Source: an optimization exercise on an open RTL-to-GDS flow (aim: small area). Production flows keep margins and buffers that such runs may drop.
RTL that was checked went through simulation tests only; none was proved equivalent to the original.
Some runs may be left out. An edit can pass the tests and still lose a function that they never use.
For runs 3 to 8, only the layout was checked, not whether the RTL still works.

**design.v**
```verilog
`timescale 1ns / 1ps
module SR_chain #(parameter PH = 0) (
    input  wire       clk,
    input  wire       clr,
    input  wire [9:0] code,
    output wire       inc
);
    function automatic reachable(input integer v);
        begin
            if (PH == 0) reachable = 1'b1;
            else reachable = (v <= 721) || v == 725 || v == 739 || v == 1004 ||
                             v == 1018 || v == 1022 || v == 1023;
        end
    endfunction
    wire [31:0] row = 32'd1 << code[9:5];
    wire [31:0] col = 32'd1 << code[4:0];
    wire [1023:0] t;
    genvar r, c;
    generate for (r = 0; r < 32; r = r + 1) begin : rw
        for (c = 0; c < 32; c = c + 1) begin : cl
            if (reachable(r*32+c)) begin : e
                reg s1, s2;
                wire hit = row[r] & col[c];
                always @(posedge clk) begin
                    s1 <= hit | (s1 & ~clr);
                    s2 <= (s2 | (hit & s1)) & ~clr;
                end
                assign t[r*32+c] = hit & s1 & ~s2;
            end else begin : n
                assign t[r*32+c] = 1'b0;
            end
        end
    end endgenerate
    assign inc = |t;
endmodule
`timescale 1ns / 1ps
module SR_chain_control (
    input  wire       clk,
    input  wire       reset,
    input  wire       start,
    output reg  [7:0] q,
    output reg        run,
    output reg        frame_end,
    output reg        done
);
    wire last = (q == 8'd249);
    always @(posedge clk) begin
        if (reset) begin
            q <= 8'd235;
            run <= 1'b0;
            frame_end <= 1'b0;
            done <= 1'b0;
        end else begin
            if (run | start) begin
                q <= last ? 8'd0 : q + 8'd1;
                if (last) run <= 1'b1;
            end
            frame_end <= run & last;
            done <= run & (q >= 8'd22) & (q <= 8'd29);
        end
    end
endmodule
`timescale 1ns / 1ps
module cordic_rtop (
    input  wire        i_clk,
    input  wire [13:0] i_xval,
    input  wire [13:0] i_yval,
    output wire [9:0]  o_mag,
    output wire [9:0]  o_phase
);
    localparam NST = 12;
    wire sx = i_xval[13], sy = i_yval[13];
    wire [14:0] ex = {sx, i_xval};
    wire [14:0] ey = {sy, i_yval};
    wire [14:0] x0 = (ex ^ {15{sx}}) + (ey ^ {15{sy}}) + {13'd0, sx & sy, sx ^ sy};
    wire [14:0] y0 = (ex ^ {15{~sy}}) + (ey ^ {15{sx}}) + {13'd0, ~sy & sx, ~sy ^ sx};
    reg [14:0] xv [0:NST];
    reg [13:0] uv [0:NST-1];
    reg [NST+1:0] dq [0:NST];
    always @(posedge i_clk) begin
        xv[0] <= x0;
        uv[0] <= y0[13:0] ^ {14{y0[14]}};
        dq[0] <= {sx, sy, y0[14], {(NST-1){1'b0}}};
    end
    genvar i, j;
    generate for (i = 0; i < NST; i = i + 1) begin : it
        localparam S = i + 1;
        wire [14:0] x = xv[i];
        wire [13:0] u = uv[i];
        wire neg = dq[i][NST-1-i];
        wire [14:0] ua = {{(S+1){1'b0}}, u[13:S]};
        wire [15:0] cx;
        wire [14:0] xn;
        assign cx[0] = neg;
        for (j = 0; j < 15; j = j + 1) begin : ax
            assign xn[j] = x[j] ^ ua[j] ^ cx[j];
            assign cx[j+1] = (x[j] & ua[j]) | (cx[j] & (x[j] ^ ua[j]));
        end
        always @(posedge i_clk) xv[i+1] <= xn;
        if (i < NST-1) begin : yy
            wire [14:0] ua2 = {1'b0, u};
            wire [14:0] xs = ~({{S{x[14]}}, x[14:S]});
            wire [15:0] cy;
            wire [14:0] d;
            assign cy[0] = 1'b1;
            for (j = 0; j < 15; j = j + 1) begin : ay
                assign d[j] = ua2[j] ^ xs[j] ^ cy[j];
                assign cy[j+1] = (ua2[j] & xs[j]) | (cy[j] & (ua2[j] ^ xs[j]));
            end
            always @(posedge i_clk) begin
                uv[i+1] <= d[13:0] ^ {14{d[14]}};
                dq[i+1] <= dq[i] | ({{(NST+1){1'b0}}, neg ^ d[14]} << (NST-2-i));
            end
        end else begin : yl
            always @(posedge i_clk) dq[i+1] <= dq[i];
        end
    end endgenerate
    wire [27:0] xw = {{13{xv[NST][14]}}, xv[NST]};
    wire [27:0] prod = (xw << 15) + (xw << 13) - (xw << 10) - (xw << 7) - (xw << 3) - (xw << 1);
    assign o_mag = prod[27:18];
    wire [NST+1:0] f = dq[NST];
    reg [18:0] k0;
    always @* begin
        case (f[NST+1:NST])
        2'b01: k0 = 19'd322560 - 19'd56184;
        2'b10: k0 = 19'd138240 - 19'd56184;
        2'b11: k0 = 19'd230400 - 19'd56184;
        default: k0 = 19'd46080 - 19'd56184;
        endcase
    end
    wire [18:0] ph = k0
        + (f[11] ? 19'd0 : 19'd54406) + (f[10] ? 19'd0 : 19'd28746)
        + (f[9]  ? 19'd0 : 19'd14592) + (f[8]  ? 19'd0 : 19'd7324)
        + (f[7]  ? 19'd0 : 19'd3664)  + (f[6]  ? 19'd0 : 19'd1832)
        + (f[5]  ? 19'd0 : 19'd916)   + (f[4]  ? 19'd0 : 19'd458)
        + (f[3]  ? 19'd0 : 19'd230)   + (f[2]  ? 19'd0 : 19'd114)
        + (f[1]  ? 19'd0 : 19'd58)    + (f[0]  ? 19'd0 : 19'd28);
    assign o_phase = ph[18:9];
endmodule
`timescale 1ns / 1ps
module DBSCAN_ARG (
    input  wire       clk,
    input  wire       clr,
    input  wire       inc,
    input  wire       load,
    output reg  [6:0] count,
    output wire [9:0] out
);
    reg [6:0] run_cnt, prev, out_r;
    always @(posedge clk) begin
        if (clr) begin
            run_cnt <= 7'd0;
            count <= run_cnt;
            prev <= count;
        end else begin
            run_cnt <= run_cnt + {6'd0, inc};
        end
        if (load) out_r <= prev;
    end
    assign out = {3'b000, out_r};
endmodule
`timescale 1ns / 1ps
module mlp_24bit_scalable (
    input  wire        clk,
    input  wire [7:0]  q,
    input  wire [6:0]  c0,
    input  wire [6:0]  c1,
    output wire [3:0]  classification_result,
    output wire [23:0] regression_result
);
    localparam W0 = 12, W1 = 11, W2 = 15;    
    wire hid  = (q >= 8'd31) & (q <= 8'd37);
    wire hid0 = (q == 8'd31);
    wire xfer = (q == 8'd38);
    reg [3:0] b;       
    reg [3:0] k;       
    wire bl = (b == 4'd13);
    always @(posedge clk) begin
        b <= (xfer | bl) ? 4'd0 : b + 4'd1;
        k <= xfer ? 4'd0 : k + {3'd0, bl};
    end
    wire have = (b == 4'd0) & (q >= 8'd53);     
    wire [2:0] cs = q[2:0] + 3'd1;
    wire cb0 = c0[cs];
    wire cb1 = c1[cs];
    reg [13:0] h0, h1, h2;
    localparam [38*16-1:0] VROM = 608'b11111100011101011111011110000010011100111111000111010111110111100000100111001111111011011011111001000100000111000011100001000001111110111101000000111101101100000110101111101000001111111100101110110010011101110010000100000001111111000110101000111010110100111111001110111111111010011111000111011111110100111111111110011010000110011011111001111000000000010100100000010100000001011010111010100101100000000000000000001101001101010111011100000001000111111101110011111111010101000001101100111101110101111111110110001000100000101110101100011111110110000010100000100110001001101100000001100111011111100011000001000000;
    wire [37:0] vk = VROM[k*38 +: 38];
    wire [W0-1:0] v0 = vk[11:0];
    wire [W1-1:0] v1 = vk[22:12];
    wire [W2-1:0] v2 = vk[37:23];
    reg [W0-1:0] d0; reg [W1-1:0] d1; reg [W2-1:0] d2;
    always @* begin
        if (hid) begin
            case ({cb1, cb0})
            2'b00: begin d0 = 0;   d1 = 0;   d2 = 0;   end
            2'b01: begin d0 = 50;  d1 = -10; d2 = -72; end
            2'b10: begin d0 = -22; d1 = 95;  d2 = 98;  end
            default: begin d0 = 28; d1 = 85; d2 = 26; end
            endcase
        end else begin
            d0 = h0[0] ? v0 : {W0{1'b0}};
            d1 = h1[0] ? v1 : {W1{1'b0}};
            d2 = h2[0] ? v2 : {W2{1'b0}};
        end
    end
    wire first = hid ? hid0 : (b == 4'd0);
    wire [W0-1:0] i0 = hid ? -12'sd1110 : 12'd0;
    wire [W1-1:0] i1 = hid ? -11'sd380 : 11'd0;
    wire [W2-1:0] i2 = hid ? 15'sd2010 : 15'd0;
    reg [W0-1:0] A0; reg [6:0] L0;
    reg [W1-1:0] A1; reg [6:0] L1;
    reg [W2-1:0] A2; reg [6:0] L2;
    wire [W0:0] s0; wire [W1:0] s1; wire [W2:0] s2;
    mlp_radd #(W0) ad0(.a(first ? i0 : A0), .b(d0), .s(s0));
    mlp_radd #(W1) ad1(.a(first ? i1 : A1), .b(d1), .s(s1));
    mlp_radd #(W2) ad2(.a(first ? i2 : A2), .b(d2), .s(s2));
    always @(posedge clk) begin
        A0 <= s0[W0:1]; L0 <= {s0[0], L0[6:1]};
        A1 <= s1[W1:1]; L1 <= {s1[0], L1[6:1]};
        A2 <= s2[W2:1]; L2 <= {s2[0], L2[6:1]};
    end
    wire [W0+6:0] f0 = {A0, L0};
    wire [W1+6:0] f1 = {A1, L1};
    wire [W2+6:0] f2 = {A2, L2};
    always @(posedge clk) begin
        h0 <= xfer ? (f0[W0+6] ? 14'd0 : f0[13:0]) : {h0[0], h0[13:1]};
        h1 <= xfer ? (f1[W1+6] ? 14'd0 : f1[13:0]) : {h1[0], h1[13:1]};
        h2 <= xfer ? (f2[W2+6] ? 14'd0 : f2[13:0]) : {h2[0], h2[13:1]};
    end
    localparam [16*16-1:0] OBROM = 256'b1110011110010110111101110011000111111111011110110000100010100101000001100011111100001110101010010000101101110110111111110110011011101110110100101111101010101111000001010011101100000011101001010000100000000010000100010111010011111011010010001110011110010110;
    wire [15:0] obk = OBROM[k*16 +: 16];
    wire [22:0] e0 = {{(23-W0-7){f0[W0+6]}}, f0};
    wire [22:0] e1 = {{(23-W1-7){f1[W1+6]}}, f1};
    wire [22:0] e2 = {{(23-W2-7){f2[W2+6]}}, f2};
    wire [22:0] e3 = {{7{obk[15]}}, obk};
    wire [22:0] p1 = e0 ^ e1 ^ e2;
    wire [22:0] g1 = {(e0[21:0] & e1[21:0]) | (e2[21:0] & (e0[21:0] ^ e1[21:0])), 1'b0};
    wire [22:0] p2 = p1 ^ g1 ^ e3;
    wire [22:0] g2 = {(p1[21:0] & g1[21:0]) | (e3[21:0] & (p1[21:0] ^ g1[21:0])), 1'b0};
    wire [23:0] ok;
    mlp_radd #(23) ads(.a(p2), .b(g2), .s(ok));
    reg [15:0] okr;
    reg        fits;
    reg        cmpv;      
    always @(posedge clk) begin
        okr <= ok[15:0];
        fits <= (ok[22:15] == 8'h00) | (ok[22:15] == 8'hff);
        cmpv <= have;
    end
    reg [15:0] maxv;
    reg [3:0] maxi;
    reg [15:0] reg0;
    wire [15:0] ma = {~maxv[15], maxv[14:0]};
    wire [15:0] ob = {okr[15], ~okr[14:0]};
    wire [16:0] cc;
    assign cc[0] = 1'b1;
    genvar j;
    generate for (j = 0; j < 16; j = j + 1) begin : cmp
        assign cc[j+1] = (ma[j] & ob[j]) | (cc[j] & (ma[j] | ob[j]));
    end endgenerate
    wire gt = fits & ~cc[16];
    always @(posedge clk) begin
        if (cmpv) begin
            if (k == 4'd1) begin
                maxv <= okr; maxi <= 4'd0; reg0 <= okr;
            end else if (gt) begin
                maxv <= okr; maxi <= k - 4'd1;
            end
        end
    end
    assign classification_result = maxi;
    assign regression_result = {{8{reg0[15]}}, reg0};
endmodule
module mlp_radd #(parameter W = 8) (
    input  wire [W-1:0] a,
    input  wire [W-1:0] b,
    output wire [W:0]   s
);
    wire [W:0] c;
    assign c[0] = 1'b0;
    genvar j;
    generate for (j = 0; j < W; j = j + 1) begin : fa
        assign s[j] = a[j] ^ b[j] ^ c[j];
        assign c[j+1] = (a[j] & b[j]) | (c[j] & (a[j] ^ b[j]));
    end endgenerate
    assign s[W] = a[W-1] ^ b[W-1] ^ c[W];
endmodule
`timescale 1ns / 1ps
module SR_full_top(input [13:0] ini,
                   input [13:0] inq,
                   input clk,
                   input reset,
                   input start,
                   output [9:0] out0,
                   output [9:0] out1,
                   output [3:0] classification_result,
                   output [23:0] regression_result,
                   output done,
                   output frame_end
    );
    wire [7:0] q;
    wire run;
    SR_chain_control ctl(.clk(clk), .reset(reset), .start(start), .q(q), .run(run),
                         .frame_end(frame_end), .done(done));
    wire [9:0] mag, arg;
    cordic_rtop cordic(.i_clk(clk), .i_xval(ini), .i_yval(inq), .o_mag(mag), .o_phase(arg));
    wire clr = (q == 8'd247);
    wire inc_abs, inc_arg;
    SR_chain #(.PH(0)) hist_abs(.clk(clk), .clr(clr), .code(mag), .inc(inc_abs));
    SR_chain #(.PH(1)) hist_arg(.clk(clk), .clr(clr), .code(arg), .inc(inc_arg));
    wire [6:0] c_arg, c_abs;
    DBSCAN_ARG cnt_arg(.clk(clk), .clr(clr), .inc(inc_arg), .load(q == 8'd1), .count(c_arg), .out(out0));
    DBSCAN_ARG cnt_abs(.clk(clk), .clr(clr), .inc(inc_abs), .load(q == 8'd1), .count(c_abs), .out(out1));
    mlp_24bit_scalable mlp(.clk(clk), .q(q), .c0(c_arg), .c1(c_abs),
                           .classification_result(classification_result),
                           .regression_result(regression_result));
endmodule
```
**run.sh**
```bash
#!/bin/bash
# synth_recipe.tcl (not shown) runs the flow's synth.tcl, then flattens the netlist and writes it again
# the make line also repeats each setting of config.mk as NAME=value (left out here)
make -C /OpenROAD-flow-scripts/flow DESIGN_CONFIG=/design/flow/config.mk WORK_HOME=/design/flow/orfs CLKGATE_MAP_FILE= SYNTH_SCRIPT=/design/flow/synth_recipe.tcl finish
```
**config.mk**
```make
export PLATFORM = sky130hd
export DESIGN_NAME = SR_full_top
export DESIGN_NICKNAME = SR_full_top
export VERILOG_FILES = /design/flow/design.v
export SDC_FILE = /design/flow/constraint.sdc
export NUM_CORES = 8
export LEC_CHECK = 0
export CAP_MARGIN = 20
export CORE_MARGIN = 2
export CORE_UTILIZATION = 40
export CTS_BUF_LIST = sky130_fd_sc_hd__clkbuf_8
export CTS_CLUSTER_DIAMETER = 100
export CTS_CLUSTER_SIZE = 12
export PLACE_DENSITY = 0.5
export SLEW_MARGIN = 20
```
**constraint.sdc**
```tcl
create_clock -name core_clock -period 10.0 [get_ports {clk}]
set_input_delay 2.0000 -clock core_clock [delete_from_list [all_inputs] [get_ports {clk}]]
set_output_delay 2.0000 -clock core_clock [all_outputs]
set_load 0.01 [all_outputs]
```
Fig. 1: run 1, routed metal, one color a layer
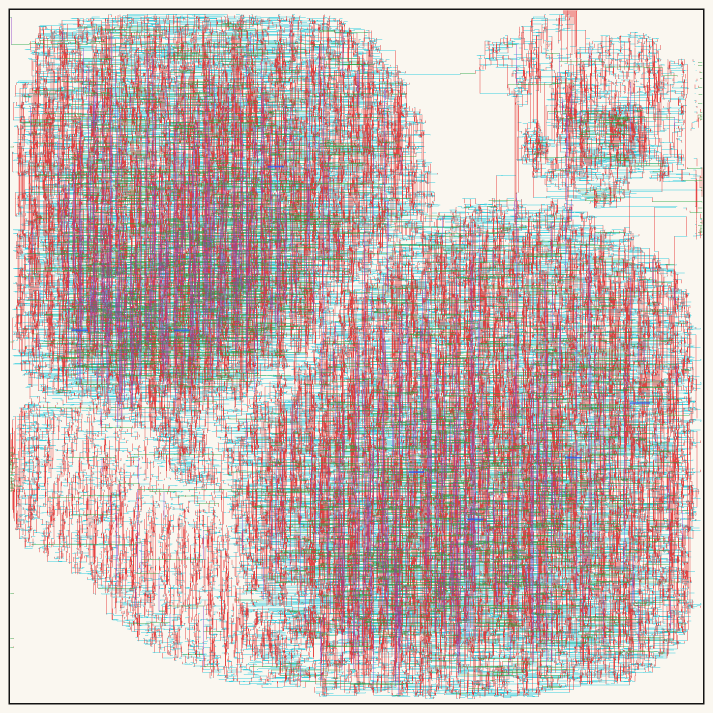
| layer | color | wire length |
|---|---|---|
| M2 | red | 293 mm |
| M1 | cyan | 284 mm |
| M4 | purple | 35.4 mm |
| M3 | green | 60.9 mm |
| M5 | blue | 98.4 µm |
Total Routed Length: 674000 µm
Via Count: 137.4k
total track usage: 0.3114
average wire per cell in the routed design: 29.42 µm

Fig. 2: run 1, close-up of the layout
Window x 309 to 339, y 439 to 469 µm. Cells in gray, sequential cells in the stronger gray; small squares are vias.
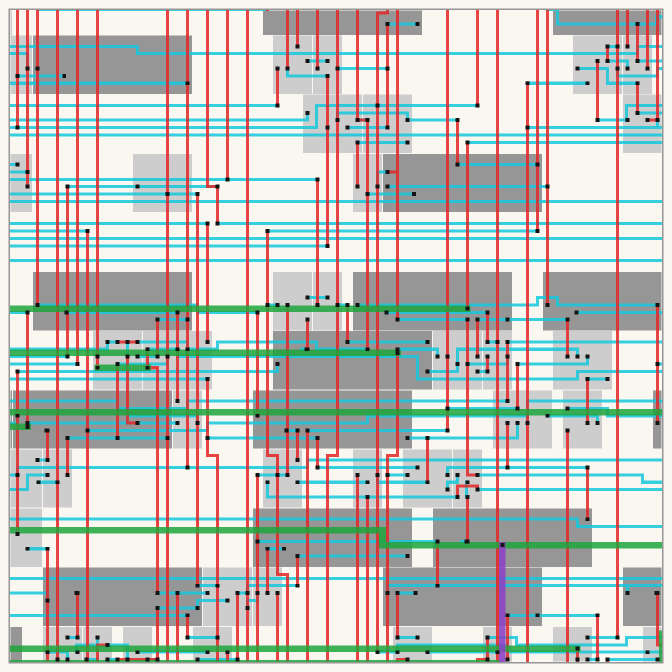
| layer | color |
|---|---|
| M1 | cyan |
| M3 | green |
| M4 | purple |
| M2 | red |
cells with their middle in the window: 48
sequential cells in the window: 12
most frequent: dfxtp_1 (12), nand2_1 (8)
netlist names of flops here include: hist_arg.rw.cl.e.s1 (6), hist_arg.rw.cl.e.s2 (6)

Fig. 3: run 1, clock wiring as the flow saved it
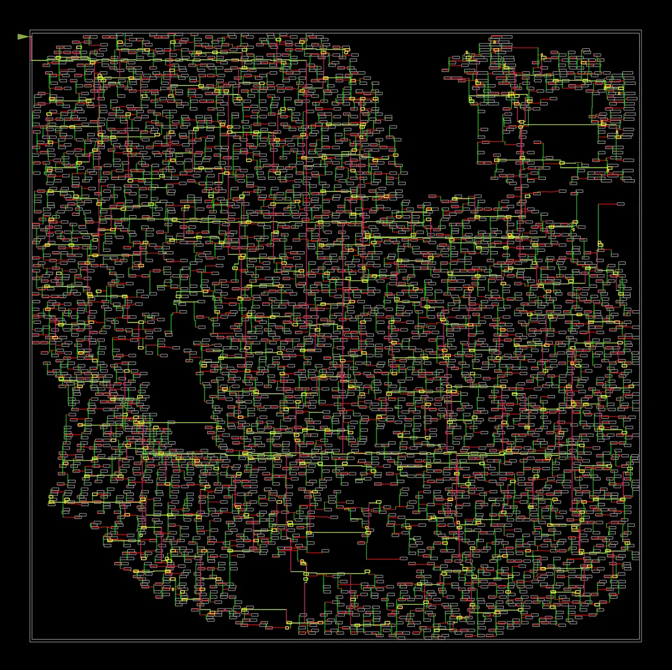
skew final: 0.1422 ns
worst-skew pair later-pin latency: 1.23 ns

==> results.py, run 1 <==
metrics = {
    "finish": {
        "multi_input_gates": 10735,
        "bufAreaShareNonClock": 0.04128,
        "seqCellArea_mm2": 0.08488,
        "fillerInstances": 40190,
        "clock_cell_area_share": 0.03194,
        "final_cell_mix": "dfxtp_1 (4122), nor2_1 (1220), inv_1 (1208), nand2_1 (1152), a31oi_1 (1126)",
        "nClkBuffers": 404,
        "mostFrequentLayoutCell": "dfxtp_1",
        "largestClassByArea": "registers",
    },
    "timing": {
        "timing.hold.ws_ns": 0.2478,
        "slew_viol_final": 0,
        "clock.fmax_ghz": 0.1022,
        "post-route-min-period_ns": 9.788,
        "fin_crit_sh": 0.9788,
    },
    "yosys": {
        "synthXorXnorAreaFrac": 0.01579,
        "synth_common_cells": "dfxtp_1 (4123), nor2_1 (1246), inv_1 (1194), nand2_1 (1161), a31oi_1 (1126)",
        "synth_compound_area_frac": 0.1873,
        "seq_area_frac_synth": 0.5117,
        "ys_ff_latch": 4201,
        "synthAdderAreaFrac": 0.07298,
        "syn_area_mm2": 0.1659,
        "yosysTopAreaCell": "dfxtp_1",
        "synthTopCellsByArea": "dfxtp_1 (50%), fa_1 (5.1%), a31oi_1 (4.2%)",
        "synth_mux_area_frac": 0.001984,
    },
    "critical_path": {
        "crit_path_end_kind": "flop",
        "reg2reg_setup_slack_ns": 0.21,
        "cp_slowest_cell": "nor4_1",
        "cp_max_fo": 17,
        "crit_path_end": "cnt_abs.run_cnt[6]",
        "cp.depth": 28,
        "critPathMostFrequentCell": "nand3_1",
    },
    "route": {
        "drcViolationCount": 0,
        "wl_met3_um": 60870,
        "m1WireLength_um": 284300,
        "wl_met2_um": 293300,
    },
    "clock_tree": {
        "cts.clk_slew.worst_paths_ns": 0.08,
        "clock_path_buffers": 4,
        "cts-buffers-inserted": 392,
        "cts_hold_buf": 0,
        "clkSinkCount": 4201,
    },
    "hold_path": {
        "holdPathStages": 0,
        "holdPathEnd": "cordic.dq[4][13]",
    },
    "placed_design": {
        "io_buffers": 74,
        "dp_slack_ns": 0.3172,
        "hpwl_um": 447200,
    },
    "status": {
        "status": "no timing/DRC/antenna violations",
    },
    "grt": {
        "global_route.usage.met2": 0.4785,
        "grt_max_degree": 160,
        "grt_use_met1": 0.4270,
    },
    "die": {
        "dieHeight_um": 648.0,
        "rows": 236,
    },
    "job": {
        "drv_cap": 0,
    },
}
## Run 2: what changed since run 1
--- a/config.mk
+++ b/config.mk
@@ -7,9 +7,9 @@
 export LEC_CHECK = 0
 export CAP_MARGIN = 20
 export CORE_MARGIN = 2
-export CORE_UTILIZATION = 40
+export CORE_UTILIZATION = 50
 export CTS_BUF_LIST = sky130_fd_sc_hd__clkbuf_8
 export CTS_CLUSTER_DIAMETER = 100
 export CTS_CLUSTER_SIZE = 12
-export PLACE_DENSITY = 0.5
+export PLACE_DENSITY = 0.6
 export SLEW_MARGIN = 20
Fig. 4: run 2, power grid
Bar = 200 µm. Pins as bars on the die edge.
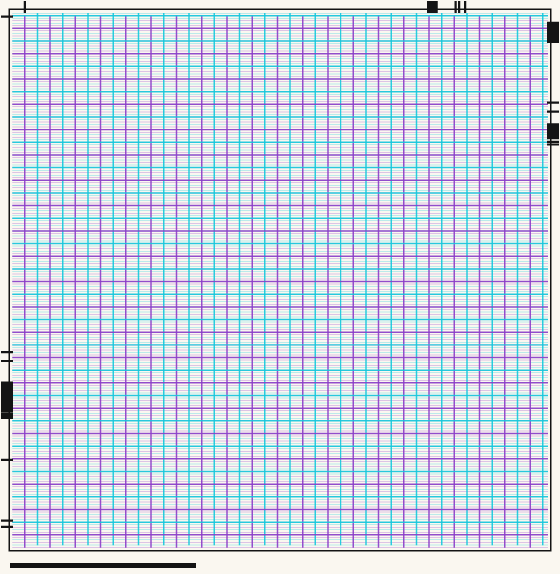
| net | color |
|---|---|
| VDD | cyan |
| VSS | purple |
met5 straps: 42
met1 rails: 212
signal pins: 81
Die Width: 580.0 µm
Die Y-Extent: 580.0 µm

Fig. 5: run 2, clock wiring as the flow saved it
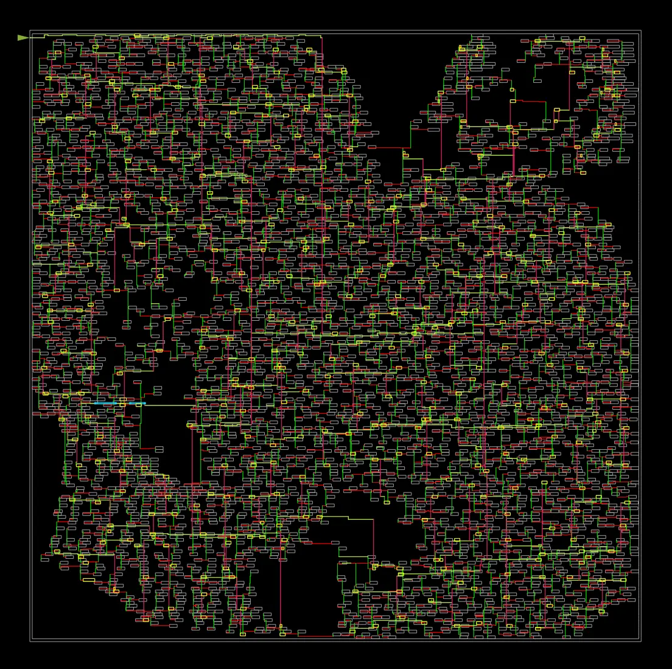
CTS Sinks: 4201
CLK BUF: 396

==> results.py, run 2 <==
metrics = {
    "status": {
        "status": "no timing/DRC/antenna violations",
    },
    "placed_design": {
        "io_buffers": 74,
        "hpwl_um": 406700,
        "dp_slack_ns": 0.6008,
    },
    "critical_path": {
        "timing.rr.start": "cordic.dq[12][4]",
        "cp.depth": 27,
        "crit_path_end_kind": "flop",
        "cp_slowest_cell": "nor4_1",
        "critPathMostFrequentCell": "ha_1",
        "cp_max_fo": 21,
        "reg2reg_setup_slack_ns": 0.24,
        "crit_path_end": "cnt_arg.run_cnt[6]",
        "critPathLaunch": "cordic.dq[12][4]",
    },
    "finish": {
        "drive_gt1_frac": 0.07623,
        "fillerInstances": 29954,
        "bufAreaShareNonClock": 0.03898,
        "largestClassByArea": "registers",
        "seqCellArea_mm2": 0.08488,
        "mostFrequentLayoutCell": "dfxtp_1",
        "multi_input_gates": 10735,
        "final_cell_mix": "dfxtp_1 (4122), nor2_1 (1220), inv_1 (1208), nand2_1 (1154), a31oi_1 (1125)",
    },
    "timing": {
        "post-route-min-period_ns": 9.761,
        "slew_viol_final": 0,
        "fin_crit_sh": 0.9761,
        "hold_violations": 0,
        "timing.hold.ws_ns": 0.2877,
        "clock_skew_ns": 0.1338,
        "setup_tns_ns": 0,
    },
    "yosys": {
        "synthTopCellsByArea": "dfxtp_1 (50%), fa_1 (5.1%), a31oi_1 (4.2%)",
        "synth_compound_area_frac": 0.1873,
        "synth_common_cells": "dfxtp_1 (4123), nor2_1 (1246), inv_1 (1194), nand2_1 (1161), a31oi_1 (1126)",
        "yosysTopAreaCell": "dfxtp_1",
        "synth_area_per_cell_um2": 9.463,
        "syn_area_mm2": 0.1659,
        "seq_area_frac_synth": 0.5117,
        "synth_mux_area_frac": 0.001984,
        "synthXorXnorAreaFrac": 0.01579,
        "ys_ff_latch": 4201,
        "synthAdderAreaFrac": 0.07298,
    },
    "clock_tree": {
        "cts_tree": "built",
        "clock_path_buffers": 4,
        "cts_hold_buf": 0,
        "cts-buffers-inserted": 390,
        "cts.clk_slew.worst_paths_ns": 0.10,
        "clk_latency_ns": 1.22,
    },
    "route": {
        "m1WireLength_um": 246100,
        "wl_met2_um": 268300,
        "wl_met3_um": 71630,
        "drcViolationCount": 0,
    },
    "die": {
        "taps": 4366,
        "rows": 211,
    },
    "grt": {
        "grt_use_met1": 0.4734,
        "global_route.usage.met2": 0.5432,
        "busiest_layer": "met2",
    },
    "hold_path": {
        "holdPathStages": 0,
        "holdPathEnd": "cordic.dq[12][6]",
    },
}
Fig. 6: run 2, routed metal, one color a layer
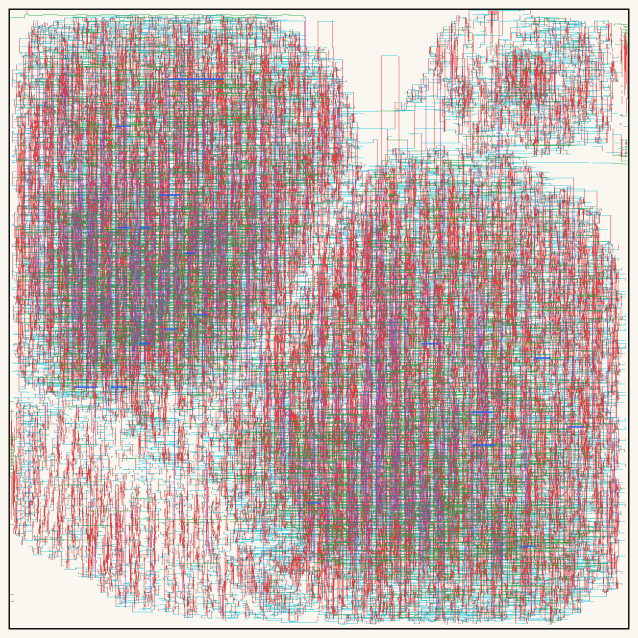
| layer | color | wire length |
|---|---|---|
| M2 | red | 268 mm |
| M5 | blue | 280 µm |
| M4 | purple | 42.7 mm |
| M1 | cyan | 246 mm |
| M3 | green | 71.6 mm |
Total Routed Length: 629100 µm
Via Count: 138.2k
total track usage: 0.3618
average wire per cell in the routed design: 28.97 µm

## Run 3: what changed since run 2
--- a/design.v
+++ b/design.v
@@ -240,19 +240,12 @@
     wire [22:0] g2 = {(p1[21:0] & g1[21:0]) | (e3[21:0] & (p1[21:0] ^ g1[21:0])), 1'b0};
     wire [23:0] ok;
     mlp_radd #(23) ads(.a(p2), .b(g2), .s(ok));
-    reg [15:0] okr;
-    reg        fits;
-    reg        cmpv;      
-    always @(posedge clk) begin
-        okr <= ok[15:0];
-        fits <= (ok[22:15] == 8'h00) | (ok[22:15] == 8'hff);
-        cmpv <= have;
-    end
     reg [15:0] maxv;
     reg [3:0] maxi;
     reg [15:0] reg0;
+    wire fits = (ok[22:15] == 8'h00) | (ok[22:15] == 8'hff);
     wire [15:0] ma = {~maxv[15], maxv[14:0]};
-    wire [15:0] ob = {okr[15], ~okr[14:0]};
+    wire [15:0] ob = {ok[15], ~ok[14:0]};
     wire [16:0] cc;
     assign cc[0] = 1'b1;
     genvar j;
@@ -261,11 +254,11 @@
     end endgenerate
     wire gt = fits & ~cc[16];
     always @(posedge clk) begin
-        if (cmpv) begin
+        if (have) begin
             if (k == 4'd1) begin
-                maxv <= okr; maxi <= 4'd0; reg0 <= okr;
+                maxv <= ok[15:0]; maxi <= 4'd0; reg0 <= ok[15:0];
             end else if (gt) begin
-                maxv <= okr; maxi <= k - 4'd1;
+                maxv <= ok[15:0]; maxi <= k - 4'd1;
             end
         end
     end
--- a/config.mk
+++ b/config.mk
@@ -7,9 +7,9 @@
 export LEC_CHECK = 0
 export CAP_MARGIN = 20
 export CORE_MARGIN = 2
-export CORE_UTILIZATION = 50
+export CORE_UTILIZATION = 40
 export CTS_BUF_LIST = sky130_fd_sc_hd__clkbuf_8
 export CTS_CLUSTER_DIAMETER = 100
 export CTS_CLUSTER_SIZE = 12
-export PLACE_DENSITY = 0.6
+export PLACE_DENSITY = 0.5
 export SLEW_MARGIN = 20
Fig. 7: run 3, clock wiring as the flow saved it
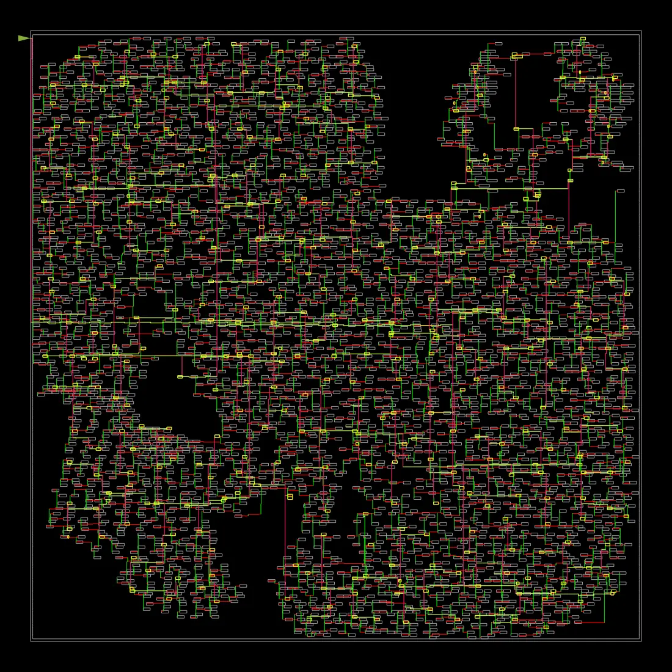
CLK BUF: 391
Num CTS Buffers: 388
FFs & Latches: 4183
skew final: 0.1330 ns
CTS Sinks: 4183

Fig. 8: run 3, power grid
Bar = 200 µm. Pins as bars on the die edge.
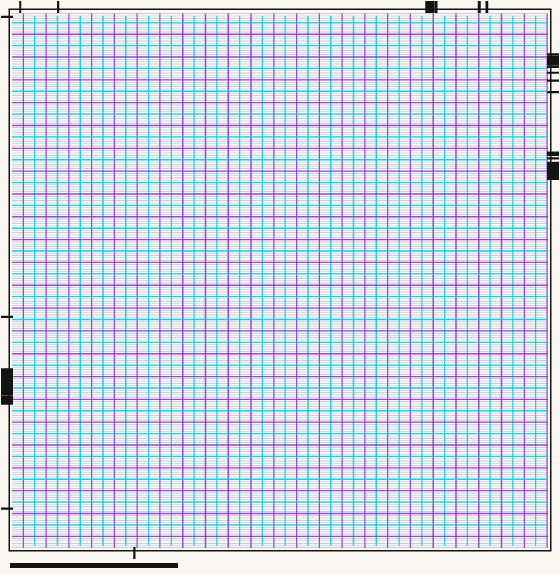
| net | color |
|---|---|
| VDD | cyan |
| VSS | purple |
met1 rails: 235
signal pins: 81
met5 straps: 46
rows: 234
met4 straps: 47
Die Y-Extent: 643.6 µm
Die Width: 643.6 µm
Core ar.: 0.4067 mm²

==> results.py, run 3 <==
metrics = {
    "status": {
        "status": "failed layout checks",
        "violations": "setup timing",
    },
    "grt": {
        "global_route.usage.met2": 0.4305,
        "gr-total-overflow": 0,
        "grt_use_met1": 0.3708,
        "busiest_layer": "met2",
        "grt_max_degree": 193,
        "grt_usage": 0.2669,
        "grt_use_met3": 0.03123,
        "grt_pass1_wl_um": 833300,
    },
    "route": {
        "dr.pass1.iters": 8,
        "postRouteWirelength_um": 572000,
        "m1WireLength_um": 256400,
        "wl_met3_um": 35440,
        "wl_per_cell_um": 25.68,
        "drcViolationCount": 0,
        "postRouteAntennaNets": 0,
        "vias": 127417,
        "wl_met2_um": 259600,
    },
    "die": {
        "rows": 234,
        "taps": 5428,
    },
    "yosys": {
        "synthAdderAreaFrac": 0.07387,
        "yosysTopAreaCell": "dfxtp_1",
        "syn_area_mm2": 0.1636,
        "synth_common_cells": "dfxtp_1 (4105), inv_1 (1299), nor2_1 (1144), a21oi_1 (1076), a22o_1 (1068)",
        "synth_edf_count": 78,
        "synth_mux_area_frac": 0.001162,
        "synth_compound_area_frac": 0.1933,
        "ys_warn_count": 9,
        "synthXorXnorAreaFrac": 0.01587,
        "synth_area_per_cell_um2": 9.606,
        "synthTopCellsByArea": "dfxtp_1 (50%), a22o_1 (5.7%), fa_1 (5.2%)",
        "seq_area_frac_synth": 0.5166,
        "ys_ff_latch": 4183,
    },
    "critical_path": {
        "crit_path_end_kind": "flop",
        "critical-path-top-delay-family": "adder cells",
        "cp.depth": 36,
        "timing.rr.start": "mlp.k[0]",
        "cp_slowest_cell": "a31oi_1",
        "cp_max_fo": 20,
        "reg2reg_depth": 36,
        "reg2reg_setup_slack_ns": -0.24,
        "critPathLaunch": "mlp.k[0]",
        "worst_ep_arrival_time_ns": 11.09,
        "crit_path_end": "mlp.maxv[4]",
        "critPathMostFrequentCell": "fa_2",
    },
    "placed_design": {
        "dp_slack_ns": -0.3681,
        "io_buffers": 74,
        "hpwl_um": 374400,
    },
    "finish": {
        "final_cell_mix": "dfxtp_1 (4101), inv_1 (1310), nor2_1 (1132), a21oi_1 (1073), a22o_1 (1068)",
        "drive_gt1_frac": 0.07854,
        "multi_input_gates": 10189,
        "inv_count": 1303,
        "mostFrequentLayoutCell": "dfxtp_1",
        "largestClassByArea": "registers",
        "fillerInstances": 39355,
        "clock_cell_area_share": 0.03202,
        "nets": 17531,
        "reg.largest.list": "hist_abs.rw.cl.e.s1: 1024 flops, hist_abs.rw.cl.e.s2: 1024 flops",
        "seqCellArea_mm2": 0.08453,
        "bufAreaShareNonClock": 0.03734,
        "buffers": 728,
    },
    "timing": {
        "slew_viol_final": 0,
        "hold_violations": 0,
        "post-route-min-period_ns": 10.24,
        "finalSetupViolations": 20,
        "slew-limit-headroom": 0.1773,
        "final.setup.worst_slack_ns": -0.2449,
        "clock.fmax_ghz": 0.09761,
        "fin_crit_sh": 1.024,
        "timing.hold.ws_ns": 0.3100,
        "setup_tns_ns": -4.801,
    },
    "clock_tree": {
        "cts_hold_buf": 0,
        "cts.clk_slew.worst_paths_ns": 0.10,
        "cts_tree": "built",
        "clock_path_buffers": 4,
        "clk_latency_ns": 1.20,
    },
    "job": {
        "drv_cap": 0,
    },
    "hold_path": {
        "holdPathStages": 0,
        "hold_class": "reg2reg",
        "holdPathEnd": "cordic.dq[7][9]",
    },
}
Fig. 9: run 3, close-up of the layout
Window x 307 to 337, y 436 to 466 µm. Cells in gray, sequential cells in the stronger gray; small squares are vias.
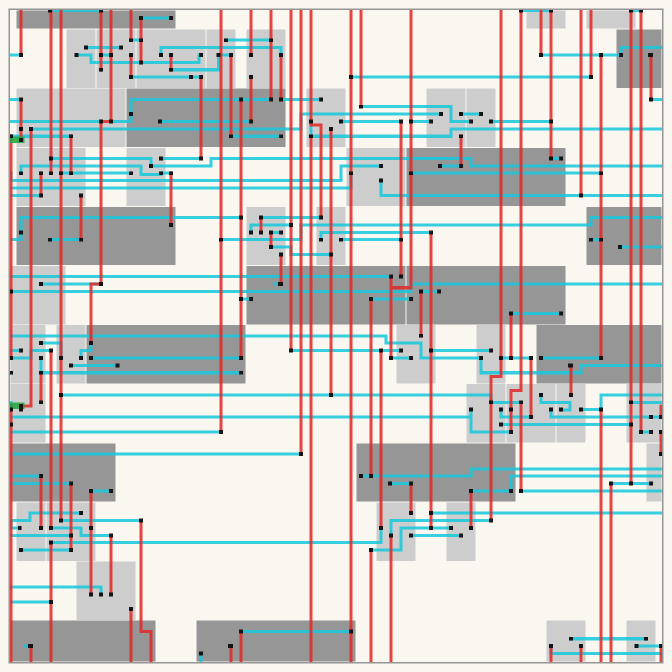
| layer | color |
|---|---|
| M3 | green |
| M1 | cyan |
| M2 | red |
cells with their middle in the window: 42
most frequent: dfxtp_1 (11), nand2_1 (4), o21ai_0 (4)
sequential cells in the window: 11
netlist names of flops here include: hist_arg.rw.cl.e.s1 (6), hist_arg.rw.cl.e.s2 (5)

## Run 4: what changed since run 3
--- a/design.v
+++ b/design.v
@@ -12,22 +12,28 @@
                              v == 1018 || v == 1022 || v == 1023;
         end
     endfunction
-    wire [31:0] row = 32'd1 << code[9:5];
-    wire [31:0] col = 32'd1 << code[4:0];
+    wire [3:0]  qs  = 4'd1 << code[9:8];
+    wire [15:0] row = 16'd1 << code[7:4];
+    wire [15:0] col = 16'd1 << code[3:0];
     wire [1023:0] t;
-    genvar r, c;
-    generate for (r = 0; r < 32; r = r + 1) begin : rw
-        for (c = 0; c < 32; c = c + 1) begin : cl
-            if (reachable(r*32+c)) begin : e
-                reg s1, s2;
-                wire hit = row[r] & col[c];
-                always @(posedge clk) begin
-                    s1 <= hit | (s1 & ~clr);
-                    s2 <= (s2 | (hit & s1)) & ~clr;
+    genvar q, r, c;
+    generate for (q = 0; q < 4; q = q + 1) begin : qu
+        wire [15:0] rq = row & {16{qs[q]}};
+        wire [15:0] cq = col & {16{qs[q]}};
+        for (r = 0; r < 16; r = r + 1) begin : rw
+            for (c = 0; c < 16; c = c + 1) begin : cl
+                localparam integer V = q*256 + r*16 + c;
+                if (reachable(V)) begin : e
+                    reg s1, s2;
+                    wire hit = rq[r] & cq[c];
+                    always @(posedge clk) begin
+                        s1 <= hit | (s1 & ~clr);
+                        s2 <= (s2 | (hit & s1)) & ~clr;
+                    end
+                    assign t[V] = hit & s1 & ~s2;
+                end else begin : n
+                    assign t[V] = 1'b0;
                 end
-                assign t[r*32+c] = hit & s1 & ~s2;
-            end else begin : n
-                assign t[r*32+c] = 1'b0;
             end
         end
     end endgenerate
@@ -240,12 +246,19 @@
     wire [22:0] g2 = {(p1[21:0] & g1[21:0]) | (e3[21:0] & (p1[21:0] ^ g1[21:0])), 1'b0};
     wire [23:0] ok;
     mlp_radd #(23) ads(.a(p2), .b(g2), .s(ok));
+    reg [15:0] okr;
+    reg        fits;
+    reg        cmpv;      
+    always @(posedge clk) begin
+        okr <= ok[15:0];
+        fits <= (ok[22:15] == 8'h00) | (ok[22:15] == 8'hff);
+        cmpv <= have;
+    end
     reg [15:0] maxv;
     reg [3:0] maxi;
     reg [15:0] reg0;
-    wire fits = (ok[22:15] == 8'h00) | (ok[22:15] == 8'hff);
     wire [15:0] ma = {~maxv[15], maxv[14:0]};
-    wire [15:0] ob = {ok[15], ~ok[14:0]};
+    wire [15:0] ob = {okr[15], ~okr[14:0]};
     wire [16:0] cc;
     assign cc[0] = 1'b1;
     genvar j;
@@ -254,11 +267,11 @@
     end endgenerate
     wire gt = fits & ~cc[16];
     always @(posedge clk) begin
-        if (have) begin
+        if (cmpv) begin
             if (k == 4'd1) begin
-                maxv <= ok[15:0]; maxi <= 4'd0; reg0 <= ok[15:0];
+                maxv <= okr; maxi <= 4'd0; reg0 <= okr;
             end else if (gt) begin
-                maxv <= ok[15:0]; maxi <= k - 4'd1;
+                maxv <= okr; maxi <= k - 4'd1;
             end
         end
     end
Fig. 10: run 4, power grid
Bar = 200 µm. Pins as bars on the die edge.
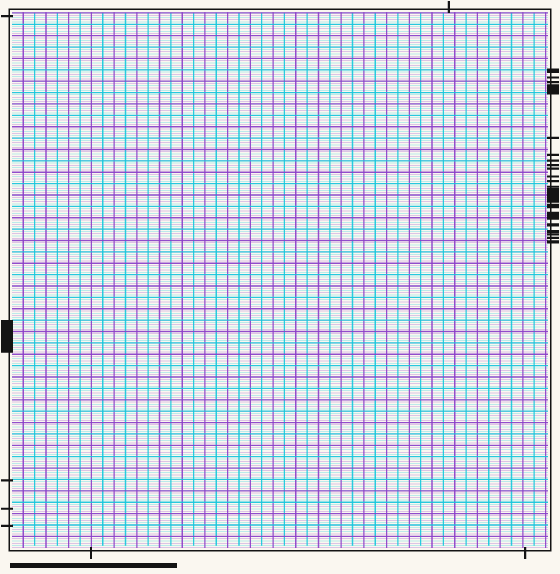
| net | color |
|---|---|
| VDD | cyan |
| VSS | purple |
met1 rails: 236
rows: 235
met4 straps: 47
met5 straps: 47
signal pins: 81
Die Y-Extent: 645.4 µm
Core ar.: 0.4096 mm²

Fig. 11: run 4, close-up of the layout
Window x 308 to 338, y 437 to 467 µm. Cells in gray, sequential cells in the stronger gray; small squares are vias.
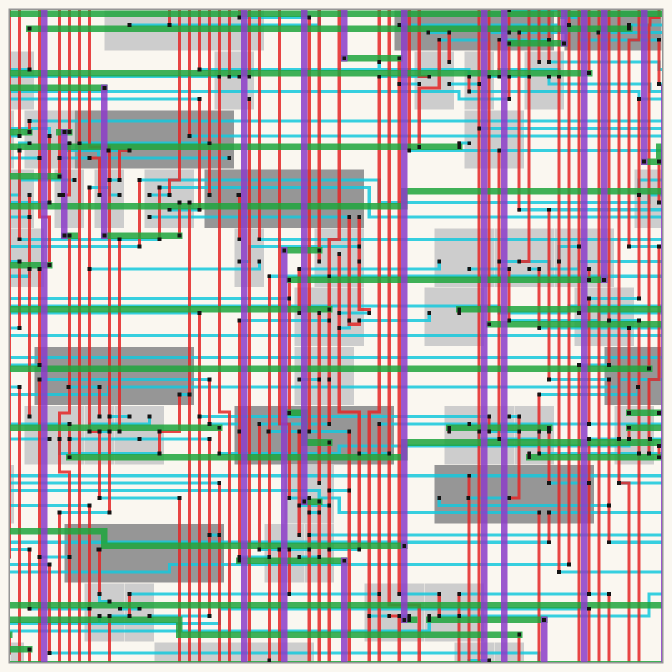
| layer | color |
|---|---|
| M2 | red |
| M4 | purple |
| M1 | cyan |
| M3 | green |
netlist names of flops here include: hist_abs.qu.rw.cl.e.s1 (5), hist_abs.qu.rw.cl.e.s2 (3)
cells with their middle in the window: 40
sequential cells in the window: 8
most frequent: buf_4 (9), dfxtp_1 (8), o21ai_0 (4)

==> results.py, run 4 <==
metrics = {
    "route": {
        "postRouteWirelength_um": 694100,
        "wl_met3_um": 65790,
        "drcViolationCount": 0,
        "m1WireLength_um": 284800,
        "wl_met2_um": 299500,
    },
    "clock_tree": {
        "cts_tree": "built",
        "clkSinkCount": 4201,
        "cts.clk_slew.worst_paths_ns": 0.08,
        "clock_path_buffers": 4,
        "cts_hold_buf": 0,
    },
    "timing": {
        "slew-limit-headroom": 0.1077,
        "setup_tns_ns": 0,
        "fin_crit_sh": 0.9889,
        "post-route-min-period_ns": 9.889,
        "clock_skew_ns": 0.1477,
        "hold_violations": 0,
        "clock.fmax_ghz": 0.1011,
    },
    "hold_path": {
        "hold_class": "reg2reg",
        "holdPathEnd": "cordic.dq[6][12]",
    },
    "critical_path": {
        "crit_path_end": "cnt_abs.run_cnt[6]",
        "critPathLaunch": "cordic.xv[12][1]",
        "timing.rr.start": "cordic.xv[12][1]",
        "cp_max_fo": 8,
        "worst_ep_arrival_time_ns": 10.97,
        "reg2reg_setup_slack_ns": 0.11,
        "crit_path_end_kind": "flop",
    },
    "yosys": {
        "synth_common_cells": "dfxtp_1 (4123), nor2_1 (1299), inv_1 (1249), a31oi_1 (1090), clkbuf_1 (1039)",
        "synth_mux_area_frac": 0.001338,
        "synthTopCellsByArea": "dfxtp_1 (50%), a22o_1 (5.2%), fa_1 (5.1%)",
        "synthXorXnorAreaFrac": 0.01548,
        "synth_edf_count": 78,
        "yosysTopAreaCell": "dfxtp_1",
        "ys_warn_count": 9,
        "seq_area_frac_synth": 0.5158,
        "synthAdderAreaFrac": 0.07351,
        "synth_area_per_cell_um2": 9.565,
    },
    "finish": {
        "seq_cell_count": 4201,
        "largestClassByArea": "registers",
        "nClkBuffers": 395,
        "inv_count": 1251,
        "final_cell_mix": "dfxtp_1 (4122), inv_1 (1268), nor2_1 (1254), a31oi_1 (1090), a22o_1 (970)",
        "reg.largest.list": "hist_abs.qu.rw.cl.e.s1: 1024 flops, hist_abs.qu.rw.cl.e.s2: 1024 flops",
        "multi_input_gates": 10423,
        "drive_gt1_frac": 0.09384,
    },
    "grt": {
        "grt_use_met3": 0.06595,
        "grt_pass1_wl_um": 973700,
        "global_route.usage.met2": 0.4936,
        "grt_max_degree": 163,
        "busiest_layer": "met2",
    },
    "die": {
        "rows": 235,
        "taps": 5451,
    },
    "placed_design": {
        "hpwl_um": 485100,
    },
    "job": {
        "drv_cap": 0,
    },
    "status": {
        "status": "no timing/DRC/antenna violations",
    },
}
Fig. 12: run 4, routed metal, one color a layer
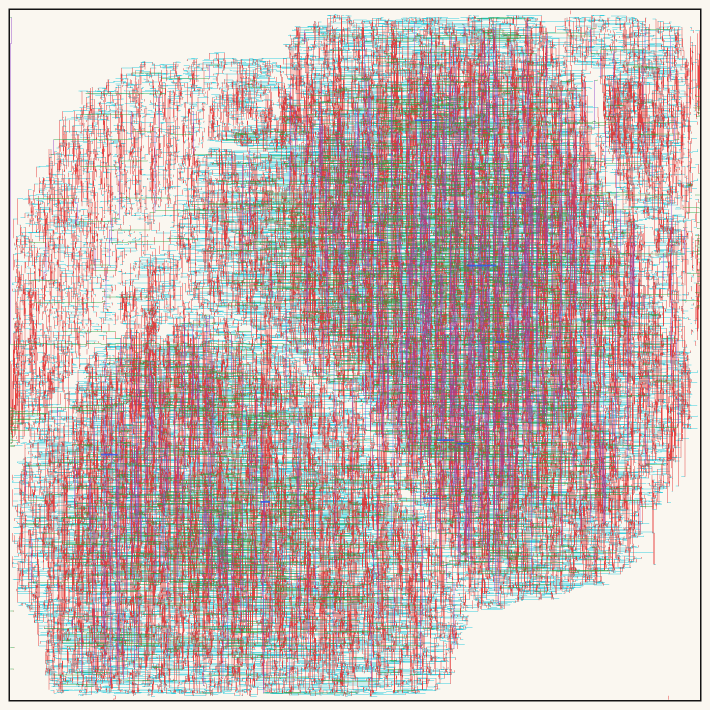
| layer | color | wire length |
|---|---|---|
| M5 | blue | 142 µm |
| M2 | red | 299 mm |
| M1 | cyan | 285 mm |
| M4 | purple | 43.9 mm |
| M3 | green | 65.8 mm |
total track usage: 0.3224
average wire per cell in the routed design: 30.48 µm
Via Count: 137.3k

## Run 5: files that changed since run 4, shown whole
==> design.v <==
`timescale 1ns / 1ps
module SR_chain #(parameter PH = 0) (
    input  wire       clk,
    input  wire       clr,
    input  wire [9:0] code,
    output wire       inc
);
    function automatic reachable(input integer v);
        begin
            if (PH == 0) reachable = 1'b1;
            else reachable = (v <= 721) || v == 725 || v == 739 || v == 1004 ||
                             v == 1018 || v == 1022 || v == 1023;
        end
    endfunction
    wire [31:0] row = 32'd1 << code[9:5];
    wire [31:0] col = 32'd1 << code[4:0];
    wire [1023:0] t;
    genvar r, c;
    generate for (r = 0; r < 32; r = r + 1) begin : rw
        for (c = 0; c < 32; c = c + 1) begin : cl
            if (reachable(r*32+c)) begin : e
                reg s1, s2;
                wire hit = row[r] & col[c];
                always @(posedge clk) begin
                    s1 <= hit | (s1 & ~clr);
                    s2 <= (s2 | (hit & s1)) & ~clr;
                end
                assign t[r*32+c] = hit & s1 & ~s2;
            end else begin : n
                assign t[r*32+c] = 1'b0;
            end
        end
    end endgenerate
    assign inc = |t;
endmodule
`timescale 1ns / 1ps
module SR_chain_control (
    input  wire       clk,
    input  wire       reset,
    input  wire       start,
    output reg  [7:0] q,
    output reg        run,
    output reg        frame_end,
    output reg        done
);
    wire last = (q == 8'd249);
    always @(posedge clk) begin
        if (reset) begin
            q <= 8'd235;
            run <= 1'b0;
            frame_end <= 1'b0;
            done <= 1'b0;
        end else begin
            if (run | start) begin
                q <= last ? 8'd0 : q + 8'd1;
                if (last) run <= 1'b1;
            end
            frame_end <= run & last;
            done <= run & (q >= 8'd22) & (q <= 8'd29);
        end
    end
endmodule
`timescale 1ns / 1ps
module cordic_rtop (
    input  wire        i_clk,
    input  wire [13:0] i_xval,
    input  wire [13:0] i_yval,
    output wire [9:0]  o_mag,
    output wire [9:0]  o_phase
);
    localparam NST = 12;
    wire sx = i_xval[13], sy = i_yval[13];
    wire [14:0] ex = {sx, i_xval};
    wire [14:0] ey = {sy, i_yval};
    wire [14:0] x0 = (ex ^ {15{sx}}) + (ey ^ {15{sy}}) + {13'd0, sx & sy, sx ^ sy};
    wire [14:0] y0 = (ex ^ {15{~sy}}) + (ey ^ {15{sx}}) + {13'd0, ~sy & sx, ~sy ^ sx};
    reg [14:0] xv [0:NST];
    reg [13:0] uv [0:NST-1];
    reg [NST+1:0] dq [0:NST];
    always @(posedge i_clk) begin
        xv[0] <= x0;
        uv[0] <= y0[13:0] ^ {14{y0[14]}};
        dq[0] <= {sx, sy, y0[14], {(NST-1){1'b0}}};
    end
    genvar i, j;
    generate for (i = 0; i < NST; i = i + 1) begin : it
        localparam S = i + 1;
        wire [14:0] x = xv[i];
        wire [13:0] u = uv[i];
        wire neg = dq[i][NST-1-i];
        wire [14:0] ua = {{(S+1){1'b0}}, u[13:S]};
        wire [15:0] cx;
        wire [14:0] xn;
        assign cx[0] = neg;
        for (j = 0; j < 15; j = j + 1) begin : ax
            assign xn[j] = x[j] ^ ua[j] ^ cx[j];
            assign cx[j+1] = (x[j] & ua[j]) | (cx[j] & (x[j] ^ ua[j]));
        end
        always @(posedge i_clk) xv[i+1] <= xn;
        if (i < NST-1) begin : yy
            wire [14:0] ua2 = {1'b0, u};
            wire [14:0] xs = ~({{S{x[14]}}, x[14:S]});
            wire [15:0] cy;
            wire [14:0] d;
            assign cy[0] = 1'b1;
            for (j = 0; j < 15; j = j + 1) begin : ay
                assign d[j] = ua2[j] ^ xs[j] ^ cy[j];
                assign cy[j+1] = (ua2[j] & xs[j]) | (cy[j] & (ua2[j] ^ xs[j]));
            end
            always @(posedge i_clk) begin
                uv[i+1] <= d[13:0] ^ {14{d[14]}};
                dq[i+1] <= dq[i] | ({{(NST+1){1'b0}}, neg ^ d[14]} << (NST-2-i));
            end
        end else begin : yl
            always @(posedge i_clk) dq[i+1] <= dq[i];
        end
    end endgenerate
    wire [27:0] xw = {{13{xv[NST][14]}}, xv[NST]};
    wire [27:0] prod = (xw << 15) + (xw << 13) - (xw << 10) - (xw << 7) - (xw << 3) - (xw << 1);
    assign o_mag = prod[27:18];
    wire [NST+1:0] f = dq[NST];
    reg [18:0] k0;
    always @* begin
        case (f[NST+1:NST])
        2'b01: k0 = 19'd322560 - 19'd56184;
        2'b10: k0 = 19'd138240 - 19'd56184;
        2'b11: k0 = 19'd230400 - 19'd56184;
        default: k0 = 19'd46080 - 19'd56184;
        endcase
    end
    wire [18:0] ph = k0
        + (f[11] ? 19'd0 : 19'd54406) + (f[10] ? 19'd0 : 19'd28746)
        + (f[9]  ? 19'd0 : 19'd14592) + (f[8]  ? 19'd0 : 19'd7324)
        + (f[7]  ? 19'd0 : 19'd3664)  + (f[6]  ? 19'd0 : 19'd1832)
        + (f[5]  ? 19'd0 : 19'd916)   + (f[4]  ? 19'd0 : 19'd458)
        + (f[3]  ? 19'd0 : 19'd230)   + (f[2]  ? 19'd0 : 19'd114)
        + (f[1]  ? 19'd0 : 19'd58)    + (f[0]  ? 19'd0 : 19'd28);
    assign o_phase = ph[18:9];
endmodule
`timescale 1ns / 1ps
module DBSCAN_ARG (
    input  wire       clk,
    input  wire       clr,
    input  wire       inc,
    input  wire       load,
    output reg  [6:0] count,
    output wire [9:0] out
);
    reg [6:0] run_cnt, prev, out_r;
    always @(posedge clk) begin
        if (clr) begin
            run_cnt <= 7'd0;
            count <= run_cnt;
            prev <= count;
        end else begin
            run_cnt <= run_cnt + {6'd0, inc};
        end
        if (load) out_r <= prev;
    end
    assign out = {3'b000, out_r};
endmodule
`timescale 1ns / 1ps
module mlp_24bit_scalable (
    input  wire        clk,
    input  wire [7:0]  q,
    input  wire [6:0]  c0,
    input  wire [6:0]  c1,
    output wire [3:0]  classification_result,
    output wire [23:0] regression_result
);
    localparam W0 = 12, W1 = 11, W2 = 15;    
    wire hid  = (q >= 8'd31) & (q <= 8'd37);
    wire hid0 = (q == 8'd31);
    wire xfer = (q == 8'd38);
    reg [3:0] b;       
    reg [3:0] k;       
    always @(posedge clk) begin
        b <= (xfer | b == 4'd13) ? 4'd0 : b + 4'd1;
        k <= xfer ? 4'd0 : (b == 4'd13) ? k + 4'd1 : k;
    end
    wire have = (b == 4'd0) & (q >= 8'd53);     
    wire [2:0] cs = q[2:0] + 3'd1;
    wire cb0 = c0[cs];
    wire cb1 = c1[cs];
    reg [13:0] h0, h1, h2;
    reg signed [W0-1:0] v0; reg signed [W1-1:0] v1; reg signed [W2-1:0] v2;
    always @* begin
        case (k)
        4'd0:  begin v0 = 64;    v1 = -29;  v2 = 206;    end
        4'd1:  begin v0 = -1893; v1 = 521;  v2 = -319;   end
        4'd2:  begin v0 = -335;  v1 = 130;  v2 = -79;    end
        4'd3:  begin v0 = -139;  v1 = 108;  v2 = -86;    end
        4'd4:  begin v0 = -36;   v1 = 17;   v2 = -5394;  end
        4'd5:  begin v0 = 52;    v1 = 0;    v2 = -2772;  end
        4'd6:  begin v0 = 90;    v1 = 20;   v2 = 41;     end
        4'd7:  begin v0 = -98;   v1 = 102;  v2 = -51;    end
        4'd8:  begin v0 = -45;   v1 = -227; v2 = -45;    end
        4'd9:  begin v0 = -50;   v1 = -332; v2 = -7343;  end
        4'd10: begin v0 = 31;    v1 = -223; v2 = -2482;  end
        4'd11: begin v0 = -14;   v1 = -96;  v2 = -10187; end
        4'd12: begin v0 = 61;    v1 = -67;  v2 = -3965;  end
        4'd13: begin v0 = 112;   v1 = -111; v2 = -147;   end
        default: begin v0 = 156; v1 = -34;  v2 = -454;   end
        endcase
    end
    reg signed [W0-1:0] d0; reg signed [W1-1:0] d1; reg signed [W2-1:0] d2;
    always @* begin
        if (hid) begin
            d0 = (cb0 ? 50 : 0)  + (cb1 ? -22 : 0);
            d1 = (cb0 ? -10 : 0) + (cb1 ? 95 : 0);
            d2 = (cb0 ? -72 : 0) + (cb1 ? 98 : 0);
        end else begin
            d0 = h0[0] ? v0 : 0;
            d1 = h1[0] ? v1 : 0;
            d2 = h2[0] ? v2 : 0;
        end
    end
    wire first = hid ? hid0 : (b == 4'd0);
    wire signed [W0-1:0] i0 = hid ? -1110 : 0;
    wire signed [W1-1:0] i1 = hid ? -380 : 0;
    wire signed [W2-1:0] i2 = hid ? 2010 : 0;
    reg signed [W0-1:0] A0; reg [6:0] L0;
    reg signed [W1-1:0] A1; reg [6:0] L1;
    reg signed [W2-1:0] A2; reg [6:0] L2;
    wire signed [W0:0] s0 = (first ? i0 : A0) + d0;
    wire signed [W1:0] s1 = (first ? i1 : A1) + d1;
    wire signed [W2:0] s2 = (first ? i2 : A2) + d2;
    always @(posedge clk) begin
        A0 <= s0 >>> 1; L0 <= {s0[0], L0[6:1]};
        A1 <= s1 >>> 1; L1 <= {s1[0], L1[6:1]};
        A2 <= s2 >>> 1; L2 <= {s2[0], L2[6:1]};
    end
    wire signed [W0+6:0] f0 = {A0, L0};
    wire signed [W1+6:0] f1 = {A1, L1};
    wire signed [W2+6:0] f2 = {A2, L2};
    always @(posedge clk) begin
        h0 <= xfer ? (f0[W0+6] ? 14'd0 : f0[13:0]) : {h0[0], h0[13:1]};
        h1 <= xfer ? (f1[W1+6] ? 14'd0 : f1[13:0]) : {h1[0], h1[13:1]};
        h2 <= xfer ? (f2[W2+6] ? 14'd0 : f2[13:0]) : {h2[0], h2[13:1]};
    end
    reg signed [15:0] obk;
    always @* begin
        case (k)
        4'd1: obk = -1208;  4'd2: obk = 4468;   4'd3: obk = 2050;  4'd4: obk = 933;
        4'd5: obk = 1339;   4'd6: obk = -1361;  4'd7: obk = -4398; 4'd8: obk = -154;
        4'd9: obk = 2934;   4'd10: obk = 3753;  4'd11: obk = 1599; 4'd12: obk = 2213;
        4'd13: obk = -133;  4'd14: obk = -2255; default: obk = -6250;
        endcase
    end
    wire signed [22:0] ok = obk + f0 + f1 + f2;
    reg signed [15:0] maxv;
    reg [3:0] maxi;
    reg signed [15:0] reg0;
    always @(posedge clk) begin
        if (have) begin
            if (k == 4'd1) begin
                maxv <= ok[15:0]; maxi <= 4'd0; reg0 <= ok[15:0];
            end else if (ok > $signed({{7{maxv[15]}}, maxv})) begin
                maxv <= ok[15:0]; maxi <= k - 4'd1;
            end
        end
    end
    assign classification_result = maxi;
    assign regression_result = {{8{reg0[15]}}, reg0};
endmodule
`timescale 1ns / 1ps
module SR_full_top(input [13:0] ini,
                   input [13:0] inq,
                   input clk,
                   input reset,
                   input start,
                   output [9:0] out0,
                   output [9:0] out1,
                   output [3:0] classification_result,
                   output [23:0] regression_result,
                   output done,
                   output frame_end
    );
    wire [7:0] q;
    wire run;
    SR_chain_control ctl(.clk(clk), .reset(reset), .start(start), .q(q), .run(run),
                         .frame_end(frame_end), .done(done));
    wire [9:0] mag, arg;
    cordic_rtop cordic(.i_clk(clk), .i_xval(ini), .i_yval(inq), .o_mag(mag), .o_phase(arg));
    wire clr = (q == 8'd247);
    wire inc_abs, inc_arg;
    SR_chain #(.PH(0)) hist_abs(.clk(clk), .clr(clr), .code(mag), .inc(inc_abs));
    SR_chain #(.PH(1)) hist_arg(.clk(clk), .clr(clr), .code(arg), .inc(inc_arg));
    wire [6:0] c_arg, c_abs;
    DBSCAN_ARG cnt_arg(.clk(clk), .clr(clr), .inc(inc_arg), .load(q == 8'd1), .count(c_arg), .out(out0));
    DBSCAN_ARG cnt_abs(.clk(clk), .clr(clr), .inc(inc_abs), .load(q == 8'd1), .count(c_abs), .out(out1));
    mlp_24bit_scalable mlp(.clk(clk), .q(q), .c0(c_arg), .c1(c_abs),
                           .classification_result(classification_result),
                           .regression_result(regression_result));
endmodule
==> config.mk <==
export PLATFORM = sky130hd
export DESIGN_NAME = SR_full_top
export DESIGN_NICKNAME = SR_full_top
export VERILOG_FILES = /design/flow/design.v
export SDC_FILE = /design/flow/constraint.sdc
export NUM_CORES = 8
export LEC_CHECK = 0
export CAP_MARGIN = 20
export CORE_MARGIN = 2
export CORE_UTILIZATION = 40
export PLACE_DENSITY = 0.5
export SLEW_MARGIN = 20
Fig. 13: run 5, close-up of the layout
Window x 308 to 338, y 438 to 468 µm. Cells in gray, sequential cells in the stronger gray; small squares are vias.
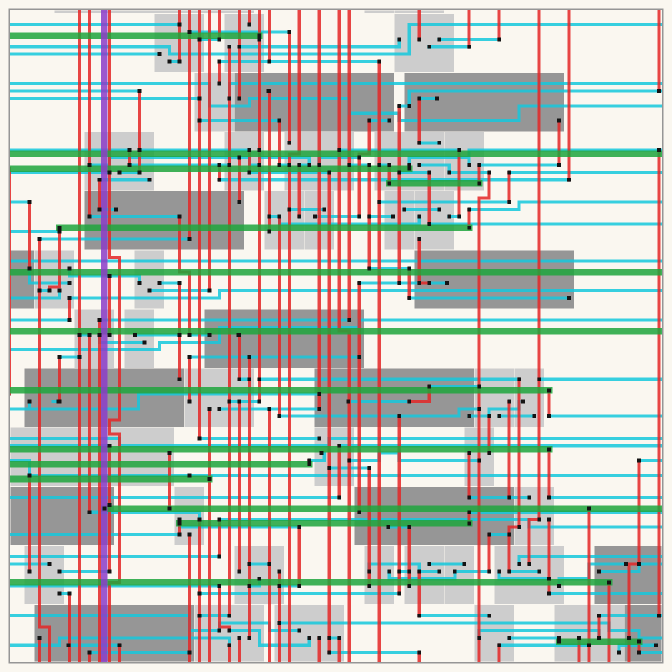
| layer | color |
|---|---|
| M4 | purple |
| M2 | red |
| M1 | cyan |
| M3 | green |
cells with their middle in the window: 45
most frequent: dfxtp_1 (10), a21oi_1 (6), nand3_1 (6)
sequential cells in the window: 10
netlist names of flops here include: hist_arg.rw.cl.e.s2 (6), hist_arg.rw.cl.e.s1 (4)

Fig. 14: run 5, power grid
Bar = 200 µm. Pins as bars on the die edge.
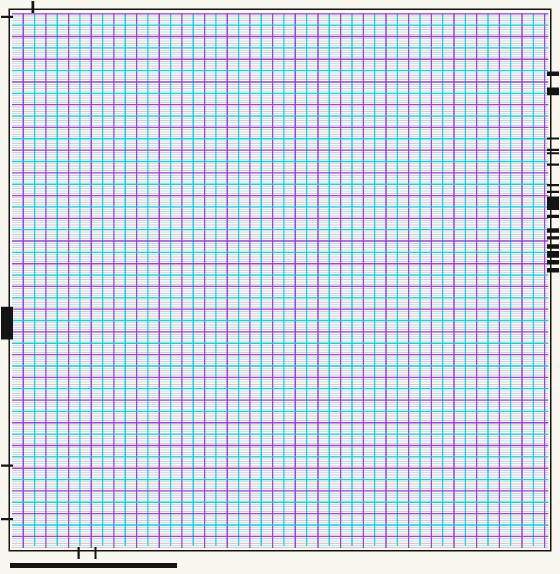
| net | color |
|---|---|
| VSS | purple |
| VDD | cyan |
met4 straps: 47
signal pins: 81
met1 rails: 236
rows: 235
Core ar.: 0.4105 mm²
Die Width: 646.5 µm
Die Y-Extent: 646.5 µm

==> results.py, run 5 <==
metrics = {
    "finish": {
        "seq_area_frac": 0.4539,
        "drive_gt1_frac": 0.08666,
        "fillerInstances": 38994,
        "multi_input_gates": 9977,
        "instances_no_fill": 22777,
        "reg.largest.list": "hist_abs.rw.cl.e.s1: 1024 flops, hist_abs.rw.cl.e.s2: 1024 flops",
        "area_growth_pct": 14.13,
        "design_area_mm2": 0.1885,
        "mostFrequentLayoutCell": "dfxtp_1",
        "largestClassByArea": "registers",
        "bufAreaShareNonClock": 0.02881,
        "seq_cell_count": 4234,
        "nClkBuffers": 686,
        "inv_count": 1653,
        "multi_input_area_share": 0.3658,
        "nets": 17683,
        "final_cell_mix": "dfxtp_1 (4156), inv_1 (1650), a22o_1 (1311), a21oi_1 (1290), nand3_1 (1016)",
        "clock_cell_area_share": 0.08208,
        "buffers": 597,
        "seqCellArea_mm2": 0.08554,
    },
    "critical_path": {
        "critPathMostFrequentCell": "buf_4",
        "critPathLaunch": "cordic.xv[12][14]",
        "cp_slowest_cell": "a2111oi_1",
        "crit_path_end_kind": "flop",
        "reg2reg_depth": 30,
        "crit_path_end": "cnt_abs.run_cnt[6]",
        "timing.rr.start": "cordic.xv[12][14]",
        "critical-path-top-delay-family": "adder cells",
        "cp.depth": 30,
        "reg2reg_setup_slack_ns": 0.29,
        "worst_ep_arrival_time_ns": 10.54,
        "cp_max_fo": 39,
    },
    "timing": {
        "clock_skew_ns": 0.09332,
        "final.setup.worst_slack_ns": 0.2872,
        "finalSetupViolations": 0,
        "slew-limit-headroom": 0.2281,
        "setup_tns_ns": 0,
        "timing.hold.ws_ns": 0.3125,
        "slew_viol_final": 0,
        "hold_violations": 0,
        "fin_crit_sh": 0.9713,
        "clock.fmax_ghz": 0.1030,
        "rsz0062_at_grt": "no",
        "post-route-min-period_ns": 9.713,
    },
    "route": {
        "drcViolationCount": 0,
        "postRouteAntennaNets": 0,
        "wl_met3_um": 36990,
        "dr.pass1.iters": 6,
        "m1WireLength_um": 260500,
        "postRouteWirelength_um": 555200,
        "wl_per_cell_um": 24.38,
        "drt_iter0_drc": 12267,
        "wl_met2_um": 242100,
        "vias": 127813,
    },
    "hold_path": {
        "hold_class": "reg2reg",
        "holdPathEnd": "cordic.dq[11][2]",
        "holdPathStages": 0,
    },
    "grt": {
        "grt_max_degree": 190,
        "grt_use_met1": 0.3788,
        "gr-total-overflow": 0,
        "global_route.usage.met2": 0.3984,
        "grt_usage": 0.2577,
        "grt_pass1_wl_um": 813500,
        "busiest_layer": "met2",
        "grt_use_met3": 0.02923,
    },
    "placed_design": {
        "dp_slack_ns": -0.1079,
        "placed_cells": 21908,
        "hpwl_um": 362300,
        "io_buffers": 74,
    },
    "clock_tree": {
        "cts_tree": "built",
        "cts.clk_slew.worst_paths_ns": 0.06,
        "clock_path_buffers": 4,
        "cts_hold_buf": 0,
        "clk_latency_ns": 1.03,
        "root_buffer": "clkbuf_16",
    },
    "yosys": {
        "synthXorXnorAreaFrac": 0.01994,
        "syn_inst": 17194,
        "ys_ff_latch": 4234,
        "synth_common_cells": "dfxtp_1 (4156), inv_1 (1651), a22o_1 (1311), a21oi_1 (1294), nand3_1 (1017)",
        "seq_area_frac_synth": 0.5181,
        "ys_warn_count": 9,
        "synth_mux_area_frac": 0.001341,
        "synthTopCellsByArea": "dfxtp_1 (50%), a22o_1 (7.0%), fa_1 (4.2%)",
        "yosysTopAreaCell": "dfxtp_1",
        "synthAdderAreaFrac": 0.07127,
        "syn_area_mm2": 0.1651,
        "synth_area_per_cell_um2": 9.603,
        "synth_compound_area_frac": 0.1968,
        "synth_edf_count": 78,
        "yosysTopAreaCellShare": 0.5039,
    },
    "die": {
        "taps": 5451,
        "rows": 235,
    },
    "job": {
        "drv_cap": 0,
    },
    "status": {
        "status": "no timing/DRC/antenna violations",
    },
}
Fig. 15: run 5, clock wiring as the flow saved it
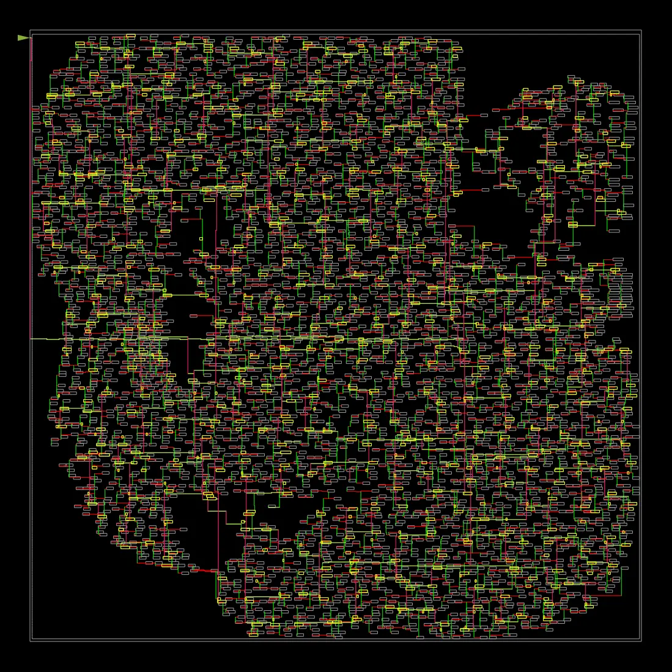
Num CTS Buffers: 456
CTS Sinks: 4234

==> run 6: a larger rewrite; changed files in full <==
==> design.v <==
`timescale 1ns / 1ps
module SR_chain #(parameter PH = 0) (
    input  wire       clk,
    input  wire       clr,
    input  wire [9:0] code,
    output wire       inc
);
    function automatic reachable(input integer v);
        begin
            if (PH == 0) reachable = 1'b1;
            else reachable = (v <= 721) || v == 725 || v == 739 || v == 1004 ||
                             v == 1018 || v == 1022 || v == 1023;
        end
    endfunction
    wire [31:0] row = 32'd1 << code[9:5];
    wire [31:0] col = 32'd1 << code[4:0];
    wire [1023:0] t;
    genvar r, c;
    generate for (r = 0; r < 32; r = r + 1) begin : rw
        for (c = 0; c < 32; c = c + 1) begin : cl
            if (reachable(r*32+c)) begin : e
                reg s1, s2;
                wire hit = row[r] & col[c];
                always @(posedge clk) begin
                    s1 <= hit | (s1 & ~clr);
                    s2 <= (s2 | (hit & s1)) & ~clr;
                end
                assign t[r*32+c] = hit & s1 & ~s2;
            end else begin : n
                assign t[r*32+c] = 1'b0;
            end
        end
    end endgenerate
    assign inc = |t;
endmodule
`timescale 1ns / 1ps
module SR_chain_control (
    input  wire       clk,
    input  wire       reset,
    input  wire       start,
    output reg  [7:0] q,
    output reg        run,
    output reg        frame_end,
    output reg        done
);
    wire last = (q == 8'd249);
    always @(posedge clk) begin
        if (reset) begin
            q <= 8'd235;
            run <= 1'b0;
            frame_end <= 1'b0;
            done <= 1'b0;
        end else begin
            if (run | start) begin
                q <= last ? 8'd0 : q + 8'd1;
                if (last) run <= 1'b1;
            end
            frame_end <= run & last;
            done <= run & (q >= 8'd22) & (q <= 8'd29);
        end
    end
endmodule
`timescale 1ns / 1ps
module cordic_rtop (
    input  wire        i_clk,
    input  wire [13:0] i_xval,
    input  wire [13:0] i_yval,
    output wire [9:0]  o_mag,
    output wire [9:0]  o_phase
);
    localparam NST = 12;
    wire signed [14:0] e_x = {i_xval[13], i_xval};
    wire signed [14:0] e_y = {i_yval[13], i_yval};
    reg signed [14:0] xv [0:NST];
    reg signed [14:0] yv [0:NST-1];
    reg [NST+1:0] dq [0:NST];
    always @(posedge i_clk) begin
        case ({i_xval[13], i_yval[13]})
        2'b01: begin xv[0] <=  e_x - e_y; yv[0] <=  e_x + e_y; end
        2'b10: begin xv[0] <= -e_x + e_y; yv[0] <= -e_x - e_y; end
        2'b11: begin xv[0] <= -e_x - e_y; yv[0] <=  e_x - e_y; end
        default: begin xv[0] <= e_x + e_y; yv[0] <= -e_x + e_y; end
        endcase
        dq[0] <= {i_xval[13], i_yval[13], {NST{1'b0}}};
    end
    genvar i;
    generate for (i = 0; i < NST; i = i + 1) begin : it
        wire neg = yv[i][14];
        always @(posedge i_clk) begin
            xv[i+1] <= neg ? xv[i] - (yv[i] >>> (i+1)) : xv[i] + (yv[i] >>> (i+1));
            dq[i+1] <= dq[i] | ({{(NST+1){1'b0}}, neg} << (NST-1-i));
        end
        if (i < NST-1) begin : yy
            always @(posedge i_clk)
                yv[i+1] <= neg ? yv[i] + (xv[i] >>> (i+1)) : yv[i] - (xv[i] >>> (i+1));
        end
    end endgenerate
    wire signed [31:0] prod = xv[NST] * 32'sd39798;
    assign o_mag = prod[27:18];
    wire [NST+1:0] f = dq[NST];
    reg [18:0] ph0;
    always @* begin
        case (f[NST+1:NST])
        2'b01: ph0 = 19'd322560;
        2'b10: ph0 = 19'd138240;
        2'b11: ph0 = 19'd230400;
        default: ph0 = 19'd46080;
        endcase
    end
    wire [18:0] a0  = f[11] ? -19'd27203 : 19'd27203;
    wire [18:0] a1  = f[10] ? -19'd14373 : 19'd14373;
    wire [18:0] a2  = f[9]  ? -19'd7296  : 19'd7296;
    wire [18:0] a3  = f[8]  ? -19'd3662  : 19'd3662;
    wire [18:0] a4  = f[7]  ? -19'd1832  : 19'd1832;
    wire [18:0] a5  = f[6]  ? -19'd916   : 19'd916;
    wire [18:0] a6  = f[5]  ? -19'd458   : 19'd458;
    wire [18:0] a7  = f[4]  ? -19'd229   : 19'd229;
    wire [18:0] a8  = f[3]  ? -19'd115   : 19'd115;
    wire [18:0] a9  = f[2]  ? -19'd57    : 19'd57;
    wire [18:0] a10 = f[1]  ? -19'd29    : 19'd29;
    wire [18:0] a11 = f[0]  ? -19'd14    : 19'd14;
    wire [18:0] ph = ph0 + a0 + a1 + a2 + a3 + a4 + a5 + a6 + a7 + a8 + a9 + a10 + a11;
    assign o_phase = ph[18:9];
endmodule
`timescale 1ns / 1ps
module DBSCAN_ARG (
    input  wire       clk,
    input  wire       clr,
    input  wire       inc,
    input  wire       load,
    output reg  [6:0] count,
    output wire [9:0] out
);
    reg [6:0] run_cnt, prev, out_r;
    always @(posedge clk) begin
        if (clr) begin
            run_cnt <= 7'd0;
            count <= run_cnt;
            prev <= count;
        end else begin
            run_cnt <= run_cnt + {6'd0, inc};
        end
        if (load) out_r <= prev;
    end
    assign out = {3'b000, out_r};
endmodule
`timescale 1ns / 1ps
module mlp_24bit_scalable (
    input  wire        clk,
    input  wire        go,          
    input  wire [6:0]  c0,
    input  wire [6:0]  c1,
    output wire [3:0]  classification_result,
    output wire [23:0] regression_result
);
    localparam W0 = 12, W1 = 11, W2 = 15;    
    reg        hid;         
    reg        act;         
    reg        fin;         
    reg  [3:0] b;           
    reg  [3:0] k;           
    wire       hid_last = hid & (b == 4'd6);
    wire       out_last = act & (b == 4'd13);
    reg signed [W0-1:0] A0; reg [6:0] L0;
    reg signed [W1-1:0] A1; reg [6:0] L1;
    reg signed [W2-1:0] A2; reg [6:0] L2;
    reg [13:0] h0, h1, h2;
    reg        xfer;        
    reg  [3:0] kp;          
    reg        have;        
    wire cb0 = c0[b[2:0]];
    wire cb1 = c1[b[2:0]];
    reg signed [W0-1:0] v0; reg signed [W1-1:0] v1; reg signed [W2-1:0] v2;
    always @* begin
        case (k)
        4'd0:  begin v0 = 64;    v1 = -29;  v2 = 206;    end
        4'd1:  begin v0 = -1893; v1 = 521;  v2 = -319;   end
        4'd2:  begin v0 = -335;  v1 = 130;  v2 = -79;    end
        4'd3:  begin v0 = -139;  v1 = 108;  v2 = -86;    end
        4'd4:  begin v0 = -36;   v1 = 17;   v2 = -5394;  end
        4'd5:  begin v0 = 52;    v1 = 0;    v2 = -2772;  end
        4'd6:  begin v0 = 90;    v1 = 20;   v2 = 41;     end
        4'd7:  begin v0 = -98;   v1 = 102;  v2 = -51;    end
        4'd8:  begin v0 = -45;   v1 = -227; v2 = -45;    end
        4'd9:  begin v0 = -50;   v1 = -332; v2 = -7343;  end
        4'd10: begin v0 = 31;    v1 = -223; v2 = -2482;  end
        4'd11: begin v0 = -14;   v1 = -96;  v2 = -10187; end
        4'd12: begin v0 = 61;    v1 = -67;  v2 = -3965;  end
        4'd13: begin v0 = 112;   v1 = -111; v2 = -147;   end
        default: begin v0 = 156; v1 = -34;  v2 = -454;   end
        endcase
    end
    reg signed [W0-1:0] d0; reg signed [W1-1:0] d1; reg signed [W2-1:0] d2;
    always @* begin
        if (hid) begin
            d0 = (cb0 ? 50 : 0)  + (cb1 ? -22 : 0);
            d1 = (cb0 ? -10 : 0) + (cb1 ? 95 : 0);
            d2 = (cb0 ? -72 : 0) + (cb1 ? 98 : 0);
        end else begin
            d0 = h0[b] ? v0 : 0;
            d1 = h1[b] ? v1 : 0;
            d2 = h2[b] ? v2 : 0;
        end
    end
    wire first = act & (b == 4'd0);
    wire signed [W0:0] s0 = (first ? 0 : A0) + d0;
    wire signed [W1:0] s1 = (first ? 0 : A1) + d1;
    wire signed [W2:0] s2 = (first ? 0 : A2) + d2;
    wire signed [W0+6:0] f0 = {A0, L0};
    wire signed [W1+6:0] f1 = {A1, L1};
    wire signed [W2+6:0] f2 = {A2, L2};
    reg signed [15:0] obk;
    always @* begin
        case (kp)
        4'd0: obk = -1208;  4'd1: obk = 4468;   4'd2: obk = 2050;  4'd3: obk = 933;
        4'd4: obk = 1339;   4'd5: obk = -1361;  4'd6: obk = -4398; 4'd7: obk = -154;
        4'd8: obk = 2934;   4'd9: obk = 3753;   4'd10: obk = 1599; 4'd11: obk = 2213;
        4'd12: obk = -133;  4'd13: obk = -2255; default: obk = -6250;
        endcase
    end
    wire signed [22:0] ok = obk + f0 + f1 + f2;
    reg signed [15:0] maxv;
    reg [3:0] maxi;
    reg signed [15:0] reg0;
    always @(posedge clk) begin
        if (go) begin
            hid <= 1'b1; act <= 1'b0; b <= 4'd0; k <= 4'd0; have <= 1'b0; xfer <= 1'b0;
            A0 <= -1110; A1 <= -380; A2 <= 2010;
        end else begin
            xfer <= hid_last;
            have <= out_last;
            if (out_last) kp <= k;
            if (hid) begin
                b <= b + 4'd1;
                if (hid_last) hid <= 1'b0;
            end
            if (xfer) begin
                h0 <= f0[W0+6] ? 14'd0 : f0[13:0];
                h1 <= f1[W1+6] ? 14'd0 : f1[13:0];
                h2 <= f2[W2+6] ? 14'd0 : f2[13:0];
                act <= 1'b1; b <= 4'd0; k <= 4'd0;
            end
            if (act) begin
                b <= out_last ? 4'd0 : b + 4'd1;
                if (out_last) begin
                    k <= k + 4'd1;
                    if (k == 4'd14) act <= 1'b0;
                end
            end
            if (hid | act) begin
                A0 <= s0 >>> 1; L0 <= {s0[0], L0[6:1]};
                A1 <= s1 >>> 1; L1 <= {s1[0], L1[6:1]};
                A2 <= s2 >>> 1; L2 <= {s2[0], L2[6:1]};
            end
            if (have) begin
                if (kp == 4'd0) begin
                    maxv <= ok[15:0]; maxi <= 4'd0; reg0 <= ok[15:0];
                end else if (ok > $signed({{7{maxv[15]}}, maxv})) begin
                    maxv <= ok[15:0]; maxi <= kp;
                end
            end
        end
    end
    assign classification_result = maxi;
    assign regression_result = {{8{reg0[15]}}, reg0};
endmodule
`timescale 1ns / 1ps
module SR_full_top(input [13:0] ini,
                   input [13:0] inq,
                   input clk,
                   input reset,
                   input start,
                   output [9:0] out0,
                   output [9:0] out1,
                   output [3:0] classification_result,
                   output [23:0] regression_result,
                   output done,
                   output frame_end
    );
    wire [7:0] q;
    wire run;
    SR_chain_control ctl(.clk(clk), .reset(reset), .start(start), .q(q), .run(run),
                         .frame_end(frame_end), .done(done));
    wire [9:0] mag, arg;
    cordic_rtop cordic(.i_clk(clk), .i_xval(ini), .i_yval(inq), .o_mag(mag), .o_phase(arg));
    wire clr = (q == 8'd247);
    wire inc_abs, inc_arg;
    SR_chain #(.PH(0)) hist_abs(.clk(clk), .clr(clr), .code(mag), .inc(inc_abs));
    SR_chain #(.PH(1)) hist_arg(.clk(clk), .clr(clr), .code(arg), .inc(inc_arg));
    wire [6:0] c_arg, c_abs;
    DBSCAN_ARG cnt_arg(.clk(clk), .clr(clr), .inc(inc_arg), .load(q == 8'd1), .count(c_arg), .out(out0));
    DBSCAN_ARG cnt_abs(.clk(clk), .clr(clr), .inc(inc_abs), .load(q == 8'd1), .count(c_abs), .out(out1));
    mlp_24bit_scalable mlp(.clk(clk), .go(run & (q == 8'd31)), .c0(c_arg), .c1(c_abs),
                           .classification_result(classification_result),
                           .regression_result(regression_result));
endmodule
Fig. 16: run 6, power grid
Bar = 200 µm. Pins as bars on the die edge.
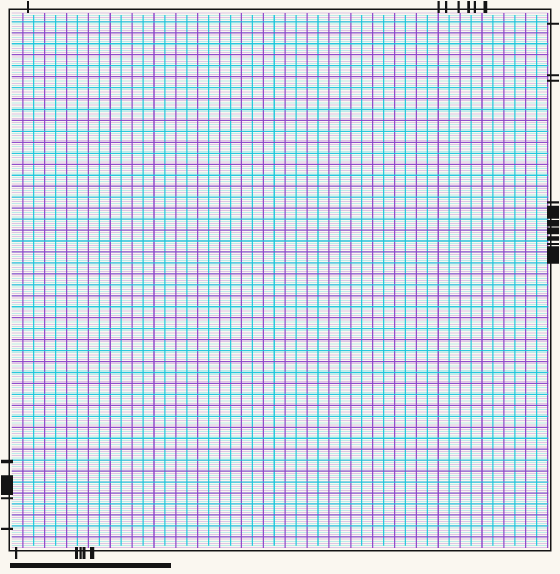
| net | color |
|---|---|
| VSS | purple |
| VDD | cyan |
met1 rails: 245
signal pins: 81
met5 straps: 48
rows: 244
Core ar.: 0.4418 mm²
Die Y-Extent: 670.2 µm

Fig. 17: run 6, routed metal, one color a layer
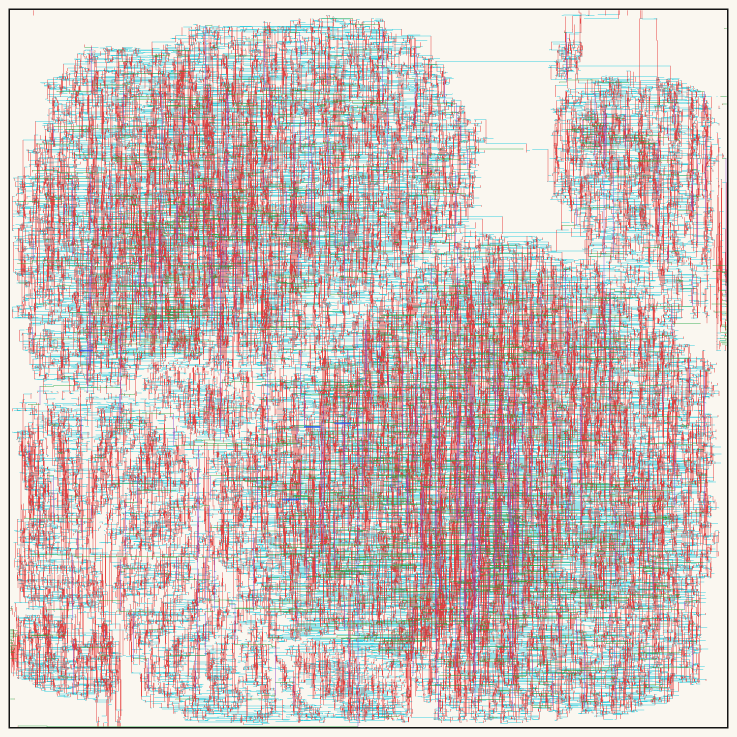
| layer | color | wire length |
|---|---|---|
| M3 | green | 32.1 mm |
| M4 | purple | 15500 µm |
| M2 | red | 265 mm |
| M5 | blue | 52.4 µm |
| M1 | cyan | 279 mm |
average wire per cell in the routed design: 23.28 µm
Total Routed Length: 591800 µm

==> results.py, run 6 <==
metrics = {
    "status": {
        "status": "no timing/DRC/antenna violations",
    },
    "route": {
        "postRouteAntennaNets": 0,
        "drcViolationCount": 0,
        "drt_iter0_drc": 11335,
        "m1WireLength_um": 279100,
        "vias": 140372,
    },
    "yosys": {
        "synthXorXnorAreaFrac": 0.02692,
        "yosysTopAreaCell": "dfxtp_1",
        "yosysTopAreaCellShare": 0.4619,
        "syn_inst": 19021,
        "synth_compound_area_frac": 0.2081,
        "synthTopCellsByArea": "dfxtp_1 (46%), a22o_1 (7.0%), ha_1 (4.8%)",
        "ys_warn_count": 9,
        "syn_area_mm2": 0.1775,
    },
    "timing": {
        "slew_viol_final": 0,
        "post-route-min-period_ns": 9.605,
        "hold_violations": 0,
        "clock.fmax_ghz": 0.1041,
        "slew-limit-headroom": 0.2052,
        "final.setup.worst_slack_ns": 0.3947,
    },
    "grt": {
        "global_route.usage.met2": 0.4058,
        "grt_pass1_wl_um": 877300,
        "gr-total-overflow": 0,
        "grt_usage": 0.2538,
        "grt_use_met3": 0.02691,
        "grt_max_degree": 182,
        "busiest_layer": "met2",
        "antenna_found_initial": 26,
        "grt_pass1_vias": 131664,
    },
    "finish": {
        "bufAreaShareNonClock": 0.04600,
        "instances_no_fill": 25425,
        "nClkBuffers": 665,
        "reg.largest.list": "hist_abs.rw.cl.e.s1: 1024 flops, hist_abs.rw.cl.e.s2: 1024 flops",
        "multi_input_gates": 11638,
        "seq_area_frac": 0.4193,
        "multi_input_area_share": 0.3906,
        "nets": 20089,
        "largestClassByArea": "registers",
        "mostFrequentLayoutCell": "dfxtp_1",
        "seqCellArea_mm2": 0.08635,
        "drive_gt1_frac": 0.09865,
        "final_cell_mix": "dfxtp_1 (4096), inv_1 (1790), a21oi_1 (1529), a22o_1 (1411), nor2_1 (1245)",
        "buffers": 994,
        "clock_cell_area_share": 0.07535,
        "inv_count": 1794,
        "area_growth_pct": 15.99,
        "seq_cell_count": 4241,
    },
    "clock_tree": {
        "cts_hold_buf": 0,
        "cts-buffers-inserted": 458,
        "cts_tree": "built",
        "cts.clk_slew.worst_paths_ns": 0.06,
        "root_buffer": "clkbuf_16",
        "clock_path_buffers": 4,
    },
    "critical_path": {
        "cp_max_fo": 13,
        "worst_ep_arrival_time_ns": 10.44,
        "critical-path-top-delay-family": "adder cells",
        "reg2reg_setup_slack_ns": 0.39,
        "timing.rr.start": "cordic.xv[12][2]",
        "crit_path_end": "cnt_abs.run_cnt[6]",
        "critPathLaunch": "cordic.xv[12][2]",
        "reg2reg_depth": 37,
        "crit_path_end_kind": "flop",
        "cp_slowest_cell": "fa_1",
    },
    "placed_design": {
        "io_buffers": 74,
        "placed_cells": 24547,
    },
    "die": {
        "rows": 244,
        "fp.dieW_um": 670.2,
        "taps": 5904,
    },
    "job": {
        "drv_cap": 0,
    },
    "hold_path": {
        "hold_class": "reg2reg",
        "holdPathEnd": "cordic.dq[7][6]",
    },
}
Fig. 18: run 6, clock wiring as the flow saved it
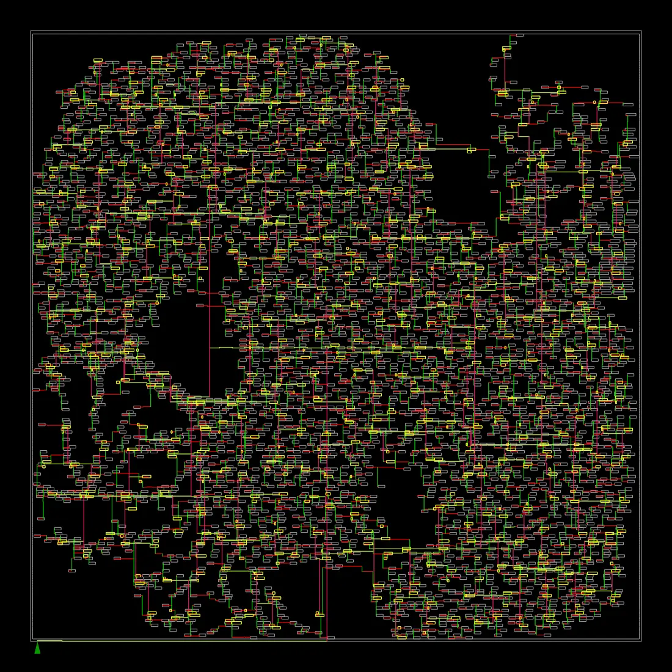
CTS Sinks: 4241
skew final: 0.08352 ns
worst-skew pair later-pin latency: 1.02 ns

==> run 7: too many edits to list; what changed since run 6 <==
design.v: 296 -> 612 lines; modules unchanged: 0
  comparator: new, 7 lines
  treg: new, 14 lines
  SR_N: new, 34 lines
  SR_full: new, 7 lines
  SR_chain: edited, 34 -> 41 lines
  SR_chain_control: edited, 26 -> 61 lines
  SR_chain_and_control_improved: new, 14 lines
  cordic_rtop: edited, 61 -> 87 lines
  DBSCAN_ARG: edited, 21 -> 36 lines
  DBSCAN_ABS: new, 36 lines
  mlp_24bit_scalable: edited, 119 -> 232 lines
  SR_full_top: edited, 29 -> 31 lines
==> module cordic_rtop as of run 7 <==
module cordic_rtop #(
    parameter IW = 14,          
    parameter OW = 10,          
    parameter NSTAGES = 12,     
    parameter WW = IW+1         
) (
    input  wire               i_clk,    
    input  wire               i_ce,     
    input  wire signed [IW-1:0] i_xval,   
    input  wire signed [IW-1:0] i_yval,   
    output reg [OW-1:0] o_mag,    
    output reg [OW-1:0] o_phase   
);
    reg signed [WW-1:0] xv [0:NSTAGES];
    reg signed [WW-1:0] yv [0:NSTAGES];
    reg signed [18:0]   ph [0:NSTAGES];   
    wire signed [WW-1:0] e_xval = { i_xval[IW-1], i_xval };
    wire signed [WW-1:0] e_yval = { i_yval[IW-1], i_yval };
    localparam signed [19:0] CORDIC_GAIN = 20'd39798;   
    wire [18:0] cordic_angle [0:NSTAGES-1];
    assign cordic_angle[0]  = 19'd27203;  
    assign cordic_angle[1]  = 19'd14373;  
    assign cordic_angle[2]  = 19'd7296;  
    assign cordic_angle[3]  = 19'd3662;  
    assign cordic_angle[4]  = 19'd1832;  
    assign cordic_angle[5]  = 19'd916;  
    assign cordic_angle[6]  = 19'd458;  
    assign cordic_angle[7]  = 19'd229;  
    assign cordic_angle[8]  = 19'd115;  
    assign cordic_angle[9]  = 19'd57;  
    assign cordic_angle[10] = 19'd29;  
    assign cordic_angle[11] = 19'd14;  
    always @(posedge i_clk)
    if (i_ce)
        case({i_xval[IW-1], i_yval[IW-1]})
        2'b01: begin  
            xv[0] <=  e_xval - e_yval;
            yv[0] <=  e_xval + e_yval;
            ph[0] <= 19'd322560;  
            end
        2'b10: begin  
            xv[0] <= -e_xval + e_yval;
            yv[0] <= -e_xval - e_yval;
            ph[0] <= 19'd138240;  
            end
        2'b11: begin  
            xv[0] <= -e_xval - e_yval;
            yv[0] <=  e_xval - e_yval;
            ph[0] <= 19'd230400;  
            end
        default: begin  
            xv[0] <=  e_xval + e_yval;
            yv[0] <= -e_xval + e_yval;
            ph[0] <= 19'd46080;  
            end
        endcase
    genvar i;
    generate for(i=0; i<NSTAGES; i=i+1) begin : TOPOLARloop
        always @(posedge i_clk)
        if (i_ce)
        begin
            if (yv[i][WW-1]) begin  
                xv[i+1] <= xv[i] - (yv[i]>>>(i+1));
                yv[i+1] <= yv[i] + (xv[i]>>>(i+1));
                ph[i+1] <= ph[i] - cordic_angle[i];
            end else begin
                xv[i+1] <= xv[i] + (yv[i]>>>(i+1));
                yv[i+1] <= yv[i] - (xv[i]>>>(i+1));
                ph[i+1] <= ph[i] + cordic_angle[i];
            end
        end
    end endgenerate
    reg signed [2*WW:0] mag_result;
    reg [OW-1:0] phase_result;
always @(posedge i_clk) begin
    if (i_ce) begin
        mag_result <= (xv[NSTAGES] * CORDIC_GAIN) >>> 13;
        phase_result <= ph[NSTAGES][18:19-OW];
    end
end
always @(posedge i_clk) begin
    if (i_ce) begin
        o_mag <= mag_result[WW-1:WW-OW];
        o_phase <= phase_result;
    end
end
endmodule
==> module SR_full as of run 7 <==
module SR_full(input[9:0] newdata, input [9:0] above, input clk, input reset,input [1:0] load,input abvctrl, output cmp, output [9:0] down
    );
wire[9:0] curval;        
SR_N SR_N0(newdata,above,cmp,clk,reset,load,abvctrl,curval);     
comparator c0(newdata,curval,cmp);       
assign down=curval;      
endmodule
==> module SR_N as of run 7 <==
module SR_N(input[9:0] newdata, input[9:0] above, input ctrl, input clk, input reset, input [1:0] load,input abvctrl, output[9:0] down
    );
    reg [9:0] data;
    always@(posedge clk) begin
        if (reset==1) begin
            data <= 10'b0;
        end
   case (load) 
   2'b00: begin
         if (abvctrl==0&&ctrl==1) begin
            data<=newdata;
        end
        else if ((abvctrl==1&&ctrl==1))begin
            data<=above;
        end 
    end
    2'b10: begin
         if (abvctrl==0) begin
            data<=newdata;
        end
        else if (abvctrl==1)begin
            data<=above;
        end 
    end
        2'b11: begin     
            data<=above;    
    end
    2'b01: begin
        data<=10'b0;
        end
    endcase
    end
  assign down= data;
endmodule
==> module comparator as of run 7 <==
module comparator(
input[9:0] newdata, 
input[9:0] storeddata,
output CMP
    );
assign CMP = newdata > storeddata ? 1'b1 : 1'b0;
endmodule
==> module SR_chain_control as of run 7 <==
module SR_chain_control(
    input start,
    input clk,
    input reset,
    output reg [N:0] enable,     
    output reg MLP_en,           
    output reg frame_end             
);
    reg [9:0] count;
    reg[3:0] cordic_count;
    reg CHAIN_en;  
    parameter N = 1000;    
        always@(posedge clk) begin
        if (reset == 1) begin
            CHAIN_en<=0;
            cordic_count<=0;
        end
        else if ((cordic_count<14)&&(start==1)) begin
            cordic_count<=cordic_count+1;
            end
        else if (start==1) begin
            CHAIN_en<=1;
        end
        end            
    always @(posedge clk) begin
        if (reset == 1) begin
            count <= 1;
            enable <= {1'b1, {(N-1){1'b1}}, 1'b0};
        end
        else if (count == N && CHAIN_en == 1) begin
            count <= 1;
            enable <= {1'b1, {(N-1){1'b1}}, 1'b0};
        end
        else if (count < N && CHAIN_en == 1) begin
            count <= count + 1;
            enable[count] <= 1'b0;
        end
    end
    always@(posedge clk) begin
        if (reset == 1) begin
            MLP_en<=0;
        end
        else if ((count<30)&&(count>2)) begin
            MLP_en<=1;
            end
        else begin
            MLP_en<=0;
        end
        end        
   always@(posedge clk) begin
        if (reset == 1) begin
            frame_end<=0;
        end
        else if ((count==N)) begin
            frame_end<=1;
            end
        else begin
            frame_end<=0;
        end
        end     
endmodule
==> module SR_full_top as of run 7 <==
module SR_full_top(input [13:0] ini, 
                    input[13:0] inq, 
                    input clk, 
                    input reset, 
                    input start, 
                    output [9:0] out0, 
                    output [9:0] out1, 
                    output[3:0] classification_result, 
                    output [23:0] regression_result, 
                    output done,
                    output frame_end
    );
    parameter N=250;    
    wire [9:0] abs, arg,sortoutarg, sortoutabs;    
    wire MLP_en;   
    wire [23:0] mlpin0,mlpin1;   
cordic_rtop CORDIC0(clk,start,ini,inq,abs,arg);
SR_chain_and_control_improved #(.N(N)) SRCC0(abs,arg,clk,reset,start,sortoutabs,sortoutarg,MLP_en,frame_end);   
reg dbscan_final;
always@(posedge clk) begin
    if (reset == 1)
        dbscan_final <= 0;
    else
        dbscan_final <= frame_end;
end
DBSCAN_ARG DBSCANARG(sortoutarg, clk, reset, start, dbscan_final,out0);  
DBSCAN_ABS DBSCANABS(sortoutabs, clk, reset, start, dbscan_final,out1);
assign mlpin0 = {7'b0000000, out0, 7'b0000000};    
assign mlpin1 = {7'b0000000, out1, 7'b0000000};    
mlp_24bit_scalable MLP0(clk,reset,MLP_en,mlpin0,mlpin1,classification_result,regression_result,done);
endmodule
==> module SR_chain as of run 7 <==
module SR_chain(input [9:0] in0, input clk, input reset, input [N:0] enable, output [9:0] out0);
    parameter N = 1000;   
    parameter R = N/10;  
    wire [N*10+19:0] downwire;   
    wire [R*10-1:0] regwire;     
    wire [N:0] ctrl;             
    genvar i, j;
    assign downwire[9:0] = 10'b1111111111;    
    assign ctrl[0] = 0;  
    generate
        for(i=0; i<R; i=i+1) begin : reg_gen
            treg tregx(clk, reset, in0, regwire[i*10+9:i*10]);
        end
    endgenerate
    SR_full sr0(regwire[9:0], downwire[9:0], clk, reset, enable[1:0], ctrl[0], ctrl[1], downwire[19:10]);
    generate
        for(i=0; i<R; i=i+1) begin : reg_group
            if(i == 0) begin
                for(j=1; j<N/R; j=j+1) begin : sr_chain_first
                    SR_full srx(regwire[i*10+9:i*10], 
                              downwire[(i*N/R+j)*10+9:(i*N/R+j)*10], 
                              clk, reset, enable[i*N/R+j+1:i*N/R+j], 
                              ctrl[i*N/R+j], 
                              ctrl[i*N/R+j+1], 
                              downwire[(i*N/R+j)*10+19:(i*N/R+j)*10+10]);
                end
            end
            else begin
                for(j=0; j<N/R; j=j+1) begin : sr_chain_others
                    SR_full srx(regwire[i*10+9:i*10], 
                              downwire[(i*N/R+j)*10+9:(i*N/R+j)*10], 
                              clk, reset, enable[i*N/R+j+1:i*N/R+j], 
                              ctrl[i*N/R+j], 
                              ctrl[i*N/R+j+1], 
                              downwire[(i*N/R+j)*10+19:(i*N/R+j)*10+10]);
                end
            end
        end
    endgenerate
    assign out0 = downwire[N*10+9:N*10];
endmodule
==> module treg as of run 7 <==
module treg (
    input wire clk,             
    input wire rst,             
    input wire [9:0] data_in,   
    output reg [9:0] data_out   
);
    always @(posedge clk) begin
        if (rst) begin
            data_out <= 10'h000;
        end else begin
            data_out <= data_in;
        end
    end
endmodule
Fig. 19: run 7, close-up of the layout
Window x 578 to 608, y 816 to 846 µm. Cells in gray, sequential cells in the stronger gray; small squares are vias.
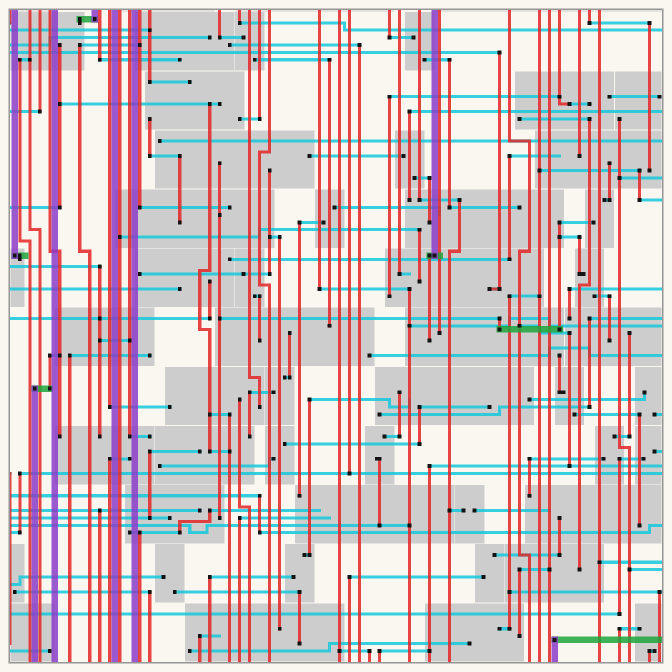
| layer | color |
|---|---|
| M1 | cyan |
| M3 | green |
| M2 | red |
| M4 | purple |
sequential cells in the window: 0
cells with their middle in the window: 42
most frequent: inv_1 (18), fa_1 (12), ha_1 (12)

Fig. 20: run 7, clock wiring as the flow saved it
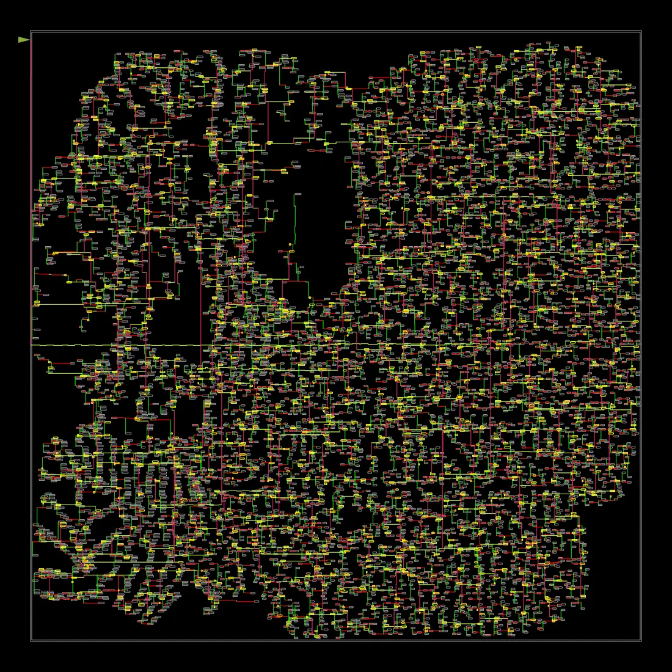
FFs & Latches: 7570
CLK BUF: 1304
worst-skew pair later-pin latency: 1.31 ns

==> results.py, run 7 <==
metrics = {
    "critical_path": {
        "cp_max_fo": 12,
        "critPathMostFrequentCell": "inv_1",
        "timing.rr.start": "MLP0.hidden_outputs[2][6]",
        "cp.depth": 20,
        "critPathLaunch": "MLP0.hidden_outputs[2][6]",
        "reg2reg_depth": 20,
        "reg2reg_setup_slack_ns": 2.03,
        "path_class": "reg2reg",
        "crit_path_end_kind": "flop",
        "worst_ep_arrival_time_ns": 9.09,
    },
    "route": {
        "wl_met2_um": 949900,
        "drt_iter0_drc": 46962,
        "postRouteAntennaNets": 0,
        "m1WireLength_um": 907300,
        "wl_met3_um": 140100,
        "drcViolationCount": 0,
        "dr.pass1.iters": 12,
    },
    "yosys": {
        "yosysTopAreaCell": "dfxtp_1",
        "synth_mux_area_frac": 0.001530,
        "ys_warn_count": 16,
        "synth_compound_area_frac": 0.1973,
        "yosysTopAreaCellShare": 0.2086,
        "syn_inst": 60704,
        "syn_area_mm2": 0.5593,
        "ys_ff_latch": 7570,
        "synth_area_per_cell_um2": 9.213,
        "seq_area_frac_synth": 0.3022,
        "synthTopCellsByArea": "dfxtp_1 (21%), ha_1 (20%), edfxtp_1 (9.4%)",
        "synth_common_cells": "inv_1 (11.19k), ha_1 (8977), dfxtp_1 (5827), a21oi_1 (2793), nor2_1 (2729)",
    },
    "placed_design": {
        "hpwl_um": 1601000,
        "io_buffers": 80,
        "placed_cells": 78294,
    },
    "clock_tree": {
        "cts-buffers-inserted": 922,
        "cts.clk_slew.worst_paths_ns": 0.08,
        "cts_hold_buf": 0,
        "clkSinkCount": 7570,
        "cts_tree": "built",
        "root_buffer": "clkbuf_16",
    },
    "finish": {
        "mostFrequentLayoutCell": "inv_1",
        "multi_input_area_share": 0.5539,
        "design_area_mm2": 0.6187,
        "final_cell_mix": "inv_1 (11.17k), ha_1 (8977), dfxtp_1 (5768), a21oi_1 (2786), nor2_1 (2694)",
        "instances_no_fill": 80252,
        "clock_cell_area_share": 0.05179,
        "largestClassByArea": "multi-input combinational cells",
        "area_growth_pct": 10.63,
        "multi_input_gates": 40014,
        "inv_count": 11201,
        "fillerInstances": 136770,
        "seqCellArea_mm2": 0.1691,
        "reg.largest.list": "SRCC0.SRC0.reg_group.genblk1.sr_chain_others.srx.SR_N0.data: 2400 flops, SRCC0.SRC1.reg_group.genblk1.sr_chain_others.srx.SR_N0.data: 2400 flops, MLP0.output_mul_results: 1001 flops",
        "seq_area_frac": 0.2733,
        "drive_gt1_frac": 0.05119,
        "bufAreaShareNonClock": 0.01454,
    },
    "timing": {
        "clock.fmax_ghz": 0.1254,
        "final.setup.worst_slack_ns": 2.028,
        "setup_tns_ns": 0,
        "clock_skew_ns": 0.1308,
        "fin_crit_sh": 0.7972,
        "slew_viol_final": 0,
        "post-route-min-period_ns": 7.972,
        "slew-limit-headroom": 0.1087,
        "rsz0062_at_grt": "no",
        "timing.hold.ws_ns": 0.3551,
        "hold_violations": 0,
        "finalSetupViolations": 0,
    },
    "grt": {
        "grt_use_met3": 0.04520,
        "grt_pass1_vias": 446033,
        "grt_max_degree": 154,
        "busiest_layer": "met2",
        "grt_pass1_wl_um": 3044000,
        "grt_use_met1": 0.3812,
        "gr-total-overflow": 0,
    },
    "die": {
        "fp.dieW_um": 1186,
        "core_area_mm2": 1.395,
        "taps": 18530,
        "dieHeight_um": 1186,
    },
    "hold_path": {
        "holdPathStages": 1,
        "hold_class": "reg2reg",
        "holdPathEnd": "SRCC0.SRC1.reg_gen[24].tregx.data_out[6]",
    },
    "status": {
        "status": "no timing/DRC/antenna violations",
    },
    "job": {
        "drv_cap": 0,
    },
}
Fig. 21: run 7, routed metal, one color a layer
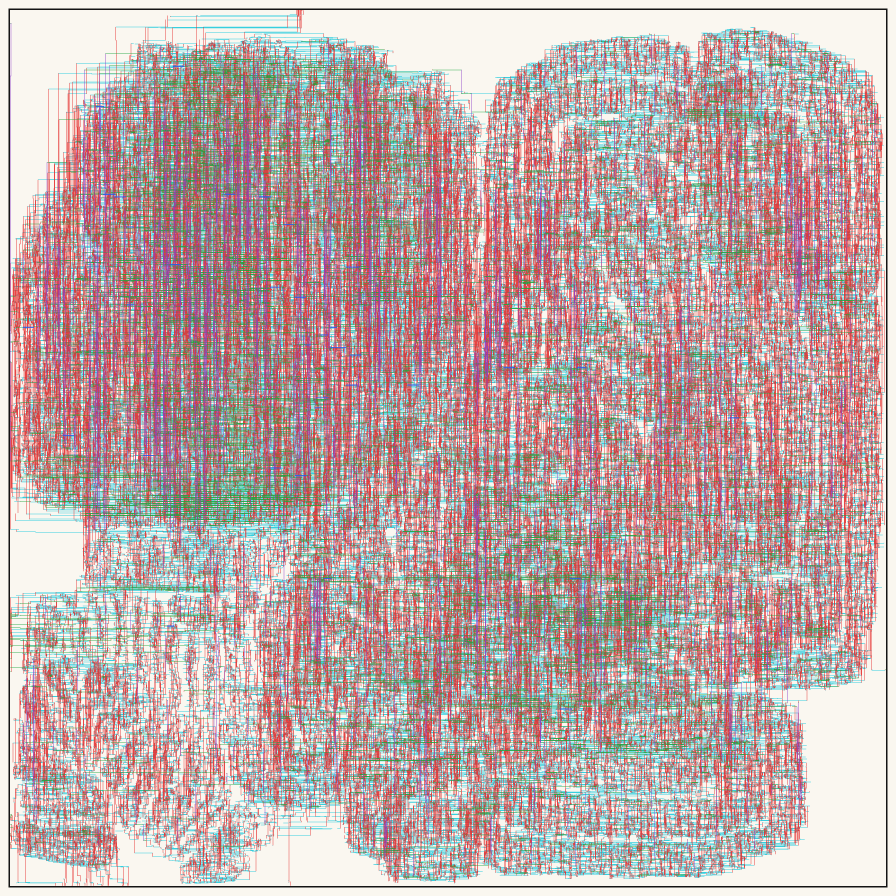
| layer | color | wire length |
|---|---|---|
| M4 | purple | 91.5 mm |
| M1 | cyan | 907 mm |
| M3 | green | 140 mm |
| M5 | blue | 441 µm |
| M2 | red | 950 mm |
Via Count: 460.9k
total track usage: 0.2871
Total Routed Length: 2089000 µm
average wire per cell in the routed design: 26.03 µm

## Run 8: large edit since run 7, in outline
design.v: 612 -> 606 lines; modules unchanged: 0
  SR_chain: edited, 41 -> 40 lines
  SR_chain_control: edited, 61 -> 26 lines
  cordic_rtop: edited, 87 -> 57 lines
  cordic_mag: new, 177 lines
  cordic_phase: new, 124 lines
  DBSCAN_ARG: edited, 36 -> 21 lines
  mlp_24bit_scalable: edited, 232 -> 112 lines
  mlp_radd: new, 14 lines
  SR_full_top: edited, 31 -> 29 lines
  removed: comparator, treg, SR_N, SR_full, SR_chain_and_control_improved, DBSCAN_ABS
==> module SR_chain as of run 8 <==
module SR_chain #(parameter PH = 0) (
    input  wire       clk,
    input  wire       clr,
    input  wire [9:0] code,
    output wire       inc
);
    function automatic reachable(input integer v);
        begin
            if (PH == 0) reachable = 1'b1;
            else reachable = (v <= 721) || v == 725 || v == 739 || v == 1004 ||
                             v == 1018 || v == 1022 || v == 1023;
        end
    endfunction
    wire [3:0]  qs  = 4'd1 << code[9:8];
    wire [15:0] row = 16'd1 << code[7:4];
    wire [15:0] col = 16'd1 << code[3:0];
    wire [1023:0] t;
    genvar q, r, c;
    generate for (q = 0; q < 4; q = q + 1) begin : qu
        wire [15:0] rq = row & {16{qs[q]}};
        wire [15:0] cq = col & {16{qs[q]}};
        for (r = 0; r < 16; r = r + 1) begin : rw
            for (c = 0; c < 16; c = c + 1) begin : cl
                localparam integer V = q*256 + r*16 + c;
                if (reachable(V)) begin : e
                    reg s1, s2;
                    wire hit = rq[r] & cq[c];
                    always @(posedge clk) begin
                        s1 <= hit | (s1 & ~clr);
                        s2 <= (s2 | (hit & s1)) & ~clr;
                    end
                    assign t[V] = hit & s1 & ~s2;
                end else begin : n
                    assign t[V] = 1'b0;
                end
            end
        end
    end endgenerate
    assign inc = |t;
endmodule
==> module SR_chain_control as of run 8 <==
module SR_chain_control (
    input  wire       clk,
    input  wire       reset,
    input  wire       start,
    output reg  [7:0] q,
    output reg        run,
    output reg        frame_end,
    output reg        done
);
    wire last = (q == 8'd249);
    always @(posedge clk) begin
        if (reset) begin
            q <= 8'd235;
            run <= 1'b0;
            frame_end <= 1'b0;
            done <= 1'b0;
        end else begin
            if (run | start) begin
                q <= last ? 8'd0 : q + 8'd1;
                if (last) run <= 1'b1;
            end
            frame_end <= run & last;
            done <= run & (q >= 8'd22) & (q <= 8'd29);
        end
    end
endmodule
==> module DBSCAN_ARG as of run 8 <==
module DBSCAN_ARG (
    input  wire       clk,
    input  wire       clr,
    input  wire       inc,
    input  wire       load,
    output reg  [6:0] count,
    output wire [9:0] out
);
    reg [6:0] run_cnt, prev, out_r;
    always @(posedge clk) begin
        if (clr) begin
            run_cnt <= 7'd0;
            count <= run_cnt;
            prev <= count;
        end else begin
            run_cnt <= run_cnt + {6'd0, inc};
        end
        if (load) out_r <= prev;
    end
    assign out = {3'b000, out_r};
endmodule
==> module mlp_radd as of run 8 <==
module mlp_radd #(parameter W = 8) (
    input  wire [W-1:0] a,
    input  wire [W-1:0] b,
    output wire [W:0]   s
);
    wire [W:0] c;
    assign c[0] = 1'b0;
    genvar j;
    generate for (j = 0; j < W; j = j + 1) begin : fa
        assign s[j] = a[j] ^ b[j] ^ c[j];
        assign c[j+1] = (a[j] & b[j]) | (c[j] & (a[j] ^ b[j]));
    end endgenerate
    assign s[W] = a[W-1] ^ b[W-1] ^ c[W];
endmodule
==> module SR_full_top as of run 8 <==
module SR_full_top(input [13:0] ini,
                   input [13:0] inq,
                   input clk,
                   input reset,
                   input start,
                   output [9:0] out0,
                   output [9:0] out1,
                   output [3:0] classification_result,
                   output [23:0] regression_result,
                   output done,
                   output frame_end
    );
    wire [7:0] q;
    wire run;
    SR_chain_control ctl(.clk(clk), .reset(reset), .start(start), .q(q), .run(run),
                         .frame_end(frame_end), .done(done));
    wire [9:0] mag, arg;
    cordic_rtop cordic(.i_clk(clk), .i_xval(ini), .i_yval(inq), .o_mag(mag), .o_phase(arg));
    wire clr = (q == 8'd247);
    wire inc_abs, inc_arg;
    SR_chain #(.PH(0)) hist_abs(.clk(clk), .clr(clr), .code(mag), .inc(inc_abs));
    SR_chain #(.PH(1)) hist_arg(.clk(clk), .clr(clr), .code(arg), .inc(inc_arg));
    wire [6:0] c_arg, c_abs;
    DBSCAN_ARG cnt_arg(.clk(clk), .clr(clr), .inc(inc_arg), .load(q == 8'd1), .count(c_arg), .out(out0));
    DBSCAN_ARG cnt_abs(.clk(clk), .clr(clr), .inc(inc_abs), .load(q == 8'd1), .count(c_abs), .out(out1));
    mlp_24bit_scalable mlp(.clk(clk), .q(q), .c0(c_arg), .c1(c_abs),
                           .classification_result(classification_result),
                           .regression_result(regression_result));
endmodule
--- a/config.mk
+++ b/config.mk
@@ -9,4 +9,7 @@
 export CORE_MARGIN = 2
 export CORE_UTILIZATION = 40
+export CTS_BUF_LIST = sky130_fd_sc_hd__clkbuf_8
+export CTS_CLUSTER_DIAMETER = 100
+export CTS_CLUSTER_SIZE = 12
 export PLACE_DENSITY = 0.5
 export SLEW_MARGIN = 20
Fig. 22: run 8, power grid
Bar = 200 µm. Pins as bars on the die edge.
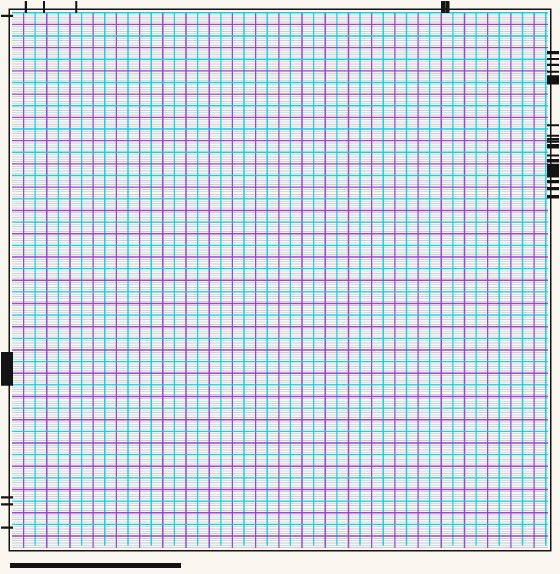
| net | color |
|---|---|
| VSS | purple |
| VDD | cyan |
met1 rails: 231
met4 straps: 46
Die Y-Extent: 631.5 µm
Die Width: 631.5 µm

Fig. 23: run 8, clock wiring as the flow saved it
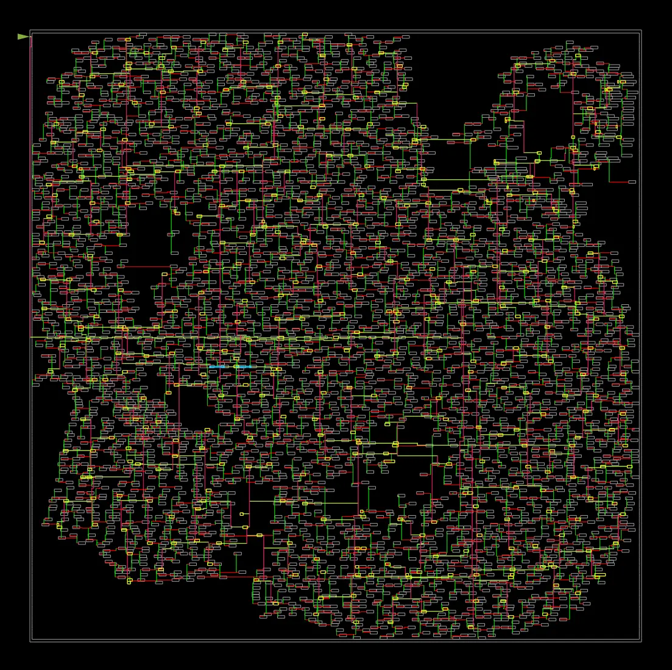
CLK BUF: 395
Num CTS Buffers: 391

==> results.py, run 8 <==
metrics = {
    "finish": {
        "design_area_mm2": 0.1870,
        "seq_area_frac": 0.4541,
        "seqCellArea_mm2": 0.08489,
        "multi_input_area_share": 0.3391,
        "largestClassByArea": "registers",
        "drive_gt1_frac": 0.1668,
        "nets": 17846,
        "buffers": 1994,
        "mostFrequentLayoutCell": "dfxtp_1",
        "bufAreaShareNonClock": 0.09933,
        "instances_no_fill": 22439,
        "area_growth_pct": 18.68,
        "multi_input_gates": 8529,
        "final_cell_mix": "dfxtp_1 (4116), inv_1 (2053), a22o_1 (1737), a21oi_1 (1661), buf_4 (1604)",
        "clock_cell_area_share": 0.03120,
        "reg.largest.list": "hist_abs.qu.rw.cl.e.s1: 1024 flops, hist_abs.qu.rw.cl.e.s2: 1024 flops",
    },
    "grt": {
        "grt_pass1_wl_um": 793300,
        "grt_pass1_vias": 114677,
        "grt_max_degree": 176,
        "grt_use_met1": 0.3815,
        "grt_usage": 0.2661,
        "gr-total-overflow": 0,
        "global_route.usage.met2": 0.4199,
        "grt_use_met3": 0.02881,
        "antenna_found_initial": 13,
        "busiest_layer": "met2",
    },
    "clock_tree": {
        "clock_path_buffers": 4,
        "clkSinkCount": 4201,
        "clk_latency_ns": 1.20,
        "root_buffer": "clkbuf_8",
        "cts_hold_buf": 0,
        "ctsResizeCount": 255,
        "cts.clk_slew.worst_paths_ns": 0.09,
        "cts_tree": "built",
    },
    "critical_path": {
        "cp_max_fo": 8,
        "timing.rr.start": "cordic.xv[12][6]",
        "critical-path-top-delay-family": "adder cells",
        "path_class": "reg2reg",
        "reg2reg_depth": 47,
        "cp.depth": 47,
        "critPathLaunch": "cordic.xv[12][6]",
        "critPathMostFrequentCell": "fa_2",
        "cp_slowest_cell": "fa_1",
        "cp-start-kind": "flop",
        "worst_ep_arrival_time_ns": 11.39,
        "reg2reg_setup_slack_ns": -0.39,
        "crit_path_end_kind": "flop",
    },
    "placed_design": {
        "hpwl_um": 383000,
        "io_buffers": 74,
        "placed_cells": 21851,
        "dp_slack_ns": -1.659,
    },
    "route": {
        "m1WireLength_um": 251600,
        "postRouteWirelength_um": 547600,
        "wl_per_cell_um": 24.40,
        "wl_met3_um": 32890,
        "drcViolationCount": 0,
        "dr.pass1.iters": 7,
        "postRouteAntennaNets": 0,
        "wl_met2_um": 243500,
        "vias": 122194,
        "drt_iter0_drc": 11031,
    },
    "timing": {
        "slew_viol_final": 0,
        "rsz0062_at_grt": "yes",
        "setup_tns_ns": -2.093,
        "post-route-min-period_ns": 10.39,
        "finalSetupViolations": 8,
        "fin_crit_sh": 1.039,
        "timing.hold.ws_ns": 0.3110,
        "clock_skew_ns": 0.09449,
        "final.setup.worst_slack_ns": -0.3914,
        "hold_violations": 0,
        "clock.fmax_ghz": 0.09623,
    },
    "yosys": {
        "synth_area_per_cell_um2": 9.865,
        "syn_area_mm2": 0.1575,
        "synthAdderAreaFrac": 0.07222,
        "synth_mux_area_frac": 0.0006116,
        "ys_ff_latch": 4201,
        "yosysTopAreaCellShare": 0.5240,
        "yosysTopAreaCell": "dfxtp_1",
        "ys_warn_count": 12,
        "synthXorXnorAreaFrac": 0.01614,
        "synth_edf_count": 78,
        "synth_common_cells": "dfxtp_1 (4123), inv_1 (2052), a22o_1 (1737), a21oi_1 (1670), nand3_1 (1667)",
        "seq_area_frac_synth": 0.5388,
    },
    "hold_path": {
        "hold_class": "reg2reg",
        "holdPathEnd": "cordic.dq[12][9]",
        "holdPathStages": 0,
    },
    "die": {
        "taps": 5220,
        "rows": 230,
        "core_area_mm2": 0.3922,
    },
    "status": {
        "status": "failed layout checks",
        "violations": "setup timing",
    },
    "job": {
        "drv_cap": 0,
    },
}
Fig. 24: run 8, close-up of the layout
Window x 301 to 331, y 427 to 457 µm. Cells in gray, sequential cells in the stronger gray; small squares are vias.
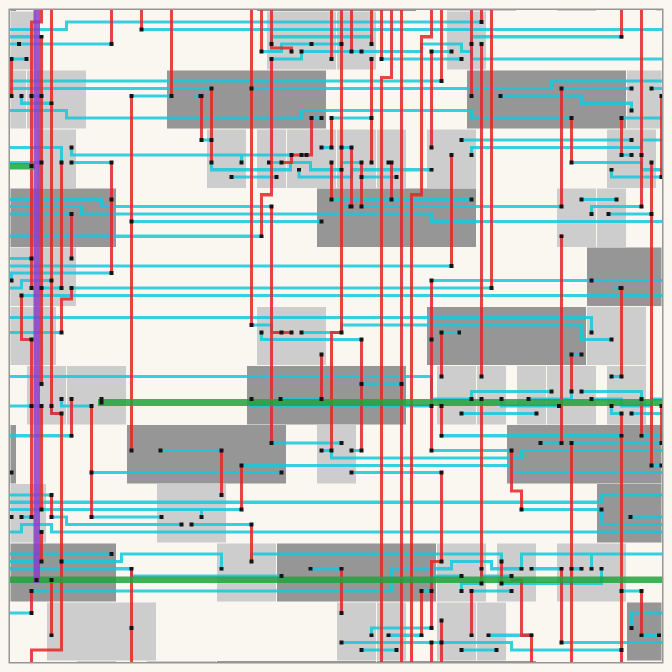
| layer | color |
|---|---|
| M3 | green |
| M1 | cyan |
| M4 | purple |
| M2 | red |
netlist names of flops here include: hist_arg.qu.rw.cl.e.s2 (6), hist_arg.qu.rw.cl.e.s1 (4)
sequential cells in the window: 10
most frequent: dfxtp_1 (10), a21oi_1 (8), inv_1 (7)
cells with their middle in the window: 49

re-timing with driven ports:
The results above use ideal ports. As a check the final layouts listed here were re-extracted and re-timed, cells and wires unchanged.
Step 1, drivers: a clkbuf_16 drives clk and a buf_2 each remaining input, both assumed.
Step 2 moves the port delays by t, midway between the first and last clock arrival at a register: inputs arrive t later, outputs are due t later. That takes back most of the time a late clock gives input paths.
a / b / c = ideal / step 1 / step 2; a / b = the first two.
run | t (ns) | setup slack, ns | worst setup path at the end | worst slew at a driven data input, ns
run 1 | 1.288 | 0.212 / 0.212 / 0.212 | register to register | 0.13
run 2 | 1.265 | 0.239 / 0.239 / 0.239 | register to register | 0.07
run 3 | 1.247 | -0.245 / -0.245 / -0.245 | register to register | 0.12
run 4 | 1.300 | 0.111 / 0.111 / 0.111 | register to register | 0.07
run 5 | 1.099 | 0.287 / 0.287 / 0.287 | register to register | 0.11
run 6 | 1.086 | 0.395 / 0.395 / 0.395 | register to register | 0.06
run 7 | 1.433 | 2.028 / 2.028 / 2.028 | register to register | 0.09
run 8 | 1.244 | -0.391 / -0.391 / -0.391 | register to register | 0.07
